This is an optimization exercise on Yosys and OpenROAD, whose aim is small area, a short achievable clock period and few clock cycles, not a production implementation.
Only simulation tests tie the RTL to the original design; equivalence was not proved.
Not every run is shown, and edits may drop behaviour that the tests do not exercise.
In runs 3 to 6 and 9 to 14 the design's own scripts or RTL, not TritonCTS, make the clock network.
The clock port is modelled as an ideal driver, which makes a skipped or thinned clock tree look cheaper than it is; a real chip needs a root buffer or a tree.
Power is estimated from default activity; no workload was simulated.

**design/flow/design.v**
```verilog
module AXI4_Lite_Master #(
    parameter integer C_M_AXI_ADDR_WIDTH = 32,
    parameter integer C_M_AXI_DATA_WIDTH = 32,
    parameter integer TIMEOUT_VAL = 255 
) (
    input wire  M_AXI_ACLK,
    input wire  M_AXI_ARESETN,
    input wire  usr_write_req,
    input wire  usr_read_req,
    input wire  [C_M_AXI_ADDR_WIDTH-1:0] usr_araddr, usr_awaddr,
    input wire  [C_M_AXI_DATA_WIDTH-1:0] usr_wdata,
    input wire  [C_M_AXI_DATA_WIDTH/8-1:0] usr_wstrb,
    output reg  [C_M_AXI_DATA_WIDTH-1:0] usr_rdata,
    output wire usr_wr_busy, usr_wr_done,
    output wire [1:0] usr_wr_resp,
    output wire usr_rd_busy, usr_rd_done,
    output wire [1:0] usr_rd_resp,
    output wire [C_M_AXI_ADDR_WIDTH-1 : 0] M_AXI_AWADDR,
    output wire [2 : 0] M_AXI_AWPROT,
    output wire  M_AXI_AWVALID,
    input wire  M_AXI_AWREADY,
    output wire [C_M_AXI_DATA_WIDTH-1 : 0] M_AXI_WDATA,
    output wire [C_M_AXI_DATA_WIDTH/8-1 : 0] M_AXI_WSTRB,
    output wire  M_AXI_WVALID,
    input wire  M_AXI_WREADY,
    input wire [1 : 0] M_AXI_BRESP,
    input wire  M_AXI_BVALID,
    output wire  M_AXI_BREADY,
    output wire [C_M_AXI_ADDR_WIDTH-1 : 0] M_AXI_ARADDR,
    output wire [2 : 0] M_AXI_ARPROT,
    output wire  M_AXI_ARVALID,
    input wire  M_AXI_ARREADY,
    input wire [C_M_AXI_DATA_WIDTH-1 : 0] M_AXI_RDATA,
    input wire [1 : 0] M_AXI_RRESP,
    input wire  M_AXI_RVALID,
    output wire  M_AXI_RREADY
);
    localparam W_IDLE = 2'b00, W_AW_W = 2'b01, W_B = 2'b10;
    localparam R_IDLE = 2'b00, R_AR   = 2'b01, R_R = 2'b10;
    reg [1:0] w_state, r_state;
    reg [C_M_AXI_ADDR_WIDTH-1:0] axi_awaddr, axi_araddr;
    reg [C_M_AXI_DATA_WIDTH-1:0] axi_wdata;
    reg [C_M_AXI_DATA_WIDTH/8-1:0] axi_wstrb;
    reg axi_awvalid, axi_wvalid, axi_bready;
    reg axi_arvalid, axi_rready;
    reg wr_busy, wr_done, rd_busy, rd_done;
    reg [1:0] wr_resp, rd_resp;
    reg [7:0] w_timeout_cnt, r_timeout_cnt;
    assign M_AXI_AWADDR  = axi_awaddr;
    assign M_AXI_AWPROT  = 3'b000;
    assign M_AXI_AWVALID = axi_awvalid;
    assign M_AXI_WDATA   = axi_wdata;
    assign M_AXI_WSTRB   = axi_wstrb;
    assign M_AXI_WVALID  = axi_wvalid;
    assign M_AXI_BREADY  = axi_bready;
    assign M_AXI_ARADDR  = axi_araddr;
    assign M_AXI_ARPROT  = 3'b000;
    assign M_AXI_ARVALID = axi_arvalid;
    assign M_AXI_RREADY  = axi_rready;
    assign usr_wr_busy = wr_busy;  
    assign usr_wr_done = wr_done;  
    assign usr_wr_resp = wr_resp;
    assign usr_rd_busy = rd_busy;  
    assign usr_rd_done = rd_done;
    assign usr_rd_resp = rd_resp;
    always @(posedge M_AXI_ACLK) begin
        if (!M_AXI_ARESETN) begin
            w_state       <= W_IDLE;
            axi_awvalid   <= 0;
            axi_wvalid    <= 0;
            axi_bready    <= 0;
            wr_busy       <= 0;
            wr_done       <= 0;
            w_timeout_cnt <= 0;
        end else begin
            wr_done <= 0;
            case (w_state)
                W_IDLE: begin
                    w_timeout_cnt <= 0;
                    if (usr_write_req) begin
                        w_state     <= W_AW_W;
                        axi_awaddr  <= usr_awaddr;
                        axi_wdata   <= usr_wdata;
                        axi_wstrb   <= usr_wstrb;
                        axi_awvalid <= 1'b1;
                        axi_wvalid  <= 1'b1;
                        wr_busy     <= 1'b1;
                    end else wr_busy <= 1'b0;
                end
                W_AW_W: begin
                    w_timeout_cnt <= w_timeout_cnt + 1;
                    if (M_AXI_AWREADY && axi_awvalid) axi_awvalid <= 1'b0;
                    if (M_AXI_WREADY  && axi_wvalid)  axi_wvalid  <= 1'b0;
                    if (!axi_awvalid && !axi_wvalid) begin
                        axi_bready    <= 1'b1;
                        w_state       <= W_B;
                        w_timeout_cnt <= 0;
                    end else if (w_timeout_cnt >= TIMEOUT_VAL) begin
                        axi_awvalid <= 1'b0;
                        axi_wvalid  <= 1'b0;
                        wr_resp     <= 2'b10;  
                        wr_done     <= 1'b1;
                        w_state     <= W_IDLE;
                    end
                end
                W_B: begin
                    w_timeout_cnt <= w_timeout_cnt + 1;
                    if (M_AXI_BVALID && axi_bready) begin
                        axi_bready <= 1'b0;
                        wr_resp    <= M_AXI_BRESP;
                        wr_done    <= 1'b1;
                        w_state    <= W_IDLE;
                    end else if (w_timeout_cnt >= TIMEOUT_VAL) begin
                        axi_bready <= 1'b0;
                        wr_resp    <= 2'b10; 
                        wr_done    <= 1'b1;
                        w_state    <= W_IDLE;
                    end
                end
                default: w_state <= W_IDLE;
            endcase
        end
    end
    always @(posedge M_AXI_ACLK) begin
        if (!M_AXI_ARESETN) begin
            r_state       <= R_IDLE;
            axi_arvalid   <= 0;
            axi_rready    <= 0;
            rd_busy       <= 0;
            rd_done       <= 0;
            usr_rdata     <= 0;
            r_timeout_cnt <= 0;
        end else begin
            rd_done <= 0;
            case (r_state)
                R_IDLE: begin
                    r_timeout_cnt <= 0;
                    if (usr_read_req) begin
                        r_state     <= R_AR;
                        axi_araddr  <= usr_araddr;
                        axi_arvalid <= 1'b1;
                        rd_busy     <= 1'b1;
                    end else rd_busy <= 1'b0;
                end
                R_AR: begin
                    r_timeout_cnt <= r_timeout_cnt + 1;
                    if (M_AXI_ARREADY && axi_arvalid) begin
                        axi_arvalid   <= 1'b0;
                        axi_rready    <= 1'b1;
                        r_state       <= R_R;
                        r_timeout_cnt <= 0;
                    end else if (r_timeout_cnt >= TIMEOUT_VAL) begin
                        axi_arvalid   <= 1'b0;
                        rd_resp       <= 2'b10;
                        rd_done       <= 1'b1;
                        r_state       <= R_IDLE;
                    end
                end
                R_R: begin
                    r_timeout_cnt <= r_timeout_cnt + 1;
                    if (M_AXI_RVALID && axi_rready) begin
                        axi_rready <= 1'b0;
                        usr_rdata  <= M_AXI_RDATA;
                        rd_resp    <= M_AXI_RRESP;
                        rd_done    <= 1'b1;
                        r_state    <= R_IDLE;
                    end else if (r_timeout_cnt >= TIMEOUT_VAL) begin
                        axi_rready <= 1'b0;
                        rd_resp    <= 2'b10;
                        rd_done    <= 1'b1;
                        r_state    <= R_IDLE;
                    end
                end
                default: r_state <= R_IDLE;
            endcase
        end
    end
endmodule
module AXI4_Lite_Slave #(
    parameter integer C_S_AXI_DATA_WIDTH = 32,
    parameter integer C_S_AXI_ADDR_WIDTH = 4
) (
    input wire  S_AXI_ACLK,
    input wire  S_AXI_ARESETN,
    input wire [C_S_AXI_ADDR_WIDTH-1 : 0] S_AXI_AWADDR,
    input wire [2 : 0] S_AXI_AWPROT,
    input wire  S_AXI_AWVALID,
    output wire  S_AXI_AWREADY,
    input wire [C_S_AXI_DATA_WIDTH-1 : 0] S_AXI_WDATA,
    input wire [(C_S_AXI_DATA_WIDTH/8)-1 : 0] S_AXI_WSTRB,
    input wire  S_AXI_WVALID,
    output wire  S_AXI_WREADY,
    output wire [1 : 0] S_AXI_BRESP,
    output wire  S_AXI_BVALID,
    input wire  S_AXI_BREADY,
    input wire [C_S_AXI_ADDR_WIDTH-1 : 0] S_AXI_ARADDR,
    input wire [2 : 0] S_AXI_ARPROT,
    input wire  S_AXI_ARVALID,
    output wire  S_AXI_ARREADY,
    output wire [C_S_AXI_DATA_WIDTH-1 : 0] S_AXI_RDATA,
    output wire [1 : 0] S_AXI_RRESP,
    output wire  S_AXI_RVALID,
    input wire  S_AXI_RREADY
);
    reg [C_S_AXI_DATA_WIDTH-1:0] slv_reg0, slv_reg1, slv_reg2, slv_reg3;
    reg axi_awready, axi_wready, axi_bvalid, axi_arready, axi_rvalid;
    reg [1:0] axi_bresp, axi_rresp;
    reg [C_S_AXI_DATA_WIDTH-1:0] axi_rdata;
    reg [C_S_AXI_ADDR_WIDTH-1:0] axi_awaddr, axi_araddr;
    reg aw_addr_valid, ar_addr_valid;
    assign S_AXI_AWREADY = axi_awready;
    assign S_AXI_WREADY  = axi_wready;
    assign S_AXI_BRESP   = axi_bresp;
    assign S_AXI_BVALID  = axi_bvalid;
    assign S_AXI_ARREADY = axi_arready;
    assign S_AXI_RDATA   = axi_rdata;
    assign S_AXI_RRESP   = axi_rresp;
    assign S_AXI_RVALID  = axi_rvalid;
    function is_addr_valid(input [C_S_AXI_ADDR_WIDTH-1:0] addr);
        is_addr_valid = (addr == 4'h0 || addr == 4'h4 || addr == 4'h8 || addr == 4'hC);
    endfunction
    always @(posedge S_AXI_ACLK) begin
        if (!S_AXI_ARESETN) begin
            axi_awready   <= 1'b0;
            axi_wready    <= 1'b0;
            aw_addr_valid <= 1'b0;
        end else begin
            if (~axi_awready && S_AXI_AWVALID && S_AXI_WVALID) begin
                axi_awready   <= 1'b1;
                axi_wready    <= 1'b1;
                axi_awaddr    <= S_AXI_AWADDR;
                aw_addr_valid <= is_addr_valid(S_AXI_AWADDR);
            end else begin
                axi_awready <= 1'b0;
                axi_wready  <= 1'b0;
            end
        end
    end
    always @(posedge S_AXI_ACLK) begin
        if (!S_AXI_ARESETN) begin
            slv_reg0 <= 0; slv_reg1 <= 0; slv_reg2 <= 0; slv_reg3 <= 0;
        end else if (axi_wready && S_AXI_WVALID && axi_awready && S_AXI_AWVALID && aw_addr_valid) begin
            case (axi_awaddr[3:2])
                2'h0: begin
                    if (S_AXI_WSTRB[0]) slv_reg0[7:0]   <= S_AXI_WDATA[7:0];
                    if (S_AXI_WSTRB[1]) slv_reg0[15:8]  <= S_AXI_WDATA[15:8];
                    if (S_AXI_WSTRB[2]) slv_reg0[23:16] <= S_AXI_WDATA[23:16];
                    if (S_AXI_WSTRB[3]) slv_reg0[31:24] <= S_AXI_WDATA[31:24];
                end
                2'h1: begin
                    if (S_AXI_WSTRB[0]) slv_reg1[7:0]   <= S_AXI_WDATA[7:0];
                    if (S_AXI_WSTRB[1]) slv_reg1[15:8]  <= S_AXI_WDATA[15:8];
                    if (S_AXI_WSTRB[2]) slv_reg1[23:16] <= S_AXI_WDATA[23:16];
                    if (S_AXI_WSTRB[3]) slv_reg1[31:24] <= S_AXI_WDATA[31:24];
                end
                2'h2: begin
                    if (S_AXI_WSTRB[0]) slv_reg2[7:0]   <= S_AXI_WDATA[7:0];
                    if (S_AXI_WSTRB[1]) slv_reg2[15:8]  <= S_AXI_WDATA[15:8];
                    if (S_AXI_WSTRB[2]) slv_reg2[23:16] <= S_AXI_WDATA[23:16];
                    if (S_AXI_WSTRB[3]) slv_reg2[31:24] <= S_AXI_WDATA[31:24];
                end
                2'h3: begin
                    if (S_AXI_WSTRB[0]) slv_reg3[7:0]   <= S_AXI_WDATA[7:0];
                    if (S_AXI_WSTRB[1]) slv_reg3[15:8]  <= S_AXI_WDATA[15:8];
                    if (S_AXI_WSTRB[2]) slv_reg3[23:16] <= S_AXI_WDATA[23:16];
                    if (S_AXI_WSTRB[3]) slv_reg3[31:24] <= S_AXI_WDATA[31:24];
                end
            endcase
        end
    end
    always @(posedge S_AXI_ACLK) begin
        if (!S_AXI_ARESETN) begin
            axi_bvalid <= 1'b0;
            axi_bresp  <= 2'b00;
        end else if (axi_awready && S_AXI_AWVALID && axi_wready && S_AXI_WVALID && ~axi_bvalid) begin
            axi_bvalid <= 1'b1;
            axi_bresp  <= aw_addr_valid ? 2'b00 : 2'b11;  
        end else if (S_AXI_BREADY && axi_bvalid) begin
            axi_bvalid <= 1'b0;
        end
    end
    always @(posedge S_AXI_ACLK) begin
        if (!S_AXI_ARESETN) begin
            axi_arready   <= 1'b0;
            axi_araddr    <= 0;
            ar_addr_valid <= 1'b0;
        end else if (~axi_arready && S_AXI_ARVALID) begin
            axi_arready   <= 1'b1;
            axi_araddr    <= S_AXI_ARADDR;
            ar_addr_valid <= is_addr_valid(S_AXI_ARADDR);
        end else begin
            axi_arready <= 1'b0;
        end
    end
    always @(posedge S_AXI_ACLK) begin
        if (!S_AXI_ARESETN) begin
            axi_rvalid <= 1'b0;
            axi_rresp  <= 2'b00;
            axi_rdata  <= 0;
        end else if (axi_arready && S_AXI_ARVALID && ~axi_rvalid) begin
            axi_rvalid <= 1'b1;
            axi_rresp  <= ar_addr_valid ? 2'b00 : 2'b11;
            if (ar_addr_valid) begin
                case (axi_araddr[3:2])
                    2'h0: axi_rdata <= slv_reg0;
                    2'h1: axi_rdata <= slv_reg1;
                    2'h2: axi_rdata <= slv_reg2;
                    2'h3: axi_rdata <= slv_reg3;
                endcase
            end else axi_rdata <= 32'hDEADDEAD;
        end else if (axi_rvalid && S_AXI_RREADY) begin
            axi_rvalid <= 1'b0;
        end
    end
endmodule
module axi4_lite_system (
    input  wire        clk,
    input  wire        resetn,
    input  wire        usr_write_req,
    input  wire        usr_read_req,
    input  wire [31:0] usr_araddr,
    input  wire [31:0] usr_awaddr,
    input  wire [31:0] usr_wdata,
    input  wire [3:0]  usr_wstrb,
    output wire [31:0] usr_rdata,
    output wire        usr_wr_busy,
    output wire        usr_wr_done,
    output wire [1:0]  usr_wr_resp,
    output wire        usr_rd_busy,
    output wire        usr_rd_done,
    output wire [1:0]  usr_rd_resp
);
    wire [31:0] awaddr, wdata, araddr, rdata;
    wire [2:0]  awprot, arprot;
    wire [1:0]  bresp, rresp;
    wire [3:0]  wstrb;
    wire        awvalid, awready, wvalid, wready, bvalid, bready;
    wire        arvalid, arready, rvalid, rready;
    AXI4_Lite_Master #(
        .C_M_AXI_ADDR_WIDTH(32),
        .C_M_AXI_DATA_WIDTH(32),
        .TIMEOUT_VAL(255)
    ) u_master (
        .M_AXI_ACLK(clk), .M_AXI_ARESETN(resetn),
        .usr_write_req(usr_write_req), .usr_read_req(usr_read_req),
        .usr_araddr(usr_araddr), .usr_awaddr(usr_awaddr),
        .usr_wdata(usr_wdata), .usr_wstrb(usr_wstrb), .usr_rdata(usr_rdata),
        .usr_wr_busy(usr_wr_busy), .usr_wr_done(usr_wr_done), .usr_wr_resp(usr_wr_resp),
        .usr_rd_busy(usr_rd_busy), .usr_rd_done(usr_rd_done), .usr_rd_resp(usr_rd_resp),
        .M_AXI_AWADDR(awaddr), .M_AXI_AWPROT(awprot), .M_AXI_AWVALID(awvalid), .M_AXI_AWREADY(awready),
        .M_AXI_WDATA(wdata), .M_AXI_WSTRB(wstrb), .M_AXI_WVALID(wvalid), .M_AXI_WREADY(wready),
        .M_AXI_BRESP(bresp), .M_AXI_BVALID(bvalid), .M_AXI_BREADY(bready),
        .M_AXI_ARADDR(araddr), .M_AXI_ARPROT(arprot), .M_AXI_ARVALID(arvalid), .M_AXI_ARREADY(arready),
        .M_AXI_RDATA(rdata), .M_AXI_RRESP(rresp), .M_AXI_RVALID(rvalid), .M_AXI_RREADY(rready)
    );
    AXI4_Lite_Slave #(
        .C_S_AXI_DATA_WIDTH(32),
        .C_S_AXI_ADDR_WIDTH(4)
    ) u_slave (
        .S_AXI_ACLK(clk), .S_AXI_ARESETN(resetn),
        .S_AXI_AWADDR(awaddr[3:0]), .S_AXI_AWPROT(awprot), .S_AXI_AWVALID(awvalid), .S_AXI_AWREADY(awready),
        .S_AXI_WDATA(wdata), .S_AXI_WSTRB(wstrb), .S_AXI_WVALID(wvalid), .S_AXI_WREADY(wready),
        .S_AXI_BRESP(bresp), .S_AXI_BVALID(bvalid), .S_AXI_BREADY(bready),
        .S_AXI_ARADDR(araddr[3:0]), .S_AXI_ARPROT(arprot), .S_AXI_ARVALID(arvalid), .S_AXI_ARREADY(arready),
        .S_AXI_RDATA(rdata), .S_AXI_RRESP(rresp), .S_AXI_RVALID(rvalid), .S_AXI_RREADY(rready)
    );
endmodule
```
**design/flow/run.sh**
```bash
#!/bin/bash
# synth_recipe.tcl (not shown) runs the flow's synth.tcl, then flattens the netlist and writes it again
# the make line also repeats each setting of config.mk as NAME=value (left out here)
make -C /OpenROAD-flow-scripts/flow DESIGN_CONFIG=/design/flow/config.mk WORK_HOME=/design/flow/orfs CLKGATE_MAP_FILE= SYNTH_SCRIPT=/design/flow/synth_recipe.tcl finish
```
**design/flow/config.mk**
```make
export PLATFORM = sky130hd
export DESIGN_NAME = axi4_lite_system
export DESIGN_NICKNAME = axi4_lite_system
export VERILOG_FILES = /design/flow/design.v
export SDC_FILE = /design/flow/constraint.sdc
export NUM_CORES = 4
export LEC_CHECK = 0
export CAP_MARGIN = 20
export CORE_MARGIN = 2
export CORE_UTILIZATION = 40
export SLEW_MARGIN = 20
```
**design/flow/constraint.sdc**
```tcl
create_clock -name core_clock -period 3.0 [get_ports {clk}]
set_input_delay 0.6000 -clock core_clock [delete_from_list [all_inputs] [get_ports {clk}]]
set_output_delay 0.6000 -clock core_clock [all_outputs]
set_load 0.01 [all_outputs]
```
==> run_1/layer_met1.png <==
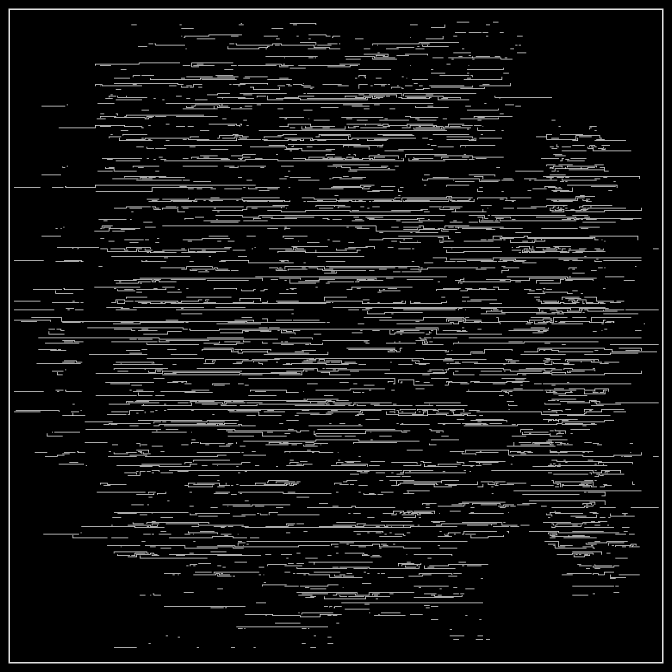
main direction: horizontal
nets with wire on the layer: 1041
share of all routed wire: 52%
wire length on this layer: 12000 µm

==> run_1/layer_met2.png <==
Scale bar: 50 µm.
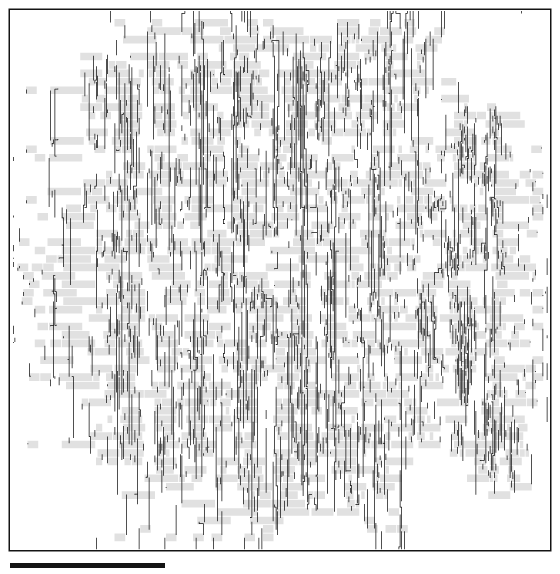
main direction: vertical
longest straight run: 64.9 µm
wire length on this layer: 10000 µm
share of all routed wire: 43%
nets with wire on the layer: 868

==> flow_summary.ini, run 1 <==
[clocking]
htreeDepth = 1
ctsLongestPathBuffers = 3
cts_tree = yes
hold_buffers = 0
clk_pin_slew_ns = 0.06
clk_latency_ns = 0.55
cts_resized = 0

[synthesis]
synth-main-ff-cell = dfxtp_1
synthArstFlopShare_pct = 0
yosysTopAreaCellShare_pct = 40.0
postSynthCellCount = 972
ys_warn_count = 2

[global_routing]
grt_pass1_wl_mm = 37.5
antenna_found_initial = 0
grt_max_degree = 153
grt_pass1_vias = 6878

[layout]
fin_cells = 1459
seq_area_um2 = 6130
area_delta_synth_final_pct = 19.0
num-fill-cells = 2606
most-common-layout-cells = dfxtp_1, nor2b_1, mux2i_1

[placed_design]
dp_slack_ns = 0.950
gp_congestion = 0.799
dp_cells = 1401

[route]
drt-vias-per-instance = 4.92
avgRoutedWirePerCell_um = 16.0
vias = 7177

[floorplanning]
dieArea_um2 = 30300
num_rows = 62

[worst_setup_path]
critical_path.max_fanout = 2
cpMaxStageDelayCell = clkdlybuf4s50_1
r2r_start = u_slave.axi_awaddr[2]

[timing]
grt_setup_unrepaired = false
setup_viol = 0

[power]
p_leak_nw = 5.39
pg_comb_mw = 0.350
peakVddDrop_mv = 0.357
switchingPower_mw = 1.72
swShare_pct = 21.6

[outcome]
status = complete, no violations
Testbench counts for the RTL of run 1, summed over its fixed seeds: cycles 10,770.
==> run_1/layer_met3.png <==
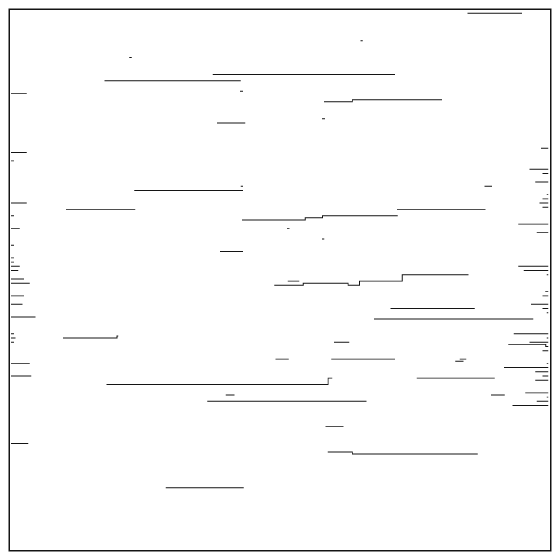
main direction: horizontal
share of all routed wire: 4.1%
nets with wire on the layer: 68

==> run_1/layer_met4.png <==
Scale bar: 50 µm.
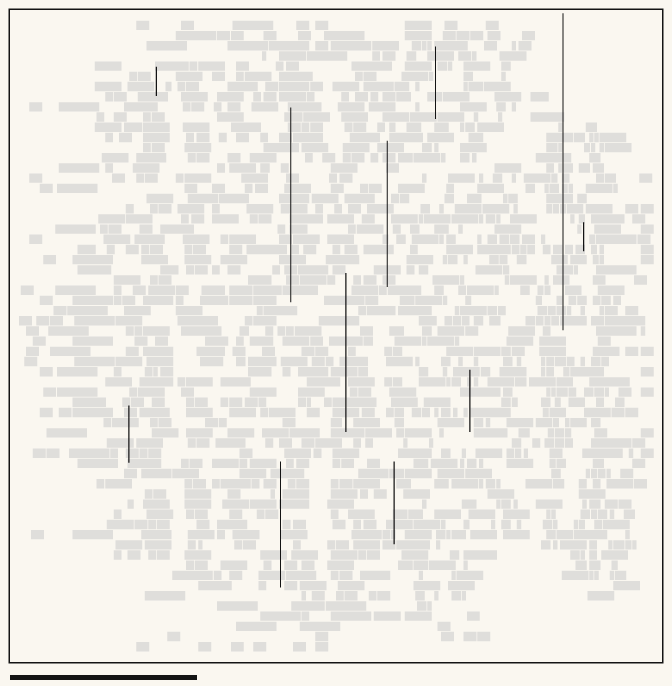
longest straight run: 84.3 µm
nets with wire on the layer: 4
wire length on this layer: 337 µm

-- run 1: per-layer routing --
layer  part of all wire (%)  global-route usage, %
met1                     52                   23.0
met2                     43                   22.8
met3                    4.1                   2.41
met4                    1.4                   3.43
met5                      0                      0
-- run 1: worst paths after layout --
check / end / slack (ns) / cells after the start
setup / recovery: usr_rdata[24] / 0.91 / 1
hold / removal: u_master.r_state[1] / 0.41 / 2
setup reg to reg: u_slave.slv_reg1[18] / 0.96 / 4
hold reg to reg: u_slave.axi_awaddr[2] / 0.45 / 0
-- run 1: cells by family after synthesis --
family / Yosys count / synth area share [%]
and+or+nand+nor: 324 / 16.9
AOI/OAI and AO/OA: 120 / 8.07
adders and majority gates: 12 / 1.30
buffers and inverters: 62 / 2.50
DFF: 281 / 52.9
muxes: 163 / 17.6
xor gates and xnor gates: 10 / 0.757
-- run 1: final cells by class --
cell class / instances / share of cell area (%)
clock buffer: 44 / 6.50
clock inverter: 14 / 0.672
inverter: 7 / 0.191
multi-input combinational: 629 / 37.5
sequential: 281 / 44.5
tap: 384 / 3.49
timing repair buffer: 100 / 7.19
==> run_1/congestion.png <==
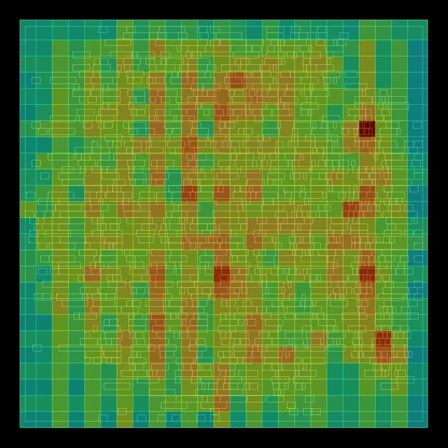

--- run 2 (changed files replaced; the others as in run 1) ---
==> design/flow/design.v <==
module axi4_lite_system (
    input  wire        clk,
    input  wire        resetn,
    input  wire        usr_write_req,
    input  wire        usr_read_req,
    input  wire [31:0] usr_araddr,
    input  wire [31:0] usr_awaddr,
    input  wire [31:0] usr_wdata,
    input  wire [3:0]  usr_wstrb,
    output wire [31:0] usr_rdata,
    output wire        usr_wr_busy,
    output wire        usr_wr_done,
    output wire [1:0]  usr_wr_resp,
    output wire        usr_rd_busy,
    output wire        usr_rd_done,
    output wire [1:0]  usr_rd_resp
);
    reg [31:0] slv_reg0, slv_reg1, slv_reg2, slv_reg3;
    reg [31:0] rdata;
    reg        wr_done, rd_done;
    reg        wr_err, rd_err;
    wire aw_ok = (usr_awaddr[1:0] == 2'b00);
    wire ar_ok = (usr_araddr[1:0] == 2'b00);
    wire wr_en = usr_write_req & aw_ok;
    always @(posedge clk) begin
        if (!resetn) begin
            slv_reg0 <= 32'h0; slv_reg1 <= 32'h0; slv_reg2 <= 32'h0; slv_reg3 <= 32'h0;
        end else if (wr_en) begin
            case (usr_awaddr[3:2])
                2'h0: begin
                    if (usr_wstrb[0]) slv_reg0[7:0]   <= usr_wdata[7:0];
                    if (usr_wstrb[1]) slv_reg0[15:8]  <= usr_wdata[15:8];
                    if (usr_wstrb[2]) slv_reg0[23:16] <= usr_wdata[23:16];
                    if (usr_wstrb[3]) slv_reg0[31:24] <= usr_wdata[31:24];
                end
                2'h1: begin
                    if (usr_wstrb[0]) slv_reg1[7:0]   <= usr_wdata[7:0];
                    if (usr_wstrb[1]) slv_reg1[15:8]  <= usr_wdata[15:8];
                    if (usr_wstrb[2]) slv_reg1[23:16] <= usr_wdata[23:16];
                    if (usr_wstrb[3]) slv_reg1[31:24] <= usr_wdata[31:24];
                end
                2'h2: begin
                    if (usr_wstrb[0]) slv_reg2[7:0]   <= usr_wdata[7:0];
                    if (usr_wstrb[1]) slv_reg2[15:8]  <= usr_wdata[15:8];
                    if (usr_wstrb[2]) slv_reg2[23:16] <= usr_wdata[23:16];
                    if (usr_wstrb[3]) slv_reg2[31:24] <= usr_wdata[31:24];
                end
                2'h3: begin
                    if (usr_wstrb[0]) slv_reg3[7:0]   <= usr_wdata[7:0];
                    if (usr_wstrb[1]) slv_reg3[15:8]  <= usr_wdata[15:8];
                    if (usr_wstrb[2]) slv_reg3[23:16] <= usr_wdata[23:16];
                    if (usr_wstrb[3]) slv_reg3[31:24] <= usr_wdata[31:24];
                end
            endcase
        end
    end
    always @(posedge clk) begin
        if (ar_ok) begin
            case (usr_araddr[3:2])
                2'h0: rdata <= slv_reg0;
                2'h1: rdata <= slv_reg1;
                2'h2: rdata <= slv_reg2;
                2'h3: rdata <= slv_reg3;
            endcase
        end else rdata <= 32'hDEADDEAD;
    end
    always @(posedge clk) begin
        wr_err <= ~aw_ok;
        rd_err <= ~ar_ok;
    end
    always @(posedge clk) begin
        wr_done <= usr_write_req & resetn;
        rd_done <= usr_read_req & resetn;
    end
    assign usr_rdata   = rdata;
    assign usr_wr_busy = wr_done;
    assign usr_wr_done = wr_done;
    assign usr_wr_resp = {2{wr_err}};
    assign usr_rd_busy = rd_done;
    assign usr_rd_done = rd_done;
    assign usr_rd_resp = {2{rd_err}};
endmodule
==> run_2/congestion.png <==
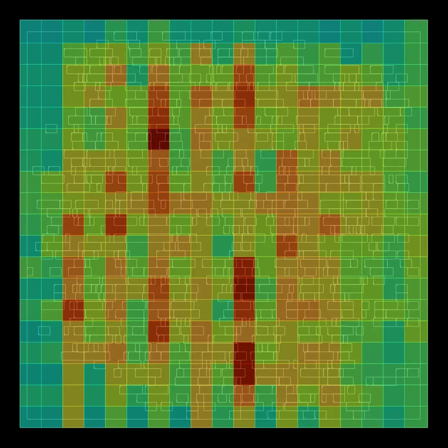
Final Util: 51.2%
DR WL/cell: 15.7 µm

==> run_2/layer_met4.png <==
Scale bar: 50 µm.
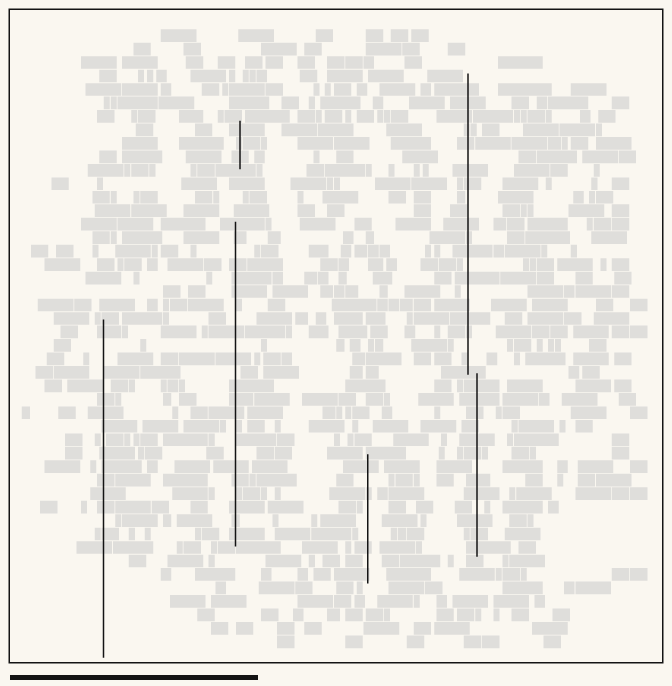
WL final: 14.0 mm
vias: 4360

==> flow_summary.ini, run 2 <==
[layout]
signal_buffers = 103
n_all_inverters = 0
most-common-layout-cells = dfxtp_1, nand2_1, mux2i_1
clock_area_share_pct = 6.55
seq_area_um2 = 3280
layout.nonclk_buf_share_pct = 12.6
final_common_cell = dfxtp_1
area_delta_synth_final_pct = 24.8
seq-cell-share_pct = 40.4
multi_input_area_share_pct = 37.2
fin_cells = 894
largest_cell_class = registers
nMultiInputCombCells = 382

[global_routing]
grt_pass1_wl_mm = 23.0
grt_max_degree = 64
antenna_found_initial = 0
grt_pass1_vias = 4582

[power]
p_leak_nw = 2.82
switchingPower_mw = 0.973
swShare_pct = 21.5
top_power_group = registers
pg_comb_mw = 0.309
p_int_mw = 3.55
peakVddDrop_mv = 0.414

[placed_design]
dp_cells = 865
gp_congestion = 0.680
dp_slack_ns = 0.495

[outcome]
status = complete, no violations

[route]
drt-vias-per-instance = 4.88
remaining_drc_errors = 0
firstDrtPassIters = 6

[synthesis]
ys_warn_count = 1
synth-main-ff-cell = dfxtp_1
postSynthCellCount = 589
yosys.area.top_type = dfxtp_1
synthArstFlopShare_pct = 0
yosysTopAreaCellShare_pct = 50.4

[clocking]
ctsLongestPathBuffers = 2
clk_latency_ns = 0.42
clk_pin_slew_ns = 0.06
hold_buffers = 0
cts_resized = 0
cts_tree = yes

[timing]
worst_hold_slack_ns = 0.452
setup_ws_ns = 0.950
grt_setup_unrepaired = false
setup_viol = 0

[floorplanning]
num_rows = 46
n_tap_cell = 216
dieArea_um2 = 17300

[worst_setup_path]
critical_path.max_fanout = 5
cpMaxStageDelayCell = or3_1
Testbench counts for the RTL of run 2, summed over its fixed seeds: cycles 2,400.
==> run 2: cell types whose count changed in the layout (fill, tap and decap cells not counted), sizes merged, moves of 24 or more <==
cell / before / now
or2: 0 / 24
dfxtp: 231 / 164
nor2b: 150 / 11
nand2: 86 / 161
edfxtp: 50 / 0
a21boi: 45 / 0
==> run 2: critical path: cells and delay by family <==
kind	cells	cell delay [ns]
buf+inv	2	0.72
mux	1	0.21
simple gates	2	0.86
==> run 2: metal layers <==
metal / track usage (%) / wire length, µm
met4: 7.49 / 265
met3: 3.82 / 467
met2: 28.4 / 6880
met5: 0 / 0
met1: 20.6 / 6400
==> run 2: final timing paths <==
check / start / endpoint / slack [ns] / cells past startpoint
worst min-delay path: slv_reg3[29] / slv_reg3[29] / 0.45 / 2
worst max register to register: slv_reg3[7] / rdata[7] / 1.82 / 2
worst max-delay path: usr_awaddr[1] / slv_reg2[14] / 0.95 / 5
worst min register to register: slv_reg3[29] / slv_reg3[29] / 0.45 / 2
==> run 2: logic make-up (layout without fill, tap and decap cells) <==
group / count (synthesis) / in the layout / synth area share, %
buf+inv: 43 / 132 / 3.21
flops: 164 / 164 / 50.4
mux: 160 / 160 / 30.7
simple gates: 222 / 222 / 15.7
==> run_2/layer_met3.png <==
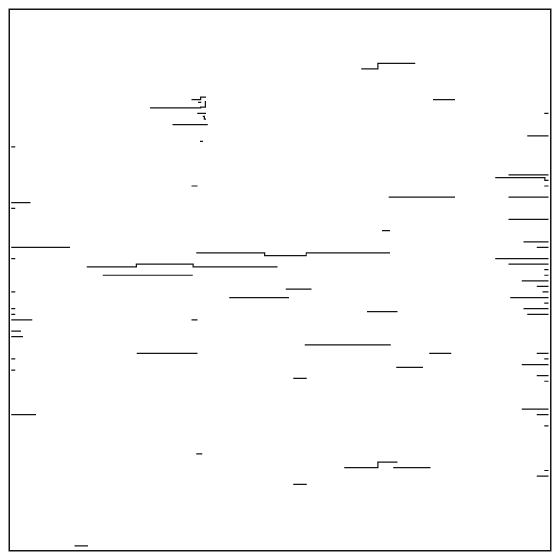

==> run 3: a larger rewrite; changed files in full <==
removed: design/flow/run.sh
==> design/flow/design.v <==
module axi4_lite_system (
    input  wire        clk,
    input  wire        resetn,
    input  wire        usr_write_req,
    input  wire        usr_read_req,
    input  wire [31:0] usr_araddr,
    input  wire [31:0] usr_awaddr,
    input  wire [31:0] usr_wdata,
    input  wire [3:0]  usr_wstrb,
    output wire [31:0] usr_rdata,
    output wire        usr_wr_busy,
    output wire        usr_wr_done,
    output wire [1:0]  usr_wr_resp,
    output wire        usr_rd_busy,
    output wire        usr_rd_done,
    output wire [1:0]  usr_rd_resp
);
    reg [31:0] slv_reg0, slv_reg1, slv_reg2, slv_reg3;
    reg [31:0] rdata;
    reg        wr_done, rd_done;
    reg        wr_err, rd_err;
    wire aw_ok = (usr_awaddr[1:0] == 2'b00);
    wire [31:0] wdata_r = usr_wdata & {32{resetn}};
    wire [3:0]  aw_lo_zero;
    wire [3:0]  wsel_q;
    wire [15:0] lane_en;
    axi_wsel u_wsel  (.req(usr_write_req), .a2(usr_awaddr[2]), .a3(usr_awaddr[3]), .q(wsel_q));
    genvar r, b;
    generate
        for (r = 0; r < 4; r = r + 1) begin : g_reg
            axi_nor2 u_aw_lo (.a(usr_awaddr[0]), .b(usr_awaddr[1]), .y(aw_lo_zero[r]));
            for (b = 0; b < 4; b = b + 1) begin : g_lane
                axi_lane u_lane (.ok(aw_lo_zero[r]), .sel(wsel_q[r]), .strb(usr_wstrb[b]),
                                 .resetn(resetn), .en(lane_en[4*r+b]));
            end
        end
    endgenerate
    always @(posedge clk) begin
        if (lane_en[0])  slv_reg0[7:0]   <= wdata_r[7:0];
        if (lane_en[1])  slv_reg0[15:8]  <= wdata_r[15:8];
        if (lane_en[2])  slv_reg0[23:16] <= wdata_r[23:16];
        if (lane_en[3])  slv_reg0[31:24] <= wdata_r[31:24];
        if (lane_en[4])  slv_reg1[7:0]   <= wdata_r[7:0];
        if (lane_en[5])  slv_reg1[15:8]  <= wdata_r[15:8];
        if (lane_en[6])  slv_reg1[23:16] <= wdata_r[23:16];
        if (lane_en[7])  slv_reg1[31:24] <= wdata_r[31:24];
        if (lane_en[8])  slv_reg2[7:0]   <= wdata_r[7:0];
        if (lane_en[9])  slv_reg2[15:8]  <= wdata_r[15:8];
        if (lane_en[10]) slv_reg2[23:16] <= wdata_r[23:16];
        if (lane_en[11]) slv_reg2[31:24] <= wdata_r[31:24];
        if (lane_en[12]) slv_reg3[7:0]   <= wdata_r[7:0];
        if (lane_en[13]) slv_reg3[15:8]  <= wdata_r[15:8];
        if (lane_en[14]) slv_reg3[23:16] <= wdata_r[23:16];
        if (lane_en[15]) slv_reg3[31:24] <= wdata_r[31:24];
    end
    wire [15:0] rsel;
    wire [3:0]  ar_ok;
    wire        ar_valid = ar_ok[0];
    wire [31:0] rdata_d;
    genvar i;
    generate
        for (i = 0; i < 4; i = i + 1) begin : g_rsel
            axi_rsel u_rsel (.a(usr_araddr[3:0]), .sel(rsel[4*i +: 4]), .ok(ar_ok[i]));
        end
        for (i = 0; i < 32; i = i + 1) begin : g_rbit
            axi_rbit #(.BAD(((32'hDEADDEAD >> i) & 1) != 0)) u_rbit (
                .sel(rsel[4*(i/8) +: 4]), .ok(ar_ok[i/8]),
                .r({slv_reg3[i], slv_reg2[i], slv_reg1[i], slv_reg0[i]}),
                .d(rdata_d[i]));
        end
    endgenerate
    always @(posedge clk) rdata <= rdata_d;
    always @(posedge clk) begin
        wr_err <= ~aw_ok;
        rd_err <= ~ar_valid;
    end
    always @(posedge clk) begin
        wr_done <= usr_write_req & resetn;
        rd_done <= usr_read_req & resetn;
    end
    assign usr_rdata   = rdata;
    assign usr_wr_busy = wr_done;
    assign usr_wr_done = wr_done;
    assign usr_wr_resp = {2{wr_err}};
    assign usr_rd_busy = rd_done;
    assign usr_rd_done = rd_done;
    assign usr_rd_resp = {2{rd_err}};
endmodule
module axi_nor2 (input wire a, input wire b, output wire y);
    assign y = ~(a | b);
endmodule
module axi_wsel (input wire req, input wire a2, input wire a3, output wire [3:0] q);
    assign q[0] = req & ~a3 & ~a2;
    assign q[1] = req & ~a3 &  a2;
    assign q[2] = req &  a3 & ~a2;
    assign q[3] = req &  a3 &  a2;
endmodule
module axi_lane (input wire ok, input wire sel, input wire strb, input wire resetn,
                 output wire en);
    assign en = ~resetn | (ok & sel & strb);
endmodule
module axi_rsel (input wire [3:0] a, output wire [3:0] sel, output wire ok);
    assign ok     = ~(a[1] | a[0]);
    assign sel[0] = ok & ~a[3] & ~a[2];
    assign sel[1] = ok & ~a[3] &  a[2];
    assign sel[2] = ok &  a[3] & ~a[2];
    assign sel[3] = ok &  a[3] &  a[2];
endmodule
module axi_rbit #(parameter BAD = 1'b0) (
    input  wire [3:0] sel,
    input  wire       ok,
    input  wire [3:0] r,
    output wire       d
);
    wire lo, hi;
    axi_aoi22 u_lo (.a1(sel[0]), .a2(r[0]), .b1(sel[1]), .b2(r[1]), .y(lo));
    axi_aoi22 u_hi (.a1(sel[2]), .a2(r[2]), .b1(sel[3]), .b2(r[3]), .y(hi));
    generate
        if (BAD) begin : g_one
            assign d = ~(lo & hi & ok);
        end else begin : g_zero
            assign d = ~(lo & hi);
        end
    endgenerate
endmodule
module axi_aoi22 (input wire a1, input wire a2, input wire b1, input wire b2, output wire y);
    assign y = ~((a1 & a2) | (b1 & b2));
endmodule
==> design/flow/flow/run.sh <==
#!/bin/bash
# Own layout flow: the standard ORFS flow (standard.sh) with four changes,
# all made through ORFS's documented hooks and variables:
#  - ports are buffered with the smallest buffer (buf_1); repair sizes them up
#    where the timing needs it;
#  - after floorplan, every combinational cell from synthesis is set to its
#    smallest drive strength (downsize.tcl), so that only cells on slow paths
#    are sized up later;
#  - the clock tree is built by hand (mycts.tcl): the clock port drives four
#    clkbuf_8, each driving one quarter of the flip-flops, clustered by
#    position; every flip-flop sits one buffer from the port;
#  - after CTS, repair_timing sizes up cells on paths with less than
#    MY_SETUP_MARGIN ns of slack (post_cts.tcl).
# Each tool's output is in orfs/logs/ (one log per step); make's own output
# goes to flow_make.log.
set -euo pipefail
HERE=$(pwd)
export BUFFER_PORTS_ARGS="-buffer_cell sky130_fd_sc_hd__buf_1"
export POST_FLOORPLAN_TCL=$HERE/flow/downsize.tcl
export PRE_CTS_TCL=$HERE/flow/mycts.tcl
export POST_CTS_TCL=$HERE/flow/post_cts.tcl
export CLK_NBUF=6
export CLK_NROOT=2
export CLK_ROOT_BUF=sky130_fd_sc_hd__clkbuf_16
export CLK_BUF=sky130_fd_sc_hd__clkbuf_16
export MY_SETUP_MARGIN=1.6
export MY_SEQUENCE=sizeup
bash standard.sh finish > flow_make.log 2>&1
==> design/flow/flow/downsize.tcl <==
# Set every combinational cell from synthesis to the smallest drive strength of
# its kind (same function, e.g. nor4_4 -> nor4_1). Synthesis sizes cells for a
# guessed load; the later repair steps size up again where the placed design
# needs it. Flip-flops are left as they are.
set dont_use {}
if {[info exists ::env(DONT_USE_CELLS)]} { set dont_use $::env(DONT_USE_CELLS) }
set db [ord::get_db]
set masters {}
foreach lib [$db getLibs] { foreach m [$lib getMasters] { lappend masters $m } }
# smallest master per base name
array set best {}
foreach m $masters {
  set name [$m getName]
  if {![regexp {^(sky130_fd_sc_hd__[a-z0-9]+?)_([0-9]+)$} $name -> base drive]} continue
  set skip 0
  foreach pat $dont_use { if {[string match $pat $name]} { set skip 1 } }
  if {$skip} continue
  set area [expr {[$m getWidth] * [$m getHeight]}]
  if {![info exists best($base)] || $area < [lindex $best($base) 1]} { set best($base) [list $name $area] }
}
set n 0
foreach inst [[ord::get_db_block] getInsts] {
  set name [[$inst getMaster] getName]
  if {![regexp {^(sky130_fd_sc_hd__[a-z0-9]+?)_([0-9]+)$} $name -> base drive]} continue
  if {[regexp {__(df|edf|sdf|dl|tap|fill|decap|clkbuf|conb)} $name]} continue
  if {![info exists best($base)]} continue
  set to [lindex $best($base) 0]
  if {$to ne $name} {
    replace_cell [$inst getName] $to
    incr n
  }
}
puts "downsize: $n cells set to their smallest size"
==> design/flow/flow/mycts.tcl <==
# Hand-built clock tree: the clock port drives CLK_NBUF buffers of type CLK_BUF,
# each placed at the centre of one cluster of flip-flops (k-means on their
# positions) and driving only that cluster. Every flip-flop is one buffer from
# the port, so the tree is balanced. Sourced before clock_tree_synthesis, which
# it then stands in for.
set nbuf [expr {[info exists ::env(CLK_NBUF)] ? $::env(CLK_NBUF) : 4}]
set bufm [expr {[info exists ::env(CLK_BUF)] ? $::env(CLK_BUF) : "sky130_fd_sc_hd__clkbuf_16"}]
set block [ord::get_db_block]
set clknet [$block findNet clk]
set sinks {}
foreach it [$clknet getITerms] {
  set inst [$it getInst]
  lappend sinks [list $inst [$it getMTerm] [lindex [$inst getLocation] 0] [lindex [$inst getLocation] 1]]
}
set n [llength $sinks]
puts "mycts: $n sinks, $nbuf x $bufm"
# k-means, seeded by sorting on x then y bands
set cx {}; set cy {}
set xs [lsort -real [lmap s $sinks {lindex $s 2}]]
set ys [lsort -real [lmap s $sinks {lindex $s 3}]]
set g [expr {int(ceil(sqrt($nbuf)))}]
for {set k 0} {$k < $nbuf} {incr k} {
  set i [expr {$k % $g}]; set j [expr {$k / $g}]
  lappend cx [lindex $xs [expr {int(($i + 0.5) * $n / $g)}]]
  lappend cy [lindex $ys [expr {int(($j + 0.5) * $n / (($nbuf + $g - 1) / $g))}]]
}
set cap [expr {int(ceil(double($n) / $nbuf)) + 2}]
for {set iter 0} {$iter < 30} {incr iter} {
  # balanced assignment: greedy by distance with a size cap per cluster
  set pairs {}
  set idx 0
  foreach s $sinks {
    for {set k 0} {$k < $nbuf} {incr k} {
      set d [expr {abs([lindex $s 2] - [lindex $cx $k]) + abs([lindex $s 3] - [lindex $cy $k])}]
      lappend pairs [list $d $idx $k]
    }
    incr idx
  }
  set pairs [lsort -real -index 0 $pairs]
  set assign [lrepeat $n -1]
  set cnt [lrepeat $nbuf 0]
  foreach p $pairs {
    lassign $p d i k
    if {[lindex $assign $i] >= 0} continue
    if {[lindex $cnt $k] >= $cap} continue
    lset assign $i $k
    lset cnt $k [expr {[lindex $cnt $k] + 1}]
  }
  set sx [lrepeat $nbuf 0.0]; set sy [lrepeat $nbuf 0.0]
  for {set i 0} {$i < $n} {incr i} {
    set k [lindex $assign $i]
    lset sx $k [expr {[lindex $sx $k] + [lindex $sinks $i 2]}]
    lset sy $k [expr {[lindex $sy $k] + [lindex $sinks $i 3]}]
  }
  for {set k 0} {$k < $nbuf} {incr k} {
    if {[lindex $cnt $k] > 0} {
      lset cx $k [expr {[lindex $sx $k] / [lindex $cnt $k]}]
      lset cy $k [expr {[lindex $sy $k] / [lindex $cnt $k]}]
    }
  }
}
puts "mycts: cluster sizes $cnt"
set master [[ord::get_db] findMaster $bufm]
# With CLK_NROOT set, the port drives CLK_NROOT root buffers (CLK_ROOT_BUF),
# each of which drives a group of the leaf buffers above: two buffers from the
# port to every flip-flop.
set nroot [expr {[info exists ::env(CLK_NROOT)] ? $::env(CLK_NROOT) : 0}]
set leafsrc [lrepeat $nbuf $clknet]
if {$nroot > 0} {
  set rootm [[ord::get_db] findMaster $::env(CLK_ROOT_BUF)]
  # leaves sorted by angle-free position: split by x then y into nroot groups
  set order [lsort -real -index 1 [lmap k [lsearch -all $cnt *] {list $k [lindex $cx $k] [lindex $cy $k]}]]
  set per [expr {int(ceil(double($nbuf) / $nroot))}]
  for {set g 0} {$g < $nroot} {incr g} {
    set members [lrange $order [expr {$g * $per}] [expr {($g + 1) * $per - 1}]]
    if {![llength $members]} continue
    set mx 0.0; set my 0.0
    foreach m $members { set mx [expr {$mx + [lindex $m 1]}]; set my [expr {$my + [lindex $m 2]}] }
    set rinst [odb::dbInst_create $block $rootm "clkroot_my_$g"]
    set rnet [odb::dbNet_create $block "clkrootnet_my_$g"]
    $rnet setSigType CLOCK
    [$rinst findITerm A] connect $clknet
    [$rinst findITerm X] connect $rnet
    $rinst setLocation [expr {int($mx / [llength $members])}] [expr {int($my / [llength $members])}]
    $rinst setPlacementStatus PLACED
    foreach m $members { lset leafsrc [lindex $m 0] $rnet }
  }
}
for {set k 0} {$k < $nbuf} {incr k} {
  set inst [odb::dbInst_create $block $master "clkbuf_my_$k"]
  set net [odb::dbNet_create $block "clknet_my_$k"]
  $net setSigType CLOCK
  [$inst findITerm A] connect [lindex $leafsrc $k]
  [$inst findITerm X] connect $net
  $inst setLocation [expr {int([lindex $cx $k])}] [expr {int([lindex $cy $k])}]
  $inst setPlacementStatus PLACED
  lappend bufnets $net
}
for {set i 0} {$i < $n} {incr i} {
  set s [lindex $sinks $i]
  set it [[lindex $s 0] getITerm [lindex $s 1]]
  $it disconnect
  $it connect [lindex $bufnets [lindex $assign $i]]
}
# stand in for the tool's clock tree synthesis
rename clock_tree_synthesis ""
proc clock_tree_synthesis {args} { puts "mycts: clock_tree_synthesis skipped" }
==> design/flow/flow/post_cts.tcl <==
# Size up cells on the paths whose slack (with placement parasitics) is under
# MY_SETUP_MARGIN ns, then legalise the placement again.
if {[info exists ::env(MY_SETUP_MARGIN)]} {
  set_propagated_clock [all_clocks]
  estimate_parasitics -placement
  puts "post_cts: before ws [worst_slack -max] area [rsz::design_area]"
  repair_timing -setup -setup_margin $::env(MY_SETUP_MARGIN) -sequence $::env(MY_SEQUENCE) -skip_last_gasp
  detailed_placement
  estimate_parasitics -placement
  puts "post_cts: after ws [worst_slack -max] area [rsz::design_area]"
}
==> design/flow/standard.sh <==
#!/bin/bash
# synth_recipe.tcl (not shown) runs the flow's synth.tcl, then flattens the netlist and writes it again
# the make line also repeats each setting of config.mk as NAME=value (left out here)
make -C /OpenROAD-flow-scripts/flow DESIGN_CONFIG=/design/flow/config.mk WORK_HOME=/design/flow/orfs CLKGATE_MAP_FILE= SYNTH_SCRIPT=/design/flow/synth_recipe.tcl "${@:-finish}"
==> design/flow/config.mk <==
export PLATFORM = sky130hd
export DESIGN_NAME = axi4_lite_system
export DESIGN_NICKNAME = axi4_lite_system
export VERILOG_FILES = /design/flow/design.v
export SDC_FILE = /design/flow/constraint.sdc
export NUM_CORES = 4
export LEC_CHECK = 0
export CAP_MARGIN = 20
export CORE_MARGIN = 2
export CORE_UTILIZATION = 65
export PLACE_DENSITY = 0.85
export SLEW_MARGIN = 20
export SYNTH_HIERARCHICAL = 1
export SYNTH_MINIMUM_KEEP_SIZE = 0
==> run_3/layer_met3.png <==
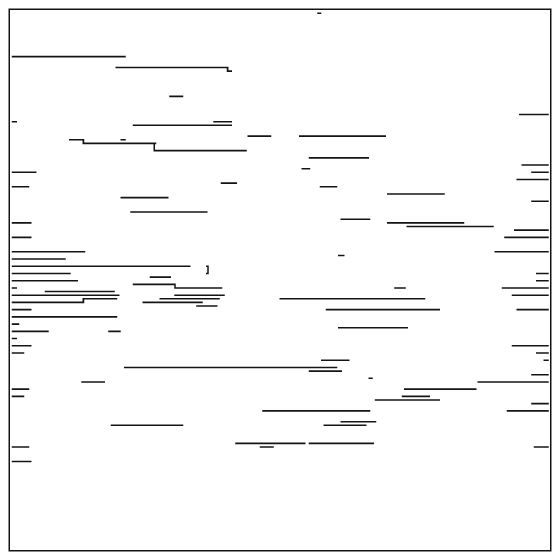
vias: 3445
WL final: 11.0 mm
GRT met3 Usage: 2.69%

==> run_3/congestion.png <==
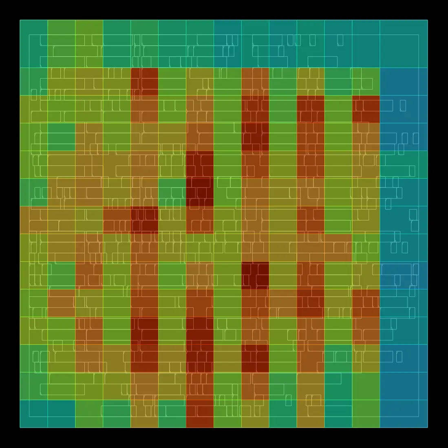
gr busiest metal: met2
DR WL/cell: 18.5 µm
total track usage: 21.5%
Final Util: 71.6%

==> flow_summary.ini, run 3 <==
[outcome]
status = complete, no violations

[worst_setup_path]
r2r_slack_ns = 2.17
cpMaxStageDelayCell = nand2_1
critical_path.max_fanout = 8
cp.depth = 4
critPathLaunch = usr_write_req
cp-endpoint = slv_reg0[10]
r2r_start = slv_reg1[25]

[timing]
setup_viol = 0
grt_setup_unrepaired = false
worst_hold_slack_ns = 0.460
setup_ws_ns = 1.47

[layout]
fin_cells = 593
num-fill-cells = 613
final_common_cell = edfxtp_1
most-common-layout-cells = edfxtp_1, buf_1, a22oi_1

[route]
firstDrtPassIters = 5
drt-vias-per-instance = 5.81
remaining_drc_errors = 0
top_layer_used = met4
met3_length_um = 802

[synthesis]
synth_compound_area_share_pct = 12.9
synth_fa_ha_area_share_pct = 0
yosys.area_share.simple_pct = 12.3
synthArstFlopShare_pct = 0
muxShareOfSynthArea_pct = 0
postSynthCellCount = 365
synth_xor_area_share_pct = 0
yosysTopAreaCellShare_pct = 62.1

[placed_design]
gp_congestion = 0.748
dp_cells = 585

[floorplanning]
num_rows = 35
dieArea_um2 = 10300

[hold_path]
hp-start = slv_reg3[17]
whs_path_depth = 2
whs_endpoint = rdata[17]

[clocking]
clk_latency_ns = 0.31
clk_pin_slew_ns = 0.10

[global_routing]
grt_pass1_vias = 3299
grt_pass1_wl_mm = 17.1
grt_use_met2_pct = 36.1
antenna_found_initial = 0

[power]
p_leak_nw = 2.20
Testbench counts for the RTL of run 3, summed over its fixed seeds: cycles 2,400.
run 3: logic make-up (layout without fill, tap and decap cells):
kind of cell / count (synthesis) / after routing
flip-flops: 164 / 164
AND/OR/NAND/NOR: 127 / 127
AO/OA/AOI/OAI: 64 / 64
buffers and inverters: 10 / 109
run 3: where the power goes:
part | total (mW) | leakage [nW] | internal, mW | switching [mW]
combinational | 0.256 | 0.563 | 0.0821 | 0.174
sequential | 2.69 | 1.54 | 2.64 | 0.0489
clock | 1.05 | 0.0986 | 0.482 | 0.566
total | 3.99 | 2.20 | 3.20 | 0.789
run 3: per-module statistics from Yosys, one instance, submodules excluded, excerpt:
module | cells inside | flip-flops and latches
axi4_lite_system | 209 | 164
axi_nor2 | 1 | 0
axi_aoi22 | 1 | 0
axi_rsel | 5 | 0
axi_lane | 2 | 0
axi_wsel | 4 | 0
run 3: final cells by class:
class	instances	area (µm²)	area share, %
sequential	164	4570	69.0
timing repair buffer	100	449	6.79
buffer	8	200	3.03
multi-input combinational	191	1240	18.7
tap	129	161	2.44
inverter	1	3.75	0.0567
run 3: worst min-delay path, stage by stage, from the launching register on:
cell and delay (ns):
edfxtp_1 0.33, a22oi_1 0.06, nand2_1 0.06
==> run_3/layer_met2.png <==
Scale bar: 20 µm.
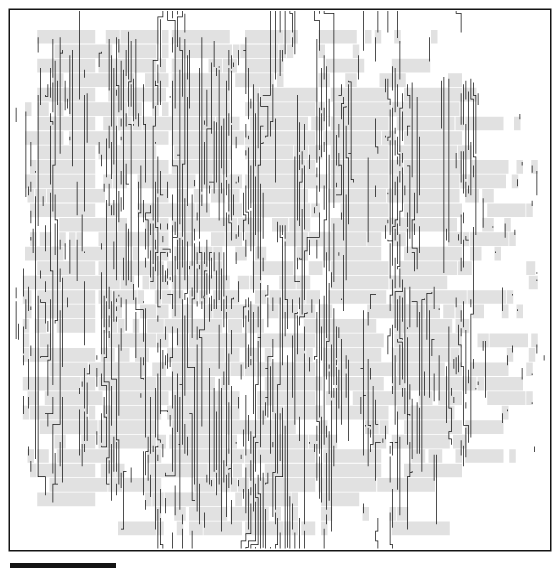

==> run 3 -> run 4 <==
--- a/design/flow/flow/run.sh
+++ b/design/flow/flow/run.sh
@@ -24,5 +24,5 @@
 export CLK_ROOT_BUF=sky130_fd_sc_hd__clkbuf_16
 export CLK_BUF=sky130_fd_sc_hd__clkbuf_16
-export MY_SETUP_MARGIN=1.6
+export MY_SETUP_MARGIN=1.90
 export MY_SEQUENCE=sizeup
 bash standard.sh finish > flow_make.log 2>&1
==> run_4/layer_met2.png <==
Scale bar: 20 µm.
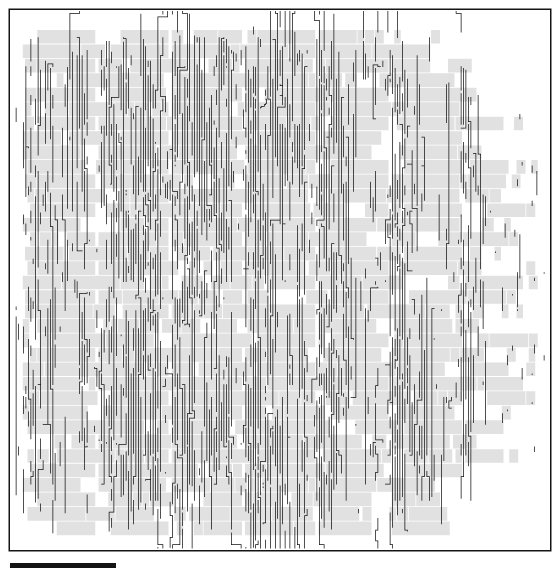
share of all routed wire: 52%
main direction: vertical
longest straight run: 45.0 µm
nets with wire on the layer: 460

==> run_4/congestion.png <==
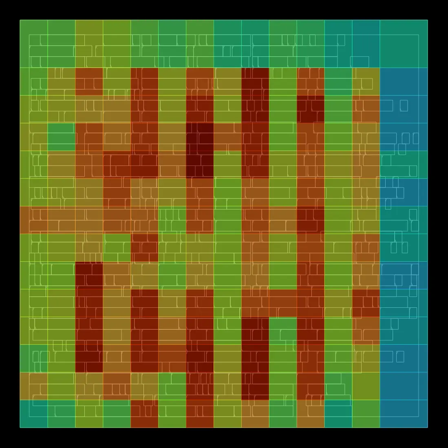
Final Util: 82.0%
GRT met3 Usage: 4.07%

==> flow_summary.ini, run 4 <==
[outcome]
status = complete, no violations

[layout]
most-common-layout-cells = edfxtp_1, a22oi_2, buf_1
final_common_cell = edfxtp_1
area_delta_synth_final_pct = 22.4

[global_routing]
grt_pass1_wl_mm = 21.7
grt_pass1_vias = 3763
grt_usage_pct = 28.1
grt_max_degree = 31
grt_use_met2_pct = 49.0

[timing]
setup_viol = 0
grt_setup_unrepaired = false
worst_hold_slack_ns = 0.449

[worst_setup_path]
critical_path.max_fanout = 2
cp-endpoint = usr_wr_busy
cpMaxStageDelayCell = dfxtp_2
rr_worst_depth = 2
cp.depth = 1
r2r-end = rdata[15]
r2r_start = slv_reg2[15]
path_buf_inv = 1

[power]
swShare_pct = 21.6
switchingPower_mw = 0.902
seq_cell_power_mw = 2.72
top_power_group = registers
pg_comb_mw = 0.382
pwr-share-clk_pct = 25.8
p_int_mw = 3.28

[synthesis]
synth-main-ff-cell = edfxtp_1
postSynthCellCount = 365
ys_warn_count = 7

[route]
firstDrtPassIters = 5
drt-vias-per-instance = 6.24
vias = 3702
avgRoutedWirePerCell_um = 23.9

[hold_path]
whs_path_depth = 2
whs_endpoint = rdata[17]

[floorplanning]
num_rows = 35
dieArea_um2 = 10300

[placed_design]
dp_slack_ns = 0.915

[clocking]
clk_latency_ns = 0.31
-- run 4: cell counts after synthesis --
Identical to the previous run, type by type.
-- run 4: per-module statistics from Yosys, one instance, submodules excluded, a selection --
module            copies in the design  cell area (µm²)
axi_nor2                             4             3.75
axi4_lite_system                     1             4890
axi_lane                            16             8.76
axi_rsel                             4             40.0
axi_wsel                             1             37.5
axi_aoi22                           64             12.5
-- run 4: routing by layer --
metal	part of all wire, %	vias up
met5	0	-
met2	52	208
met4	3.0	0
met1	37	1833
li1	-	1629
met3	8.2	32
-- run 4: cell families (layout without fill, tap and decap cells) --
kind of cell | after synthesis | after routing | share of synthesized area, %
compound gates | 64 | 64 | 12.9
flops | 164 | 164 | 73.7
simple gates | 127 | 127 | 12.3
buf+inv | 10 | 109 | 1.03
-- run 4: final cells by class --
type / instances / area (µm²) / share of cell area (%)
flip-flops and latches: 164 / 4570 / 60.3
multi-input cells: 191 / 1900 / 25.0
repair buffers: 100 / 743 / 9.81
plain buffers: 8 / 200 / 2.64
well taps: 129 / 161 / 2.13
inverters: 1 / 3.75 / 0.0495
==> run_4/layer_met1.png <==
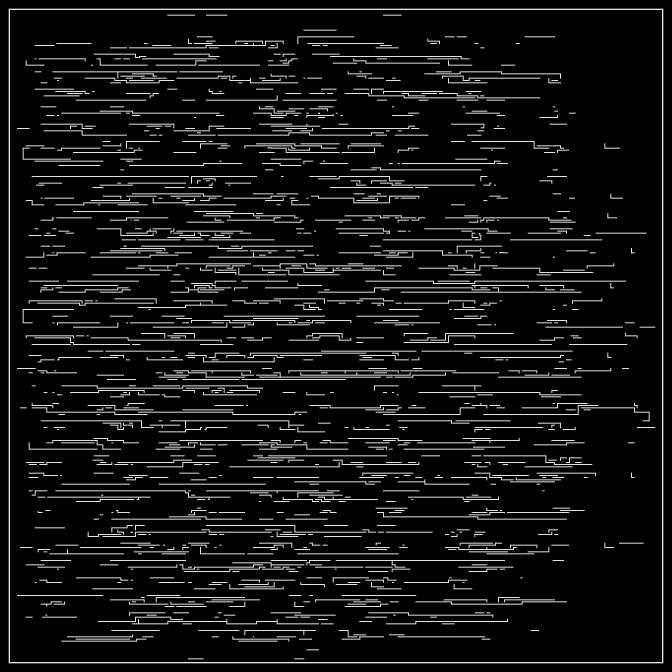

==> run 4 -> run 5 <==
--- a/design/flow/flow/run.sh
+++ b/design/flow/flow/run.sh
@@ -24,5 +24,5 @@
 export CLK_ROOT_BUF=sky130_fd_sc_hd__clkbuf_16
 export CLK_BUF=sky130_fd_sc_hd__clkbuf_16
-export MY_SETUP_MARGIN=1.90
+export MY_SETUP_MARGIN=1.75
 export MY_SEQUENCE=sizeup
 bash standard.sh finish > flow_make.log 2>&1
==> run_5/layer_met1.png <==
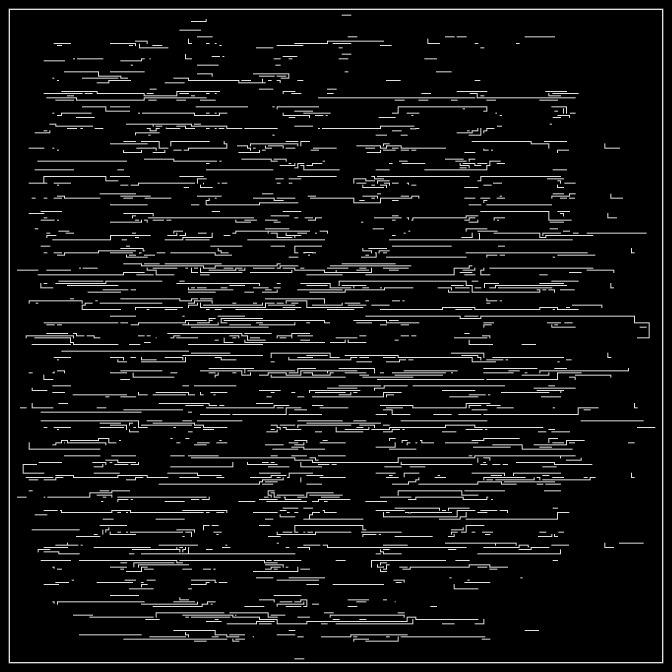
nets with wire on the layer: 451
wire length on this layer: 4550 µm
share of all routed wire: 39%
longest straight run: 28.5 µm
main direction: horizontal

==> run_5/layer_met2.png <==
Scale bar: 20 µm.
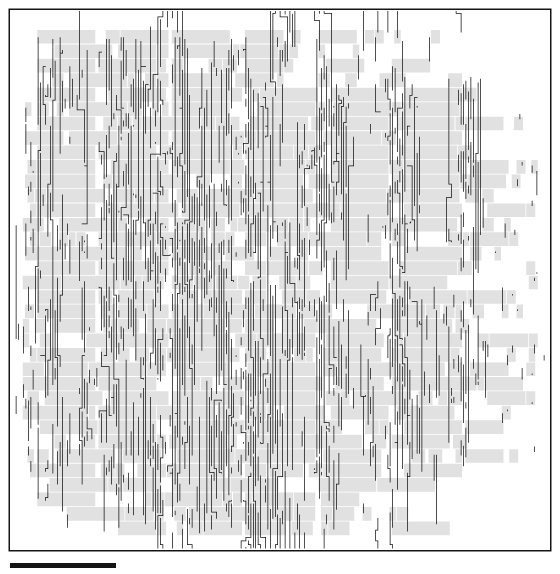
main direction: vertical
share of all routed wire: 51%
longest straight run: 39.4 µm
nets with wire on the layer: 435
wire length on this layer: 6030 µm

==> flow_summary.ini, run 5 <==
[route]
top_layer_used = met4
remaining_drc_errors = 0
met3_length_um = 904
met2_length_mm = 6.03
firstDrtPassIters = 4
finalWirelength_mm = 11.8
drt-vias-per-instance = 5.95

[floorplanning]
num_rows = 35
dieArea_um2 = 10300
die_height_um = 102

[synthesis]
yosysTopAreaCellShare_pct = 62.1
synth-main-ff-cell = edfxtp_1
ys_warn_count = 7
yosys.area.top_type = edfxtp_1
postSynthCellCount = 365
synthTopCellsByCount = edfxtp_1, a22oi_2, nand3_1
synthArstFlopShare_pct = 0

[timing]
grt_setup_unrepaired = false
slew_headroom_pct = 69.1
setup_ws_ns = 1.58
worst_hold_slack_ns = 0.460
setup_viol = 0

[global_routing]
grt_use_met1_pct = 31.2
busiest_layer = met2
grt_use_met2_pct = 38.4
grt_use_met3_pct = 3.52
grt_pass1_vias = 3360
grt_max_degree = 31
grt_pass1_wl_mm = 18.0

[placed_design]
dp_slack_ns = 0.915
dp_cells = 585
gp_congestion = 0.748

[layout]
final_common_cell = edfxtp_1
most-common-layout-cells = edfxtp_1, a22oi_1, buf_1
fin_cells = 593
n_antenna_cell = 0
area_delta_synth_final_pct = 13.2

[outcome]
status = complete, no violations

[worst_setup_path]
rr_worst_depth = 2
r2r_slack_ns = 2.13
critPathLaunch = usr_awaddr[1]
cp-endpoint = slv_reg0[4]
r2r-end = rdata[10]
critical_path.max_fanout = 8

[power]
p_int_mw = 3.24
peakVddDrop_mv = 0.728
swShare_pct = 20.3
clock_power_mw = 1.06
p_leak_nw = 2.36
share_seq_of_total_power_pct = 66.3
pg_comb_mw = 0.308
power_frac_comb_pct = 7.6

[clocking]
clk_pin_slew_ns = 0.10

[hold_path]
hp-start = slv_reg3[17]
-- run 5: layout make-up --
cell class | count | area [µm²]
inverter | 1 | 3.75
timing repair buffer | 100 | 618
tap | 129 | 161
fill | 542 | 2230
multi-input combinational | 191 | 1450
sequential | 164 | 4570
buffer | 8 | 200
-- run 5: modules after synthesis, one instance, submodules excluded, a selection --
| module | copies in the design | cells | flops+latches |
|---|---|---|---|
| axi4_lite_system | 1 | 209 | 164 |
| axi_rsel | 4 | 5 | 0 |
| axi_wsel | 1 | 4 | 0 |
| axi_aoi22 | 64 | 1 | 0 |
| axi_lane | 16 | 2 | 0 |
| axi_nor2 | 4 | 1 | 0 |
-- run 5: cell families after synthesis --
family,after synthesis,synth area share (%)
buffers and inverters,10,1.03
AND/OR/NAND/NOR,127,12.3
AO/OA/AOI/OAI,64,12.9
flip-flops,164,73.7
-- run 5: worst min-delay path by stage --
stage	endpoint	slack, ns
after global placement	rdata[20]	0.44
final	rdata[17]	0.46
after global routing	rdata[17]	0.49
after detailed placement	rdata[29]	0.44
after floorplan	rdata[13]	0.43
-- run 5: worst max-delay path, stage by stage --
cell	delay [ns]
clkbuf_2	0.18
nor2_2	0.31
nand3_2	0.15
nand2_4	0.19
==> run_5/layer_met3.png <==
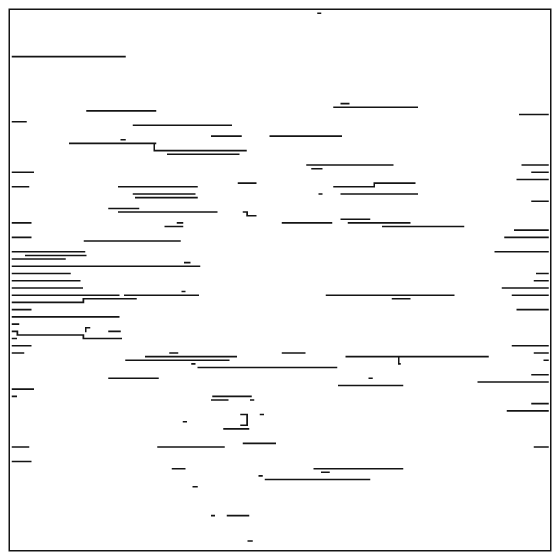

==> run 5 -> run 6 <==
--- a/design/flow/flow/run.sh
+++ b/design/flow/flow/run.sh
@@ -20,9 +20,9 @@
 export PRE_CTS_TCL=$HERE/flow/mycts.tcl
 export POST_CTS_TCL=$HERE/flow/post_cts.tcl
-export CLK_NBUF=6
+export CLK_NBUF=8
 export CLK_NROOT=2
 export CLK_ROOT_BUF=sky130_fd_sc_hd__clkbuf_16
-export CLK_BUF=sky130_fd_sc_hd__clkbuf_16
-export MY_SETUP_MARGIN=1.75
+export CLK_BUF=sky130_fd_sc_hd__clkbuf_8
+export MY_SETUP_MARGIN=1.6
 export MY_SEQUENCE=sizeup
 bash standard.sh finish > flow_make.log 2>&1
==> run_6/layer_met3.png <==
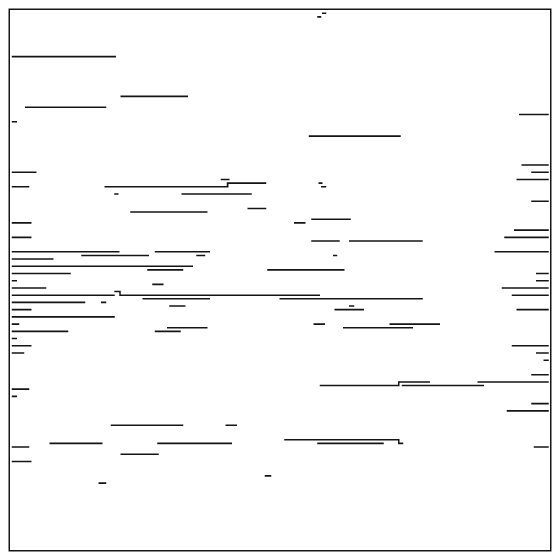
main direction: horizontal
wire length on this layer: 731 µm
nets with wire on the layer: 79
longest straight run: 37.5 µm
share of all routed wire: 6.7%

==> flow_summary.ini, run 6 <==
[outcome]
status = complete, no violations

[worst_setup_path]
crit_chain = buf_1 > nor3b_2 > nand3_1 > nand2_1
cpMaxStageDelayCell = nand2_1
cp_top_family = simple AND/OR/NAND/NOR gates
critical_path.max_fanout = 8

[timing]
worst_hold_slack_ns = 0.468
setup_ws_ns = 1.45

[synthesis]
synthTopCellsByCount = edfxtp_1, a22oi_2, nand3_1
synth-main-ff-cell = edfxtp_1
ys_warn_count = 7
synth_top_family_by_area = compound AO/OA/AOI/OAI gates
yosys.area.top_type = edfxtp_1
synth_fa_ha_area_share_pct = 0
synth_compound_area_share_pct = 12.9

[clocking]
clk_pin_slew_ns = 0.12
clk_latency_ns = 0.32

[power]
pwr-share-clk_pct = 24.1
switchingPower_mw = 0.792
peakVddDrop_mv = 0.604
seq_cell_power_mw = 2.69
p_leak_nw = 2.21

[floorplanning]
num_rows = 35
dieArea_um2 = 10300

[route]
remaining_drc_errors = 0
met2_length_mm = 5.64
wl_met1_mm = 4.33
vias = 3469

[global_routing]
grt_pass1_vias = 3307
grt_use_met1_pct = 30.2
grt_usage_pct = 21.2
grt_max_degree = 30
grt_pass1_wl_mm = 17.0
grt_use_met3_pct = 2.62
grt_use_met2_pct = 35.4

[layout]
fin_cells = 595
final_common_cell = edfxtp_1
area_delta_synth_final_pct = 6.39
final_core_util_pct = 71.3
most-common-layout-cells = edfxtp_1, buf_1, a22oi_1

[placed_design]
dp_cells = 585
gp_congestion = 0.748
dp_slack_ns = 0.915
==> run_6/layer_met2.png <==
Scale bar: 20 µm.
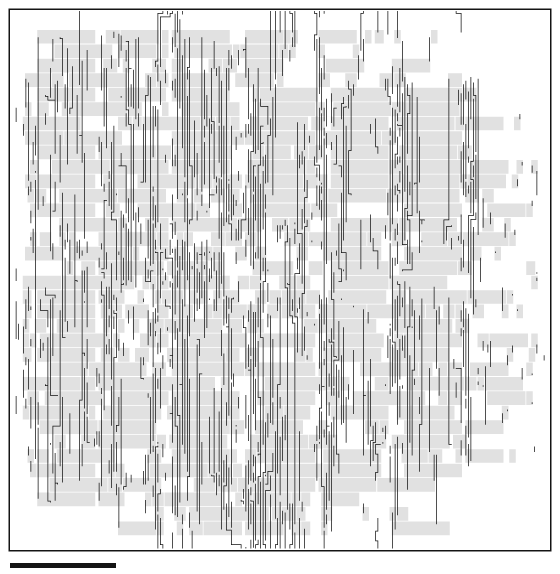
main direction: vertical
longest straight run: 52.4 µm
nets with wire on the layer: 423
wire length on this layer: 5640 µm
share of all routed wire: 52%

==> run 6: cell counts after synthesis <==
Identical to the previous run, type by type.
==> run 6: cell families (layout without fill, tap and decap cells) <==
group,Yosys count,after routing
flip-flops,164,164
AND/OR/NAND/NOR,127,127
AO/OA/AOI/OAI,64,64
buffers and inverters,10,111
==> run 6: Yosys stat by module, one instance, submodules excluded, excerpt <==
module	cell area, µm²	times used
axi_nor2	3.75	4
axi_wsel	37.5	1
axi4_lite_system	4890	1
axi_rsel	40.0	4
axi_aoi22	12.5	64
axi_lane	8.76	16
==> run 6: path summary, 6_finish.rpt <==
| path | start | end | slack (ns) | cells past startpoint |
|---|---|---|---|---|
| worst max-delay path | usr_write_req | slv_reg0[12] | 1.45 | 4 |
| worst min-delay path | slv_reg3[29] | rdata[29] | 0.47 | 2 |
| worst max register to register | slv_reg0[25] | rdata[25] | 2.16 | 2 |
| worst min register to register | slv_reg3[29] | rdata[29] | 0.47 | 2 |
==> run 6: final cells by class <==
type                       instances  area (µm²)
tap                              129         161
sequential                       164        4570
buffer                            10         160
multi-input combinational        191        1240
timing repair buffer             100         458
fill                             617        2650
inverter                           1        3.75
==> run 6 -> run 7 <==
--- a/design/flow/flow/run.sh
+++ b/design/flow/flow/run.sh
@@ -20,9 +20,10 @@
 export PRE_CTS_TCL=$HERE/flow/mycts.tcl
 export POST_CTS_TCL=$HERE/flow/post_cts.tcl
-export CLK_NBUF=8
+export CLK_NBUF=6
 export CLK_NROOT=2
 export CLK_ROOT_BUF=sky130_fd_sc_hd__clkbuf_16
-export CLK_BUF=sky130_fd_sc_hd__clkbuf_8
-export MY_SETUP_MARGIN=1.6
+export CLK_BUF=sky130_fd_sc_hd__clkbuf_16
+export MY_SETUP_MARGIN=1.85
+export OUT_BUF=sky130_fd_sc_hd__buf_2
 export MY_SEQUENCE=sizeup
 bash standard.sh finish > flow_make.log 2>&1
==> design/flow/flow/post_cts.tcl (replaced) <==
set_propagated_clock [all_clocks]
set out_cells {}
foreach port [get_ports -filter "direction==output"] {
  foreach pin [get_pins -of_objects [get_nets -of_objects $port] -filter "direction==output"] {
    set buf [get_cells -of_objects $pin]
    if {[info exists ::env(OUT_BUF)] && [string match "*buf_*" [get_property $buf ref_name]]} {
      replace_cell [get_property $buf full_name] $::env(OUT_BUF)
    }
    lappend out_cells $buf
    foreach in [get_pins -of_objects $buf -filter "direction==input"] {
      foreach drv [get_pins -of_objects [get_nets -of_objects $in] -filter "direction==output"] {
        lappend out_cells [get_cells -of_objects $drv]
      }
    }
  }
}
if {[info exists ::env(MY_SETUP_MARGIN)]} {
  estimate_parasitics -placement
  puts "post_cts: before ws [worst_slack -max] area [rsz::design_area]"
  set_dont_touch $out_cells
  repair_timing -setup -setup_margin $::env(MY_SETUP_MARGIN) -sequence $::env(MY_SEQUENCE) -skip_last_gasp
  unset_dont_touch $out_cells
  estimate_parasitics -placement
  puts "post_cts: after ws [worst_slack -max] area [rsz::design_area]"
}
detailed_placement
==> flow_summary.ini, run 7 <==
[placed_design]
gp_congestion = 0.748
dp_slack_ns = 0.915
placed_area_um2 = 6350
io_buffer_count = 87
detailed_place_hpwl_mm = 7.08
dp_cells = 585

[synthesis]
yosys.area.top_type = edfxtp_1
ys_seq_elements = 164
ys_warn_count = 7
synth_cell_types = 17
synth_edf_count = 128
synth_area_leaders = edfxtp_1, a22oi_2, dfxtp_1
synth_area_per_cell_um2 = 17.0
postSynthCellCount = 365
synthTopCellsByCount = edfxtp_1, a22oi_2, nand3_1
yosysMostFrequentCell = edfxtp_1
synth-main-ff-cell = edfxtp_1
synthArstFlopShare_pct = 0
synth_nets = 469
yosysSeqAreaShare_pct = 73.7
syn_area_um2 = 6190
yosysTopAreaCellShare_pct = 62.1

[outcome]
stop_stage = clock tree synthesis
tool.error = [ERROR STA-0100] unsupported object type Port.
status = aborted with a tool error

[floorplanning]
start_util_pct = 67.0
ios = 144
die_w_um = 102
num_rows = 35
die_height_um = 102
[run 7: cell counts after synthesis]
Identical to the previous run, type by type.
[run 7: worst min-delay path by stage]
stage / start / to / slack [ns] / cells after the start
detailed placement: slv_reg3[29] / rdata[29] / 0.44 / 2
floorplan: slv_reg3[13] / rdata[13] / 0.43 / 2
global placement: slv_reg3[20] / rdata[20] / 0.44 / 2
[run 7: cell families after synthesis]
group | after synthesis | synth area share [%]
compound gates | 64 | 12.9
buf+inv | 10 | 1.03
simple gates | 127 | 12.3
flops | 164 | 73.7
[run 7: modules after synthesis, one instance, submodules excluded, a selection]
module | cells inside | flip-flops and latches
axi4_lite_system | 209 | 164
axi_wsel | 4 | 0
axi_rsel | 5 | 0
axi_lane | 2 | 0
axi_nor2 | 1 | 0
axi_aoi22 | 1 | 0
[run 7: power by group through the flow]
stage          combinational, mW  sequential [mW]  clock (mW)
3_3_place_gp               0.238             2.73           0
2_1_floorplan              0.153             2.77           0
3_5_place_dp               0.247             2.74           0
==> run 7 -> run 8 <==
--- a/design/flow/flow/run.sh
+++ b/design/flow/flow/run.sh
@@ -24,5 +24,5 @@
 export CLK_ROOT_BUF=sky130_fd_sc_hd__clkbuf_16
 export CLK_BUF=sky130_fd_sc_hd__clkbuf_16
-export MY_SETUP_MARGIN=1.85
+export MY_SETUP_MARGIN=1.75
 export OUT_BUF=sky130_fd_sc_hd__buf_2
 export MY_SEQUENCE=sizeup
==> flow_summary.ini, run 8 <==
[placed_design]
detailed_place_hpwl_mm = 7.08
dp_slack_ns = 0.915
io_buffer_count = 87
dp_cells = 585
placed_area_um2 = 6350
gp_congestion = 0.748

[synthesis]
ys_warn_count = 7
synthArstFlopShare_pct = 0
synth-main-ff-cell = edfxtp_1
yosysMostFrequentCell = edfxtp_1
synthTopCellsByCount = edfxtp_1, a22oi_2, nand3_1
synth_nets = 469
synth_area_per_cell_um2 = 17.0
synth_area_leaders = edfxtp_1, a22oi_2, dfxtp_1
yosysTopAreaCellShare_pct = 62.1
ys_seq_elements = 164
postSynthCellCount = 365
syn_area_um2 = 6190
yosys.area.top_type = edfxtp_1
synth_edf_count = 128
yosysSeqAreaShare_pct = 73.7
synth_cell_types = 17

[floorplanning]
die_height_um = 102
num_rows = 35
start_util_pct = 67.0
die_w_um = 102
ios = 144

[outcome]
stop_stage = clock tree synthesis
tool.error = [ERROR STA-0100] unsupported object type Port.
status = aborted with a tool error
[run 8: logic make-up after synthesis]
kind of cell / after synthesis / synth area share [%]
DFF: 164 / 73.7
buffers and inverters: 10 / 1.03
and+or+nand+nor: 127 / 12.3
AOI/OAI and AO/OA: 64 / 12.9
[run 8: power by group through the flow]
stage | combinational (mW) | clock, mW | sequential (mW)
2_1_floorplan | 0.153 | 0 | 2.77
3_3_place_gp | 0.238 | 0 | 2.73
3_5_place_dp | 0.247 | 0 | 2.74
[run 8: worst max-delay path by stage]
stage	start	end	slack, ns	depth (start not counted)
after floorplan	usr_araddr[2]	rdata[0]	0.78	3
after global placement	usr_araddr[1]	rdata[10]	0.98	4
after detailed placement	usr_araddr[1]	rdata[10]	0.91	4
[run 8: Yosys stat by module (local to each module, per instance), a selection]
module / cell area, µm² / copies in the design / cells / flip-flops and latches
axi4_lite_system: 4890 / 1 / 209 / 164
axi_rsel: 40.0 / 4 / 5 / 0
axi_wsel: 37.5 / 1 / 4 / 0
axi_aoi22: 12.5 / 64 / 1 / 0
axi_lane: 8.76 / 16 / 2 / 0
axi_nor2: 3.75 / 4 / 1 / 0
==> run 8 -> run 9 <==
--- a/design/flow/flow/run.sh
+++ b/design/flow/flow/run.sh
@@ -24,5 +24,5 @@
 export CLK_ROOT_BUF=sky130_fd_sc_hd__clkbuf_16
 export CLK_BUF=sky130_fd_sc_hd__clkbuf_16
-export MY_SETUP_MARGIN=1.75
+export MY_SETUP_MARGIN=1.85
 export OUT_BUF=sky130_fd_sc_hd__buf_2
 export MY_SEQUENCE=sizeup
==> design/flow/flow/post_cts.tcl (replaced) <==
set_propagated_clock [all_clocks]
set out_cells {}
foreach bterm [[ord::get_db_block] getBTerms] {
  if {[$bterm getIoType] ne "OUTPUT"} continue
  foreach it [[$bterm getNet] getITerms] {
    if {![$it isOutputSignal]} continue
    set buf [$it getInst]
    if {[info exists ::env(OUT_BUF)] && [string match "*buf_*" [[$buf getMaster] getName]]} {
      replace_cell [$buf getName] $::env(OUT_BUF)
    }
    lappend out_cells [get_cells [$buf getName]]
    foreach bit [$buf getITerms] {
      if {![$bit isInputSignal]} continue
      foreach dit [[$bit getNet] getITerms] {
        if {[$dit isOutputSignal]} { lappend out_cells [get_cells [[$dit getInst] getName]] }
      }
    }
  }
}
puts "post_cts: [llength $out_cells] output-side cells held"
if {[info exists ::env(MY_SETUP_MARGIN)]} {
  estimate_parasitics -placement
  puts "post_cts: before ws [worst_slack -max] area [rsz::design_area]"
  set_dont_touch $out_cells
  repair_timing -setup -setup_margin $::env(MY_SETUP_MARGIN) -sequence $::env(MY_SEQUENCE) -skip_last_gasp
  unset_dont_touch $out_cells
  estimate_parasitics -placement
  puts "post_cts: after ws [worst_slack -max] area [rsz::design_area]"
}
detailed_placement
==> run_9/layer_met2.png <==
Scale bar: 20 µm.
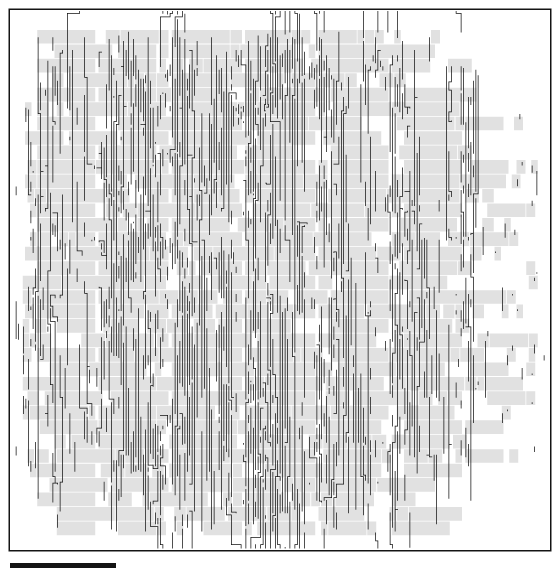
longest straight run: 47.6 µm
wire length on this layer: 6920 µm
share of all routed wire: 52%
nets with wire on the layer: 451

==> run_9/congestion.png <==
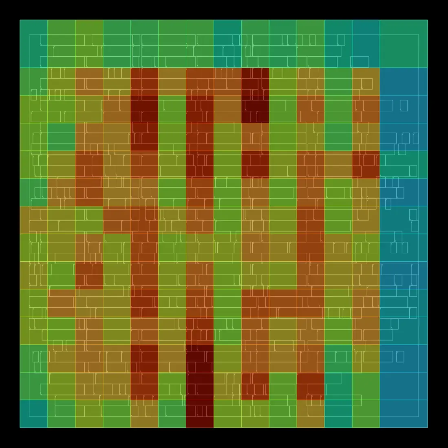
M2 GR Usage: 44.6%
Final Util: 80.0%
DR WL/cell: 22.4 µm

==> flow_summary.ini, run 9 <==
[synthesis]
synth_xor_area_share_pct = 0
yosys.area_share.simple_pct = 12.3
yosys.area.top_type = edfxtp_1
ys_warn_count = 7
yosysSeqAreaShare_pct = 73.7

[route]
remaining_drc_errors = 0
met2_length_mm = 6.92
top_layer_used = met4
met3_length_um = 918

[floorplanning]
ios = 144
num_rows = 35
dieArea_um2 = 10300

[hold_path]
whs_path_depth = 2
whs_endpoint = rdata[29]
hp-start = slv_reg3[29]

[clocking]
clk_latency_ns = 0.31
clk_pin_slew_ns = 0.10

[worst_setup_path]
cp_top_family = flip-flops
critPathLaunch = wr_done

[global_routing]
grt_pass1_vias = 3560
busiest_layer = met2

[power]
swShare_pct = 21.0
p_leak_nw = 2.45

[layout]
area_delta_synth_final_pct = 19.5

[outcome]
status = complete, no violations
## run 9: cell counts after synthesis
No cell type changed its count.
## run 9: per-module statistics from Yosys (local to each module, per instance), a selection
module            flops+latches  area [µm²]  cells inside
axi_nor2                      0        3.75             1
axi_lane                      0        8.76             2
axi_wsel                      0        37.5             4
axi_aoi22                     0        12.5             1
axi_rsel                      0        40.0             5
axi4_lite_system            164        4890           209
## run 9: power groups by stage
stage               Clock (mW)  Combinational [mW]  Sequential, mW
floorplan                    0               0.153            2.77
global placement             0               0.238            2.73
detailed placement           0               0.247            2.74
global route              1.14               0.382            2.72
finish                    1.06               0.358            2.71
## run 9: final cells by class
class | count | area share, %
flip-flops and latches | 164 | 61.7
multi-input cells | 191 | 24.3
repair buffers | 100 | 9.00
plain buffers | 8 | 2.71
well taps | 129 | 2.18
inverters | 1 | 0.0508
## run 9: metrics by stage
step	hold slack (ns)	worst slack (ns)	cell area (µm²)	cells	util [%]
after global routing	0.490	1.55	7400	593	80.0
after floorplan	0.434	0.781	6190	365	-
final	0.459	1.57	7400	593	80.0
after global placement	0.436	0.978	6350	585	68.7
after detailed placement	0.439	0.915	6350	585	68.7
==> run_9/layer_met1.png <==
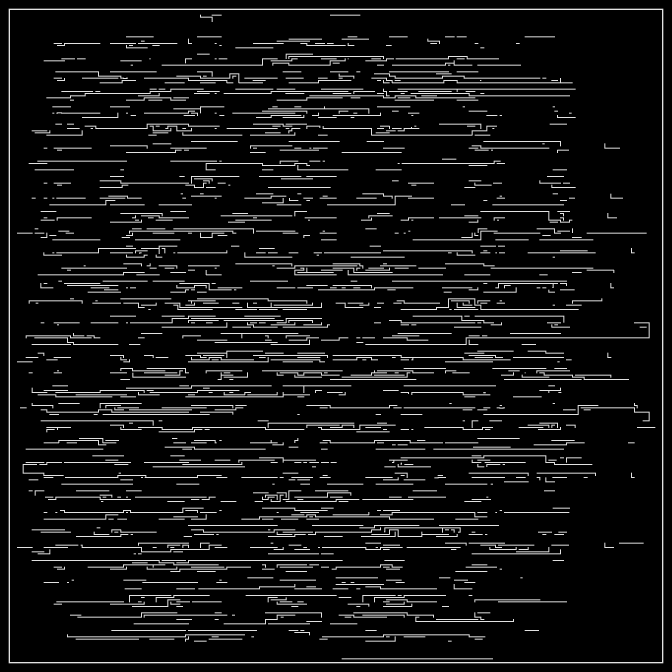

==> run 9 -> run 10 <==
--- a/design/flow/flow/run.sh
+++ b/design/flow/flow/run.sh
@@ -24,5 +24,5 @@
 export CLK_ROOT_BUF=sky130_fd_sc_hd__clkbuf_16
 export CLK_BUF=sky130_fd_sc_hd__clkbuf_16
-export MY_SETUP_MARGIN=1.85
+export MY_SETUP_MARGIN=1.75
 export OUT_BUF=sky130_fd_sc_hd__buf_2
 export MY_SEQUENCE=sizeup
==> run_10/layer_met1.png <==
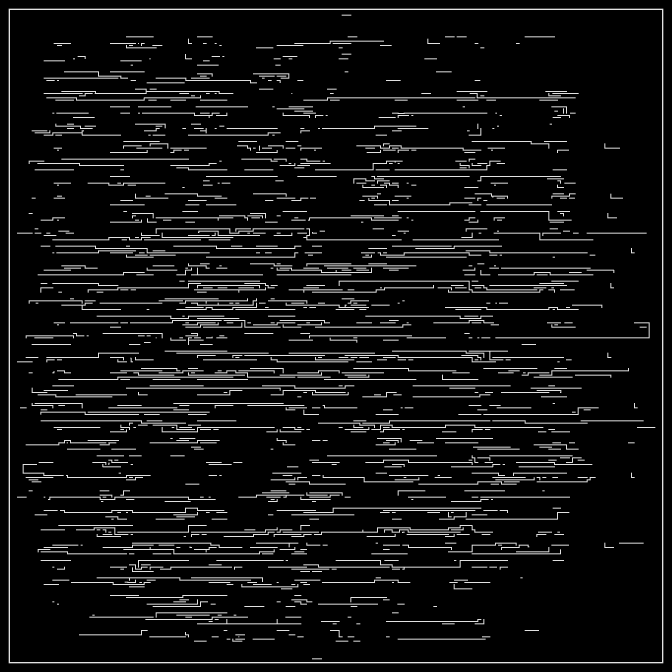
main direction: horizontal
longest straight run: 23.9 µm
wire length on this layer: 4670 µm

==> run_10/congestion.png <==
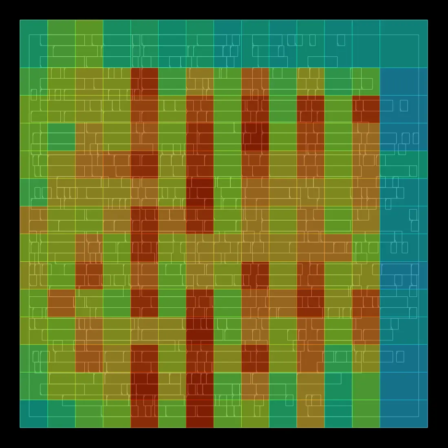
DR WL/cell: 19.3 µm
M2 GR Usage: 37.2%
Final Util: 75.2%
GRT met3 Usage: 3.31%
met1 usage: 31.0%

==> flow_summary.ini, run 10 <==
[outcome]
status = complete, no violations

[power]
top_power_group = registers
power_frac_comb_pct = 7.4
swShare_pct = 20.1
p_int_mw = 3.23
seq_cell_power_mw = 2.69
share_seq_of_total_power_pct = 66.5
pg_comb_mw = 0.299

[worst_setup_path]
critPathMaxStageDelay_ns = 0.26
cpMaxStageDelayCell = nor2_2
critPathLaunch = usr_awaddr[0]
critical_path.max_fanout = 8
path_buf_inv = 1

[placed_design]
io_buffer_count = 87
dp_slack_ns = 0.915
placed_area_um2 = 6350
detailed_place_hpwl_mm = 7.08

[synthesis]
yosysMostFrequentCell = edfxtp_1
synthArstFlopShare_pct = 0
yosysTopAreaCellShare_pct = 62.1
synth_edf_count = 128
ys_seq_elements = 164
synth_area_leaders = edfxtp_1, a22oi_2, dfxtp_1

[layout]
final_common_cell = edfxtp_1
fin_cells = 593
n_antenna_cell = 0
most-common-layout-cells = edfxtp_1, a22oi_1, buf_2

[timing]
setup_ws_ns = 1.57
slew_headroom_pct = 68.3
setup_viol = 0

[route]
drt-vias-per-instance = 5.84
remaining_drc_errors = 0
finalWirelength_mm = 11.4

[floorplanning]
num_rows = 35
die_w_um = 102

[clocking]
clk_latency_ns = 0.31

[global_routing]
grt_max_degree = 31
antenna_found_initial = 0
grt_usage_pct = 22.2
run 10: layer usage:
metal,up-vias,track usage [%],routed length [µm]
li1,1625,-,-
met1,1709,31.0,4670
met2,116,37.2,5860
met3,16,3.31,677
met4,0,5.51,221
met5,-,0,0
run 10: modules after synthesis, one instance, submodules excluded, a selection:
module,flip-flops and latches,times used
axi4_lite_system,164,1
axi_aoi22,0,64
axi_lane,0,16
axi_nor2,0,4
axi_rsel,0,4
axi_wsel,0,1
run 10: cell families after synthesis:
group | synth area share [%]
and+or+nand+nor | 12.3
buffers and inverters | 1.03
DFF | 73.7
AOI/OAI and AO/OA | 12.9
run 10: layout make-up:
cell class                 instances  area, µm²
inverter                           1       3.75
timing repair buffer             100        556
buffer                             8        200
sequential                       164       4560
fill                             559       2290
multi-input combinational        191       1460
tap                              129        161
run 10: path summary, 6_finish.rpt:
| check | to | slack (ns) | cells past startpoint |
|---|---|---|---|
| setup / recovery | slv_reg0[10] | 1.57 | 4 |
| hold / removal | rdata[29] | 0.46 | 2 |
| setup reg to reg | rdata[10] | 2.14 | 2 |
| hold reg to reg | rdata[29] | 0.46 | 2 |
==> run_10/layer_met2.png <==
Scale bar: 20 µm.
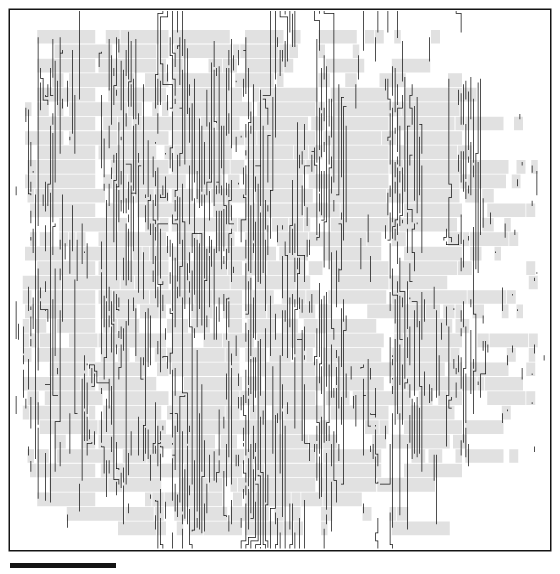

==> run 10 -> run 11 <==
--- a/design/flow/flow/run.sh
+++ b/design/flow/flow/run.sh
@@ -24,6 +24,5 @@
 export CLK_ROOT_BUF=sky130_fd_sc_hd__clkbuf_16
 export CLK_BUF=sky130_fd_sc_hd__clkbuf_16
-export MY_SETUP_MARGIN=1.75
-export OUT_BUF=sky130_fd_sc_hd__buf_2
+export MY_MARGIN_DELTA=0.05
 export MY_SEQUENCE=sizeup
 bash standard.sh finish > flow_make.log 2>&1
--- a/design/flow/flow/post_cts.tcl
+++ b/design/flow/flow/post_cts.tcl
@@ -19,9 +19,14 @@
 }
 puts "post_cts: [llength $out_cells] output-side cells held"
-if {[info exists ::env(MY_SETUP_MARGIN)]} {
+if {[info exists ::env(MY_MARGIN_DELTA)]} {
   estimate_parasitics -placement
   puts "post_cts: before ws [worst_slack -max] area [rsz::design_area]"
+  # The output paths set the period; size up only the input-side paths that
+  # are slower than them (plus MY_MARGIN_DELTA ns).
+  set out_path [find_timing_paths -to [all_outputs] -sort_by_slack -group_path_count 1]
+  set margin [expr {[get_property $out_path slack] + $::env(MY_MARGIN_DELTA)}]
+  puts "post_cts: output paths' slack [get_property $out_path slack], margin $margin"
   set_dont_touch $out_cells
-  repair_timing -setup -setup_margin $::env(MY_SETUP_MARGIN) -sequence $::env(MY_SEQUENCE) -skip_last_gasp
+  repair_timing -setup -setup_margin $margin -sequence $::env(MY_SEQUENCE) -skip_last_gasp
   unset_dont_touch $out_cells
   estimate_parasitics -placement
==> run_11/layer_met2.png <==
Scale bar: 20 µm.
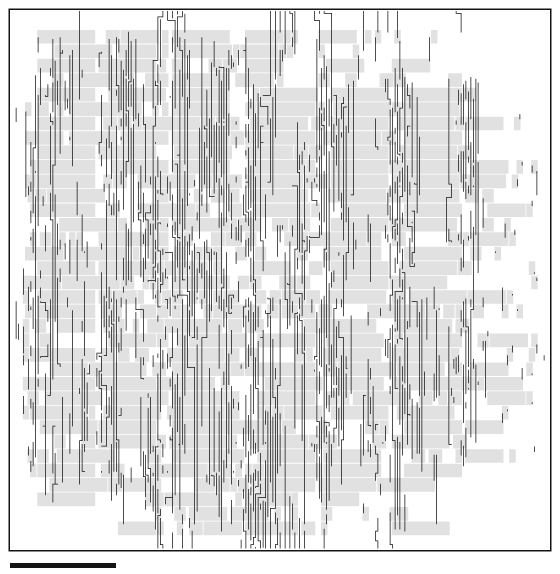
wire length on this layer: 5700 µm
share of all routed wire: 52%

==> run_11/cell_density.png <==
Scale bar: 20 µm. 10 x 10 tiles, from dark blue (low) to red (high), 0 to 100% covered.
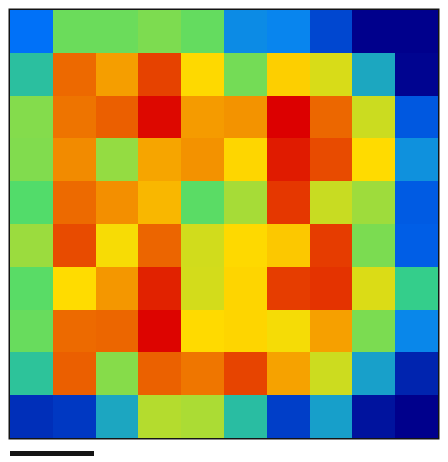
mean over tiles: 63%
nearly empty tiles: 4.0%
fullest tile: 100%

==> flow_summary.ini, run 11 <==
[global_routing]
grt_usage_pct = 21.4
grt_pass1_vias = 3295
antenna_found_initial = 0
grt_pass1_wl_mm = 17.1
grt_max_degree = 31

[route]
drt-vias-per-instance = 5.85
finalWirelength_mm = 11.0
remaining_drc_errors = 0
firstDrtPassIters = 5
vias = 3470
avgRoutedWirePerCell_um = 18.6

[floorplanning]
die_height_um = 102
dieArea_um2 = 10300
n_tap_cell = 129
start_util_pct = 67.0

[layout]
area_delta_synth_final_pct = 6.77
multi_input_area_share_pct = 18.7
fin_area_um2 = 6610
num-fill-cells = 616
multi_input_area_um2 = 1240
final_common_cell = edfxtp_1
most-common-layout-cells = edfxtp_1, buf_1, a22oi_1
nMultiInputCombCells = 191
design.seq.count = 164

[synthesis]
yosysTopAreaCellShare_pct = 62.1
yosysMostFrequentCell = edfxtp_1
yosysSeqAreaShare_pct = 73.7
synth_nets = 469
synth_cell_types = 17
synthArstFlopShare_pct = 0
ys_warn_count = 7
synthTopCellsByCount = edfxtp_1, a22oi_2, nand3_1
synth_edf_count = 128
synth_area_per_cell_um2 = 17.0
yosys.area.top_type = edfxtp_1

[hold_path]
whs_endpoint = rdata[29]
whs_path_depth = 2

[worst_setup_path]
cp_top_family = simple AND/OR/NAND/NOR gates
cp.depth = 4
critPathMaxStageDelay_ns = 0.32
cp-endpoint = slv_reg0[4]
r2r-end = rdata[26]
r2r_start = slv_reg0[26]
cpMaxStageDelayCell = nor3b_2
crit_chain = buf_1 > nor3b_2 > nand3_1 > nand2_2

[outcome]
status = complete, no violations

[timing]
setup_viol = 0
worst_hold_slack_ns = 0.460
slew_headroom_pct = 68.5
grt_setup_unrepaired = false

[power]
peakVddDrop_mv = 0.751

[placed_design]
detailed_place_hpwl_mm = 7.08
gp_congestion = 0.748

[clocking]
clk_latency_ns = 0.30
## run 11: cell counts after synthesis
Identical to the previous run, type by type.
## run 11: where the power goes
group,switching [mW],internal [mW]
combinational,0.174,0.0811
sequential,0.0490,2.64
clock,0.569,0.482
## run 11: kinds of logic after synthesis
kind of cell	Yosys count	synth area share, %
and+or+nand+nor	127	12.3
buffers and inverters	10	1.03
DFF	164	73.7
AOI/OAI and AO/OA	64	12.9
## run 11: routing by layer
metal / wire length [µm] / up-vias / global-route usage, %
met5: 0 / - / 0
met4: 162 / 0 / 5.30
met3: 776 / 10 / 2.69
met2: 5700 / 128 / 35.9
met1: 4390 / 1707 / 30.4
li1: - / 1625 / -
## run 11: per-stage QoR
stage,utilization (%),std cells,setup slack (ns)
3_3_place_gp,68.7,585,0.978
3_5_place_dp,68.7,585,0.915
6_report,71.5,593,1.55
2_1_floorplan,-,365,0.781
5_1_grt,71.5,593,1.42
## run 11: worst reg2reg max path: stages, from the launching register on
cell and delay, ns:
edfxtp_1 0.40, a22oi_1 0.21, nand3_1 0.10
==> run_11/congestion.png <==
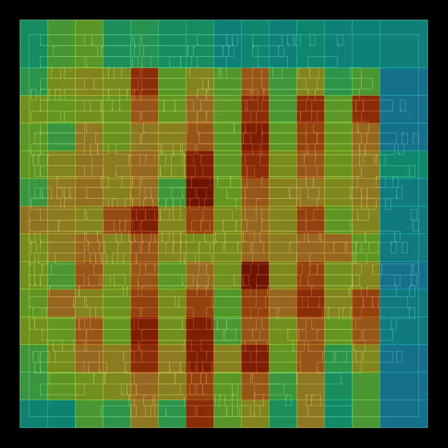

==> run 11 -> run 12 <==
--- a/design/flow/flow/run.sh
+++ b/design/flow/flow/run.sh
@@ -24,5 +24,6 @@
 export CLK_ROOT_BUF=sky130_fd_sc_hd__clkbuf_16
 export CLK_BUF=sky130_fd_sc_hd__clkbuf_16
-export MY_MARGIN_DELTA=0.05
+export MY_MARGIN_DELTA=0.12
+export OUT_FF_MULTI=sky130_fd_sc_hd__dfxtp_2
 export MY_SEQUENCE=sizeup
 bash standard.sh finish > flow_make.log 2>&1
--- a/design/flow/flow/post_cts.tcl
+++ b/design/flow/flow/post_cts.tcl
@@ -1,4 +1,4 @@
 set_propagated_clock [all_clocks]
-set out_cells {}
+set out_insts {}
 foreach bterm [[ord::get_db_block] getBTerms] {
   if {[$bterm getIoType] ne "OUTPUT"} continue
@@ -9,12 +9,31 @@
       replace_cell [$buf getName] $::env(OUT_BUF)
     }
-    lappend out_cells [get_cells [$buf getName]]
+    lappend out_insts $buf
     foreach bit [$buf getITerms] {
       if {![$bit isInputSignal]} continue
       foreach dit [[$bit getNet] getITerms] {
-        if {[$dit isOutputSignal]} { lappend out_cells [get_cells [[$dit getInst] getName]] }
+        if {[$dit isOutputSignal]} { lappend out_insts [$dit getInst] }
       }
     }
   }
+}
+# A flip-flop that drives more than one output buffer gets OUT_FF_MULTI.
+set out_insts [lsort -unique $out_insts]
+if {[info exists ::env(OUT_FF_MULTI)]} {
+  foreach inst $out_insts {
+    if {![string match "*dfxtp_1" [[$inst getMaster] getName]]} continue
+    set n 0
+    foreach it [$inst getITerms] {
+      if {[$it isOutputSignal]} { set n [expr {[llength [[$it getNet] getITerms]] - 1}] }
+    }
+    if {$n > 1} {
+      replace_cell [$inst getName] $::env(OUT_FF_MULTI)
+      puts "post_cts: [$inst getName] drives $n, set to $::env(OUT_FF_MULTI)"
+    }
+  }
+}
+set out_cells {}
+foreach inst $out_insts {
+  lappend out_cells [get_cells [string map {[ \\[ ] \\]} [$inst getName]]]
 }
 puts "post_cts: [llength $out_cells] output-side cells held"
==> run_12/congestion.png <==
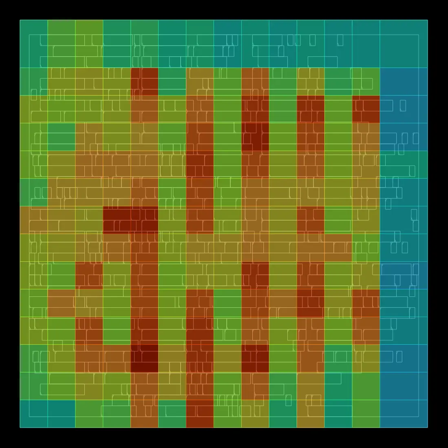
Final Util: 73.8%
met1 usage: 30.3%
M2 GR Usage: 36.1%
GRT met3 Usage: 3.11%

==> flow_summary.ini, run 12 <==
[worst_setup_path]
critical_path.max_fanout = 1
cpMaxStageDelayCell = dfxtp_2

[clocking]
clk_pin_slew_ns = 0.10

[global_routing]
grt_pass1_vias = 3338
grt_usage_pct = 21.6
grt_max_degree = 31

[synthesis]
ys_warn_count = 7
synthTopCellsByCount = edfxtp_1, a22oi_2, nand3_1
synth_edf_count = 128
ys_seq_elements = 164
postSynthCellCount = 365
synth_area_per_cell_um2 = 17.0
yosysTopAreaCellShare_pct = 62.1

[layout]
final_common_cell = edfxtp_1
most-common-layout-cells = edfxtp_1, buf_1, a22oi_1

[power]
seq_cell_power_mw = 2.69
pg_comb_mw = 0.279
p_int_mw = 3.22

[timing]
worst_hold_slack_ns = 0.460
grt_setup_unrepaired = false

[route]
firstDrtPassIters = 5
met2_length_mm = 5.75
finalWirelength_mm = 11.2
vias = 3456

[outcome]
status = complete, no violations

[hold_path]
whs_endpoint = rdata[29]
hp-start = slv_reg3[29]
==> run_12/layer_met1.png <==
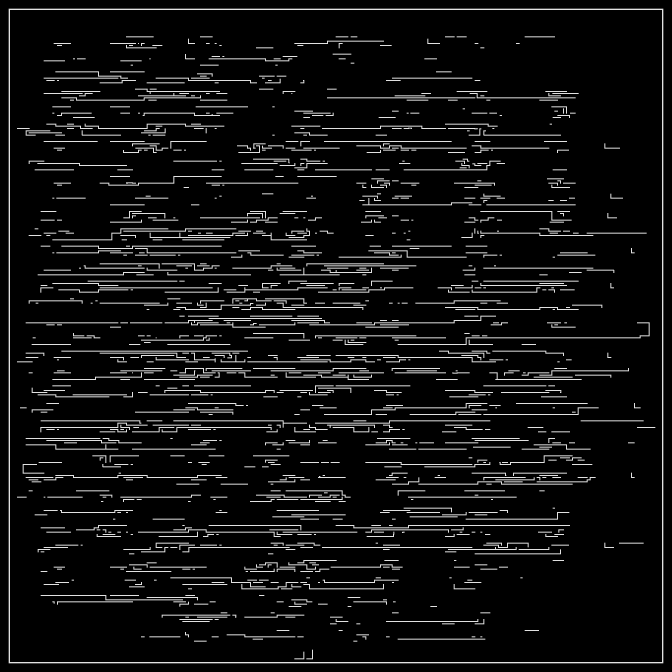
main direction: horizontal
longest straight run: 29.0 µm
wire length on this layer: 4370 µm
nets with wire on the layer: 456
share of all routed wire: 39%

## run 12: cell counts after synthesis
No cell type changed its count.
## run 12: kinds of logic after synthesis
| family | share of synthesized area, % |
|---|---|
| compound gates | 12.9 |
| buf+inv | 1.03 |
| flops | 73.7 |
| simple gates | 12.3 |
## run 12: per-layer routing
layer / GRT usage (%) / vias to the layer above
met5: 0 / -
met4: 5.41 / 0
met3: 3.11 / 16
met2: 36.1 / 153
met1: 30.3 / 1660
li1: - / 1627
## run 12: cell type report
cell class	count	area (µm²)	area share [%]
Inverter	1	3.75	0.0550
Timing Repair Buffer	100	465	6.82
Sequential cell	164	4570	67.0
Buffer	8	200	2.93
Multi-Input combinational cell	191	1420	20.8
Tap cell	129	161	2.37
## run 12: worst max path at each step
stage                             start  cells after the start  slack (ns)           end
after floorplan           usr_araddr[2]                      3        0.78      rdata[0]
after global placement    usr_araddr[1]                      4        0.98     rdata[10]
after detailed placement  usr_araddr[1]                      4        0.91     rdata[10]
after global routing           rdata[2]                      1        1.56  usr_rdata[2]
final                          rdata[2]                      1        1.59  usr_rdata[2]
==> run_12/layer_met3.png <==
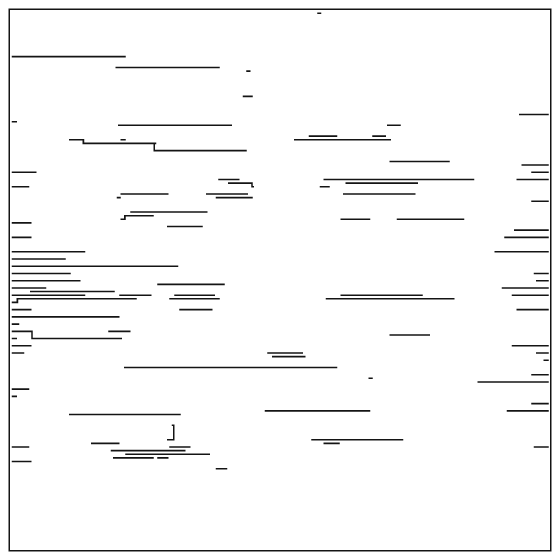

==> run 12 -> run 13 <==
--- a/design/flow/flow/run.sh
+++ b/design/flow/flow/run.sh
@@ -20,5 +20,5 @@
 export PRE_CTS_TCL=$HERE/flow/mycts.tcl
 export POST_CTS_TCL=$HERE/flow/post_cts.tcl
-export CLK_NBUF=6
+export CLK_NBUF=8
 export CLK_NROOT=2
 export CLK_ROOT_BUF=sky130_fd_sc_hd__clkbuf_16
==> run_13/layer_met3.png <==
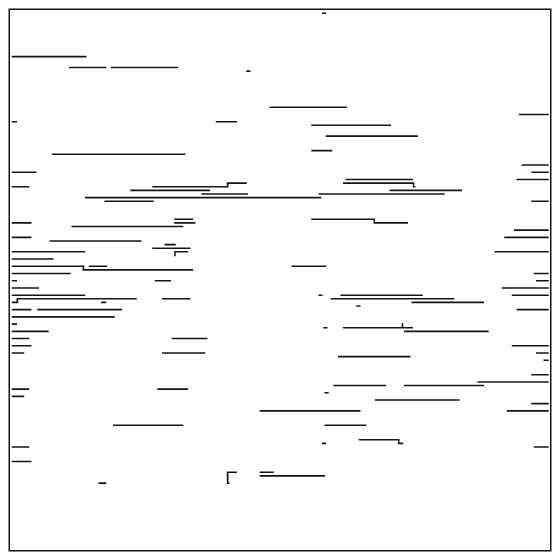
wire length on this layer: 884 µm
main direction: horizontal
share of all routed wire: 7.9%

==> flow_summary.ini, run 13 <==
[placed_design]
dp_slack_ns = 0.915
placed_area_um2 = 6350

[worst_setup_path]
r2r-end = rdata[10]
r2r_slack_ns = 2.14
r2r_start = slv_reg0[10]

[outcome]
status = complete, no violations

[synthesis]
ys_seq_elements = 164
syn_area_um2 = 6190
synth_edf_count = 128
ys_warn_count = 7
synth-main-ff-cell = edfxtp_1
synth_area_per_cell_um2 = 17.0

[layout]
fin_cells = 595
fin_area_um2 = 6780
area_delta_synth_final_pct = 9.48
final_core_util_pct = 73.4

[floorplanning]
die_w_um = 102
ios = 144
start_util_pct = 67.0

[route]
top_layer_used = met4
remaining_drc_errors = 0
drt-vias-per-instance = 5.82

[power]
peakVddDrop_mv = 0.496

[hold_path]
whs_path_depth = 2

[global_routing]
grt_use_met2_pct = 36.0
busiest_layer = met2

[clocking]
clk_pin_slew_ns = 0.08

[timing]
grt_setup_unrepaired = false
==> run_13/layer_met1.png <==
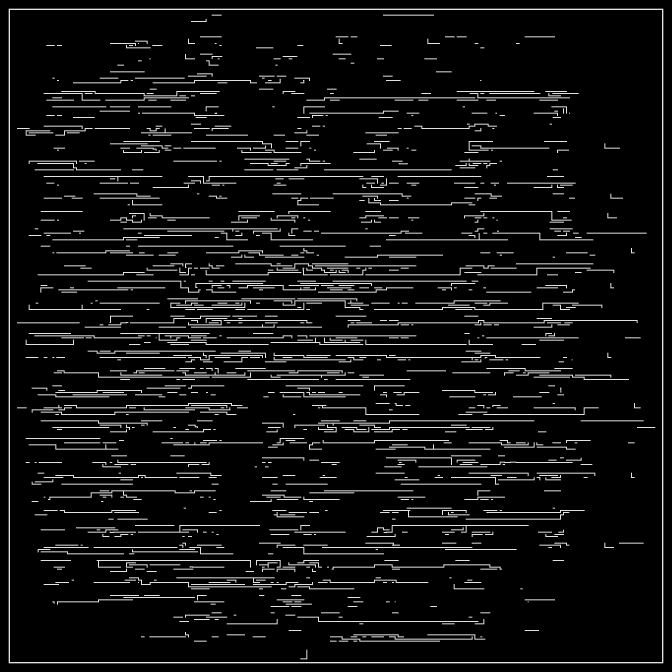
met1 usage: 30.7%
vias: 3463

-- run 13: cell counts after synthesis --
No cell type changed its count.
-- run 13: cell families (layout without fill, tap and decap cells) --
logic type	after synthesis	in the layout	share of synthesized area, %
DFF	164	164	73.7
buffers and inverters	10	111	1.03
AOI/OAI and AO/OA	64	64	12.9
and+or+nand+nor	127	127	12.3
-- run 13: worst max-delay path, cell delays in order --
cell and delay (ns):
buf_1 0.14, nor2_1 0.31, nand3_1 0.16, nand2_2 0.23
-- run 13: how the worst max path moves through the flow --
stage	startpoint	cells after the start	endpoint	slack [ns]
floorplan	usr_araddr[2]	3	rdata[0]	0.78
global placement	usr_araddr[1]	4	rdata[10]	0.98
detailed placement	usr_araddr[1]	4	rdata[10]	0.91
global route	usr_write_req	4	slv_reg0[21]	1.45
finish	usr_awaddr[1]	4	slv_reg3[18]	1.52
-- run 13: cell type report --
cell class	count	area (µm²)	area share, %
inverter	1	3.75	0.0554
timing repair buffer	100	452	6.66
multi-input combinational	191	1340	19.7
sequential	164	4570	67.5
buffer	10	250	3.69
tap	129	161	2.38
-- run 13: power by group --
part	switching (mW)	internal [mW]
clock	0.600	0.596
combinational	0.181	0.0876
sequential	0.0478	2.64
total	0.829	3.33
==> run_13/layer_met2.png <==
Scale bar: 20 µm.
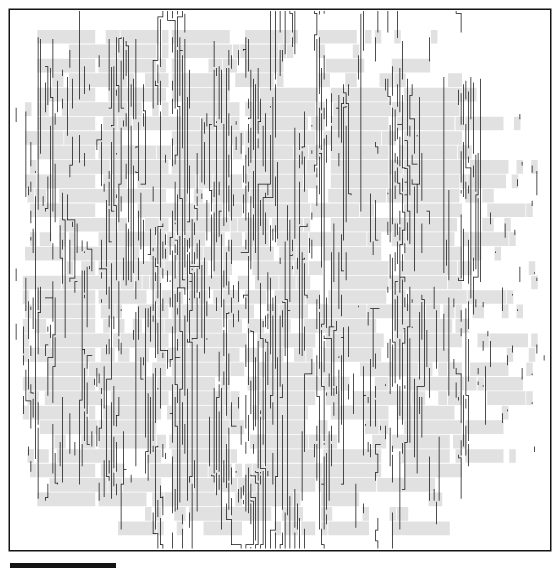

==> run 13 -> run 14 <==
--- a/design/flow/design.v
+++ b/design/flow/design.v
@@ -23,13 +23,17 @@
     wire [31:0] wdata_r = usr_wdata & {32{resetn}};
     wire [3:0]  aw_lo_zero;
-    wire [3:0]  wsel_q;
+    wire [3:0]  aw_reg;
+    wire [3:0]  req_strb;
     wire [15:0] lane_en;
-    axi_wsel u_wsel  (.req(usr_write_req), .a2(usr_awaddr[2]), .a3(usr_awaddr[3]), .q(wsel_q));
+    axi_dec2 u_aw_dec (.a0(usr_awaddr[2]), .a1(usr_awaddr[3]), .d(aw_reg));
     genvar r, b;
     generate
+        for (b = 0; b < 4; b = b + 1) begin : g_strb
+            axi_and2 u_req_strb (.a(usr_write_req), .b(usr_wstrb[b]), .y(req_strb[b]));
+        end
         for (r = 0; r < 4; r = r + 1) begin : g_reg
             axi_nor2 u_aw_lo (.a(usr_awaddr[0]), .b(usr_awaddr[1]), .y(aw_lo_zero[r]));
             for (b = 0; b < 4; b = b + 1) begin : g_lane
-                axi_lane u_lane (.ok(aw_lo_zero[r]), .sel(wsel_q[r]), .strb(usr_wstrb[b]),
+                axi_lane u_lane (.ok(aw_lo_zero[r]), .sel(aw_reg[r]), .strb(req_strb[b]),
                                  .resetn(resetn), .en(lane_en[4*r+b]));
             end
@@ -90,9 +94,12 @@
     assign y = ~(a | b);
 endmodule
-module axi_wsel (input wire req, input wire a2, input wire a3, output wire [3:0] q);
-    assign q[0] = req & ~a3 & ~a2;
-    assign q[1] = req & ~a3 &  a2;
-    assign q[2] = req &  a3 & ~a2;
-    assign q[3] = req &  a3 &  a2;
+module axi_dec2 (input wire a0, input wire a1, output wire [3:0] d);
+    assign d[0] = ~a1 & ~a0;
+    assign d[1] = ~a1 &  a0;
+    assign d[2] =  a1 & ~a0;
+    assign d[3] =  a1 &  a0;
+endmodule
+module axi_and2 (input wire a, input wire b, output wire y);
+    assign y = a & b;
 endmodule
 module axi_lane (input wire ok, input wire sel, input wire strb, input wire resetn,
@@ -101,9 +108,13 @@
 endmodule
 module axi_rsel (input wire [3:0] a, output wire [3:0] sel, output wire ok);
-    assign ok     = ~(a[1] | a[0]);
-    assign sel[0] = ok & ~a[3] & ~a[2];
-    assign sel[1] = ok & ~a[3] &  a[2];
-    assign sel[2] = ok &  a[3] & ~a[2];
-    assign sel[3] = ok &  a[3] &  a[2];
+    wire [3:0] d;
+    axi_nor2 u_ok  (.a(a[1]), .b(a[0]), .y(ok));
+    axi_dec2 u_dec (.a0(a[2]), .a1(a[3]), .d(d));
+    genvar k;
+    generate
+        for (k = 0; k < 4; k = k + 1) begin : g_sel
+            axi_and2 u_sel (.a(ok), .b(d[k]), .y(sel[k]));
+        end
+    endgenerate
 endmodule
 module axi_rbit #(parameter BAD = 1'b0) (
--- a/design/flow/flow/run.sh
+++ b/design/flow/flow/run.sh
@@ -20,5 +20,5 @@
 export PRE_CTS_TCL=$HERE/flow/mycts.tcl
 export POST_CTS_TCL=$HERE/flow/post_cts.tcl
-export CLK_NBUF=8
+export CLK_NBUF=6
 export CLK_NROOT=2
 export CLK_ROOT_BUF=sky130_fd_sc_hd__clkbuf_16
@@ -26,4 +26,5 @@
 export MY_MARGIN_DELTA=0.12
 export OUT_FF_MULTI=sky130_fd_sc_hd__dfxtp_2
+export OUT_BUF=sky130_fd_sc_hd__buf_2
 export MY_SEQUENCE=sizeup
 bash standard.sh finish > flow_make.log 2>&1
==> run_14/layer_met2.png <==
Scale bar: 20 µm.
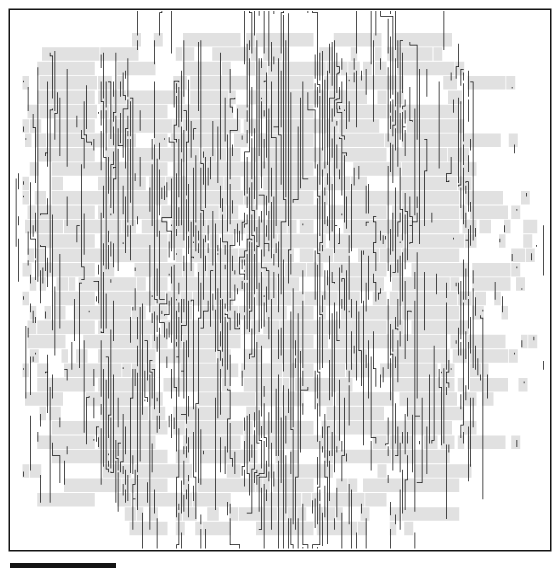
share of all routed wire: 53%
longest straight run: 40.5 µm

==> run_14/congestion.png <==
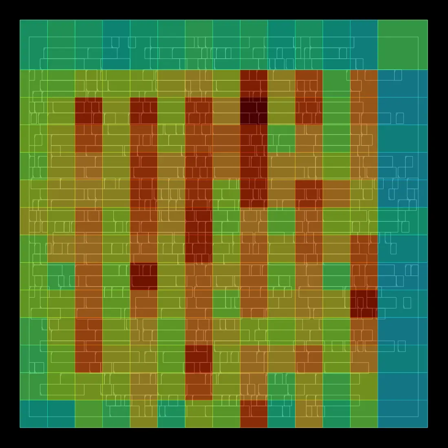
met1 usage: 30.0%
M2 GR Usage: 40.3%
DR WL/cell: 19.4 µm

==> flow_summary.ini, run 14 <==
[route]
finalWirelength_mm = 11.7

[layout]
n_all_inverters = 1
n_antenna_cell = 0
area_delta_synth_final_pct = 9.95
nMultiInputCombCells = 211
design.seq.count = 164
fin_area_um2 = 6890

[global_routing]
grt_usage_pct = 22.4

[timing]
setup_ws_ns = 1.62

[floorplanning]
n_tap_cell = 129
start_util_pct = 67.5
ios = 144

[worst_setup_path]
critPathLaunch = wr_err
path_buf_inv = 1
critical_path.max_fanout = 2

[synthesis]
synth_compound_area_share_pct = 12.8
synth_cell_types = 14
synth_edf_count = 128
synth-main-ff-cell = edfxtp_1
ys_warn_count = 7

[outcome]
status = complete, no violations

[placed_design]
dp_cells = 593
gp_congestion = 0.762
detailed_place_hpwl_mm = 7.19

[hold_path]
hp-start = slv_reg3[20]

[clocking]
clk_pin_slew_ns = 0.09
Testbench counts for the RTL of run 14, summed over its fixed seeds: cycles 2,400.
-- run 14: cell types whose count changed in the layout (fill, tap and decap cells not counted), moves of 5 or more --
cell and delta:
nand2_4 +9, buf_1 -43, nor2_4 +8, nor4b_1 -5
and2_4 +21, buf_2 +41, nand2_2 -9, buf_4 -14
-- run 14: final timing paths --
| check | to | slack [ns] | depth (start not counted) |
|---|---|---|---|
| setup / recovery | usr_wr_resp[0] | 1.62 | 1 |
| hold / removal | rdata[20] | 0.46 | 2 |
| setup reg to reg | rdata[9] | 2.10 | 2 |
| hold reg to reg | rdata[20] | 0.46 | 2 |
-- run 14: per-layer routing --
metal  up-vias  global-route usage, %  share of wire, %
met5         -                      0                 0
met3        18                   2.26               7.2
met4         0                   5.23               1.9
li1       1625                      -                 -
met2       168                   40.3                53
met1      1734                   30.0                38
-- run 14: power breakdown --
group | total (mW) | internal [mW] | switching [mW]
Sequential | 2.69 | 2.64 | 0.0511
Clock | 1.07 | 0.483 | 0.588
Combinational | 0.298 | 0.106 | 0.191
-- run 14: worst reg2reg max path, stage by stage (launching register included) --
cell	delay (ns)
edfxtp_1	0.40
a22oi_1	0.25
nand3_1	0.13

==> notes/layouts.md <==
Pictures saved along the way, in no particular order.

M3 wires.
(a)
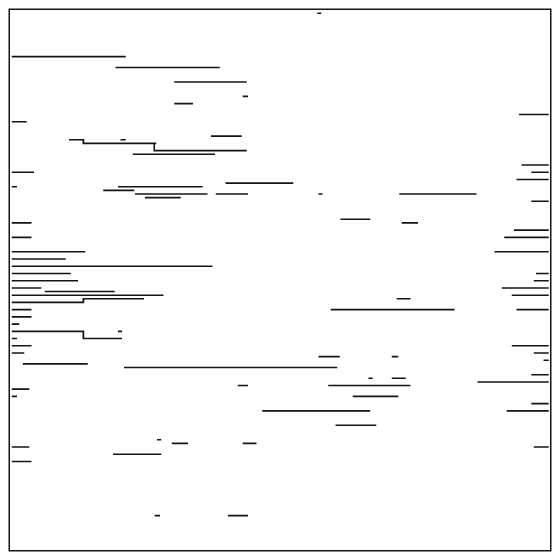
(b)
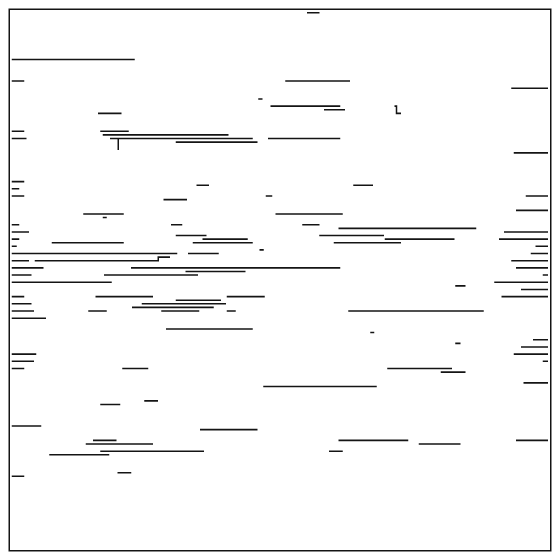
(b) -> run 14
(a) -> run 10

Key to (a):
wire length on this layer: 678 µm
share of all routed wire: 5.9%
main direction: horizontal
longest straight run: 39.8 µm

==> static timing again, ports no longer ideal <==
No port has a modelled driver above. Below, the same layouts with a new extraction and two added sets of constraints. Step 1 assumes that a clkbuf_16 drives the clock port and a buf_2 every other input. Step 2 times the ports against the registers' clock, not the clock port: input delays grow and output delays shrink by t, the midpoint of the rising clock arrivals with the driver on. Three values: ideal ports, drivers, drivers and shift; two values: the first two.
run | t (ns) | slack for setup (ns) | worst setup path at the end | worst register clock-pin slew, ns | worst data-port slew with drivers (ns)
run 1 | 0.593 | 0.915 / 0.865 / 0.929 | input to register | 0.06 / 0.06 | 0.04
run 2 | 0.465 | 0.950 / 0.931 / 0.466 | input to register | 0.06 / 0.06 | 0.08
run 3 | 0.354 | 1.472 / 1.489 / 1.135 | input to register | 0.10 / 0.10 | 0.06
run 4 | 0.362 | 1.608 / 1.549 / 1.287 | input to register | 0.10 / 0.10 | 0.10
run 5 | 0.357 | 1.581 / 1.563 / 1.248 | input to register | 0.10 / 0.10 | 0.07
run 6 | 0.357 | 1.447 / 1.461 / 1.104 | input to register | 0.12 / 0.12 | 0.05
run 9 | 0.357 | 1.572 / 1.516 / 1.215 | input to register | 0.10 / 0.10 | 0.11
run 10 | 0.354 | 1.566 / 1.535 / 1.236 | input to register | 0.10 / 0.10 | 0.07
run 11 | 0.353 | 1.547 / 1.505 / 1.212 | input to register | 0.10 / 0.10 | 0.06
run 12 | 0.354 | 1.595 / 1.539 / 1.284 | input to register | 0.10 / 0.10 | 0.06
run 13 | 0.352 | 1.523 / 1.551 / 1.201 | input to register | 0.08 / 0.08 | 0.07
run 14 | 0.353 | 1.623 / 1.571 / 1.306 | input to register | 0.10 / 0.10 | 0.07
After both steps every run listed still meets setup and hold. The setup slack of run 2, which loses most, moves by -0.019 ns with the drivers and by -0.484 ns with both steps.
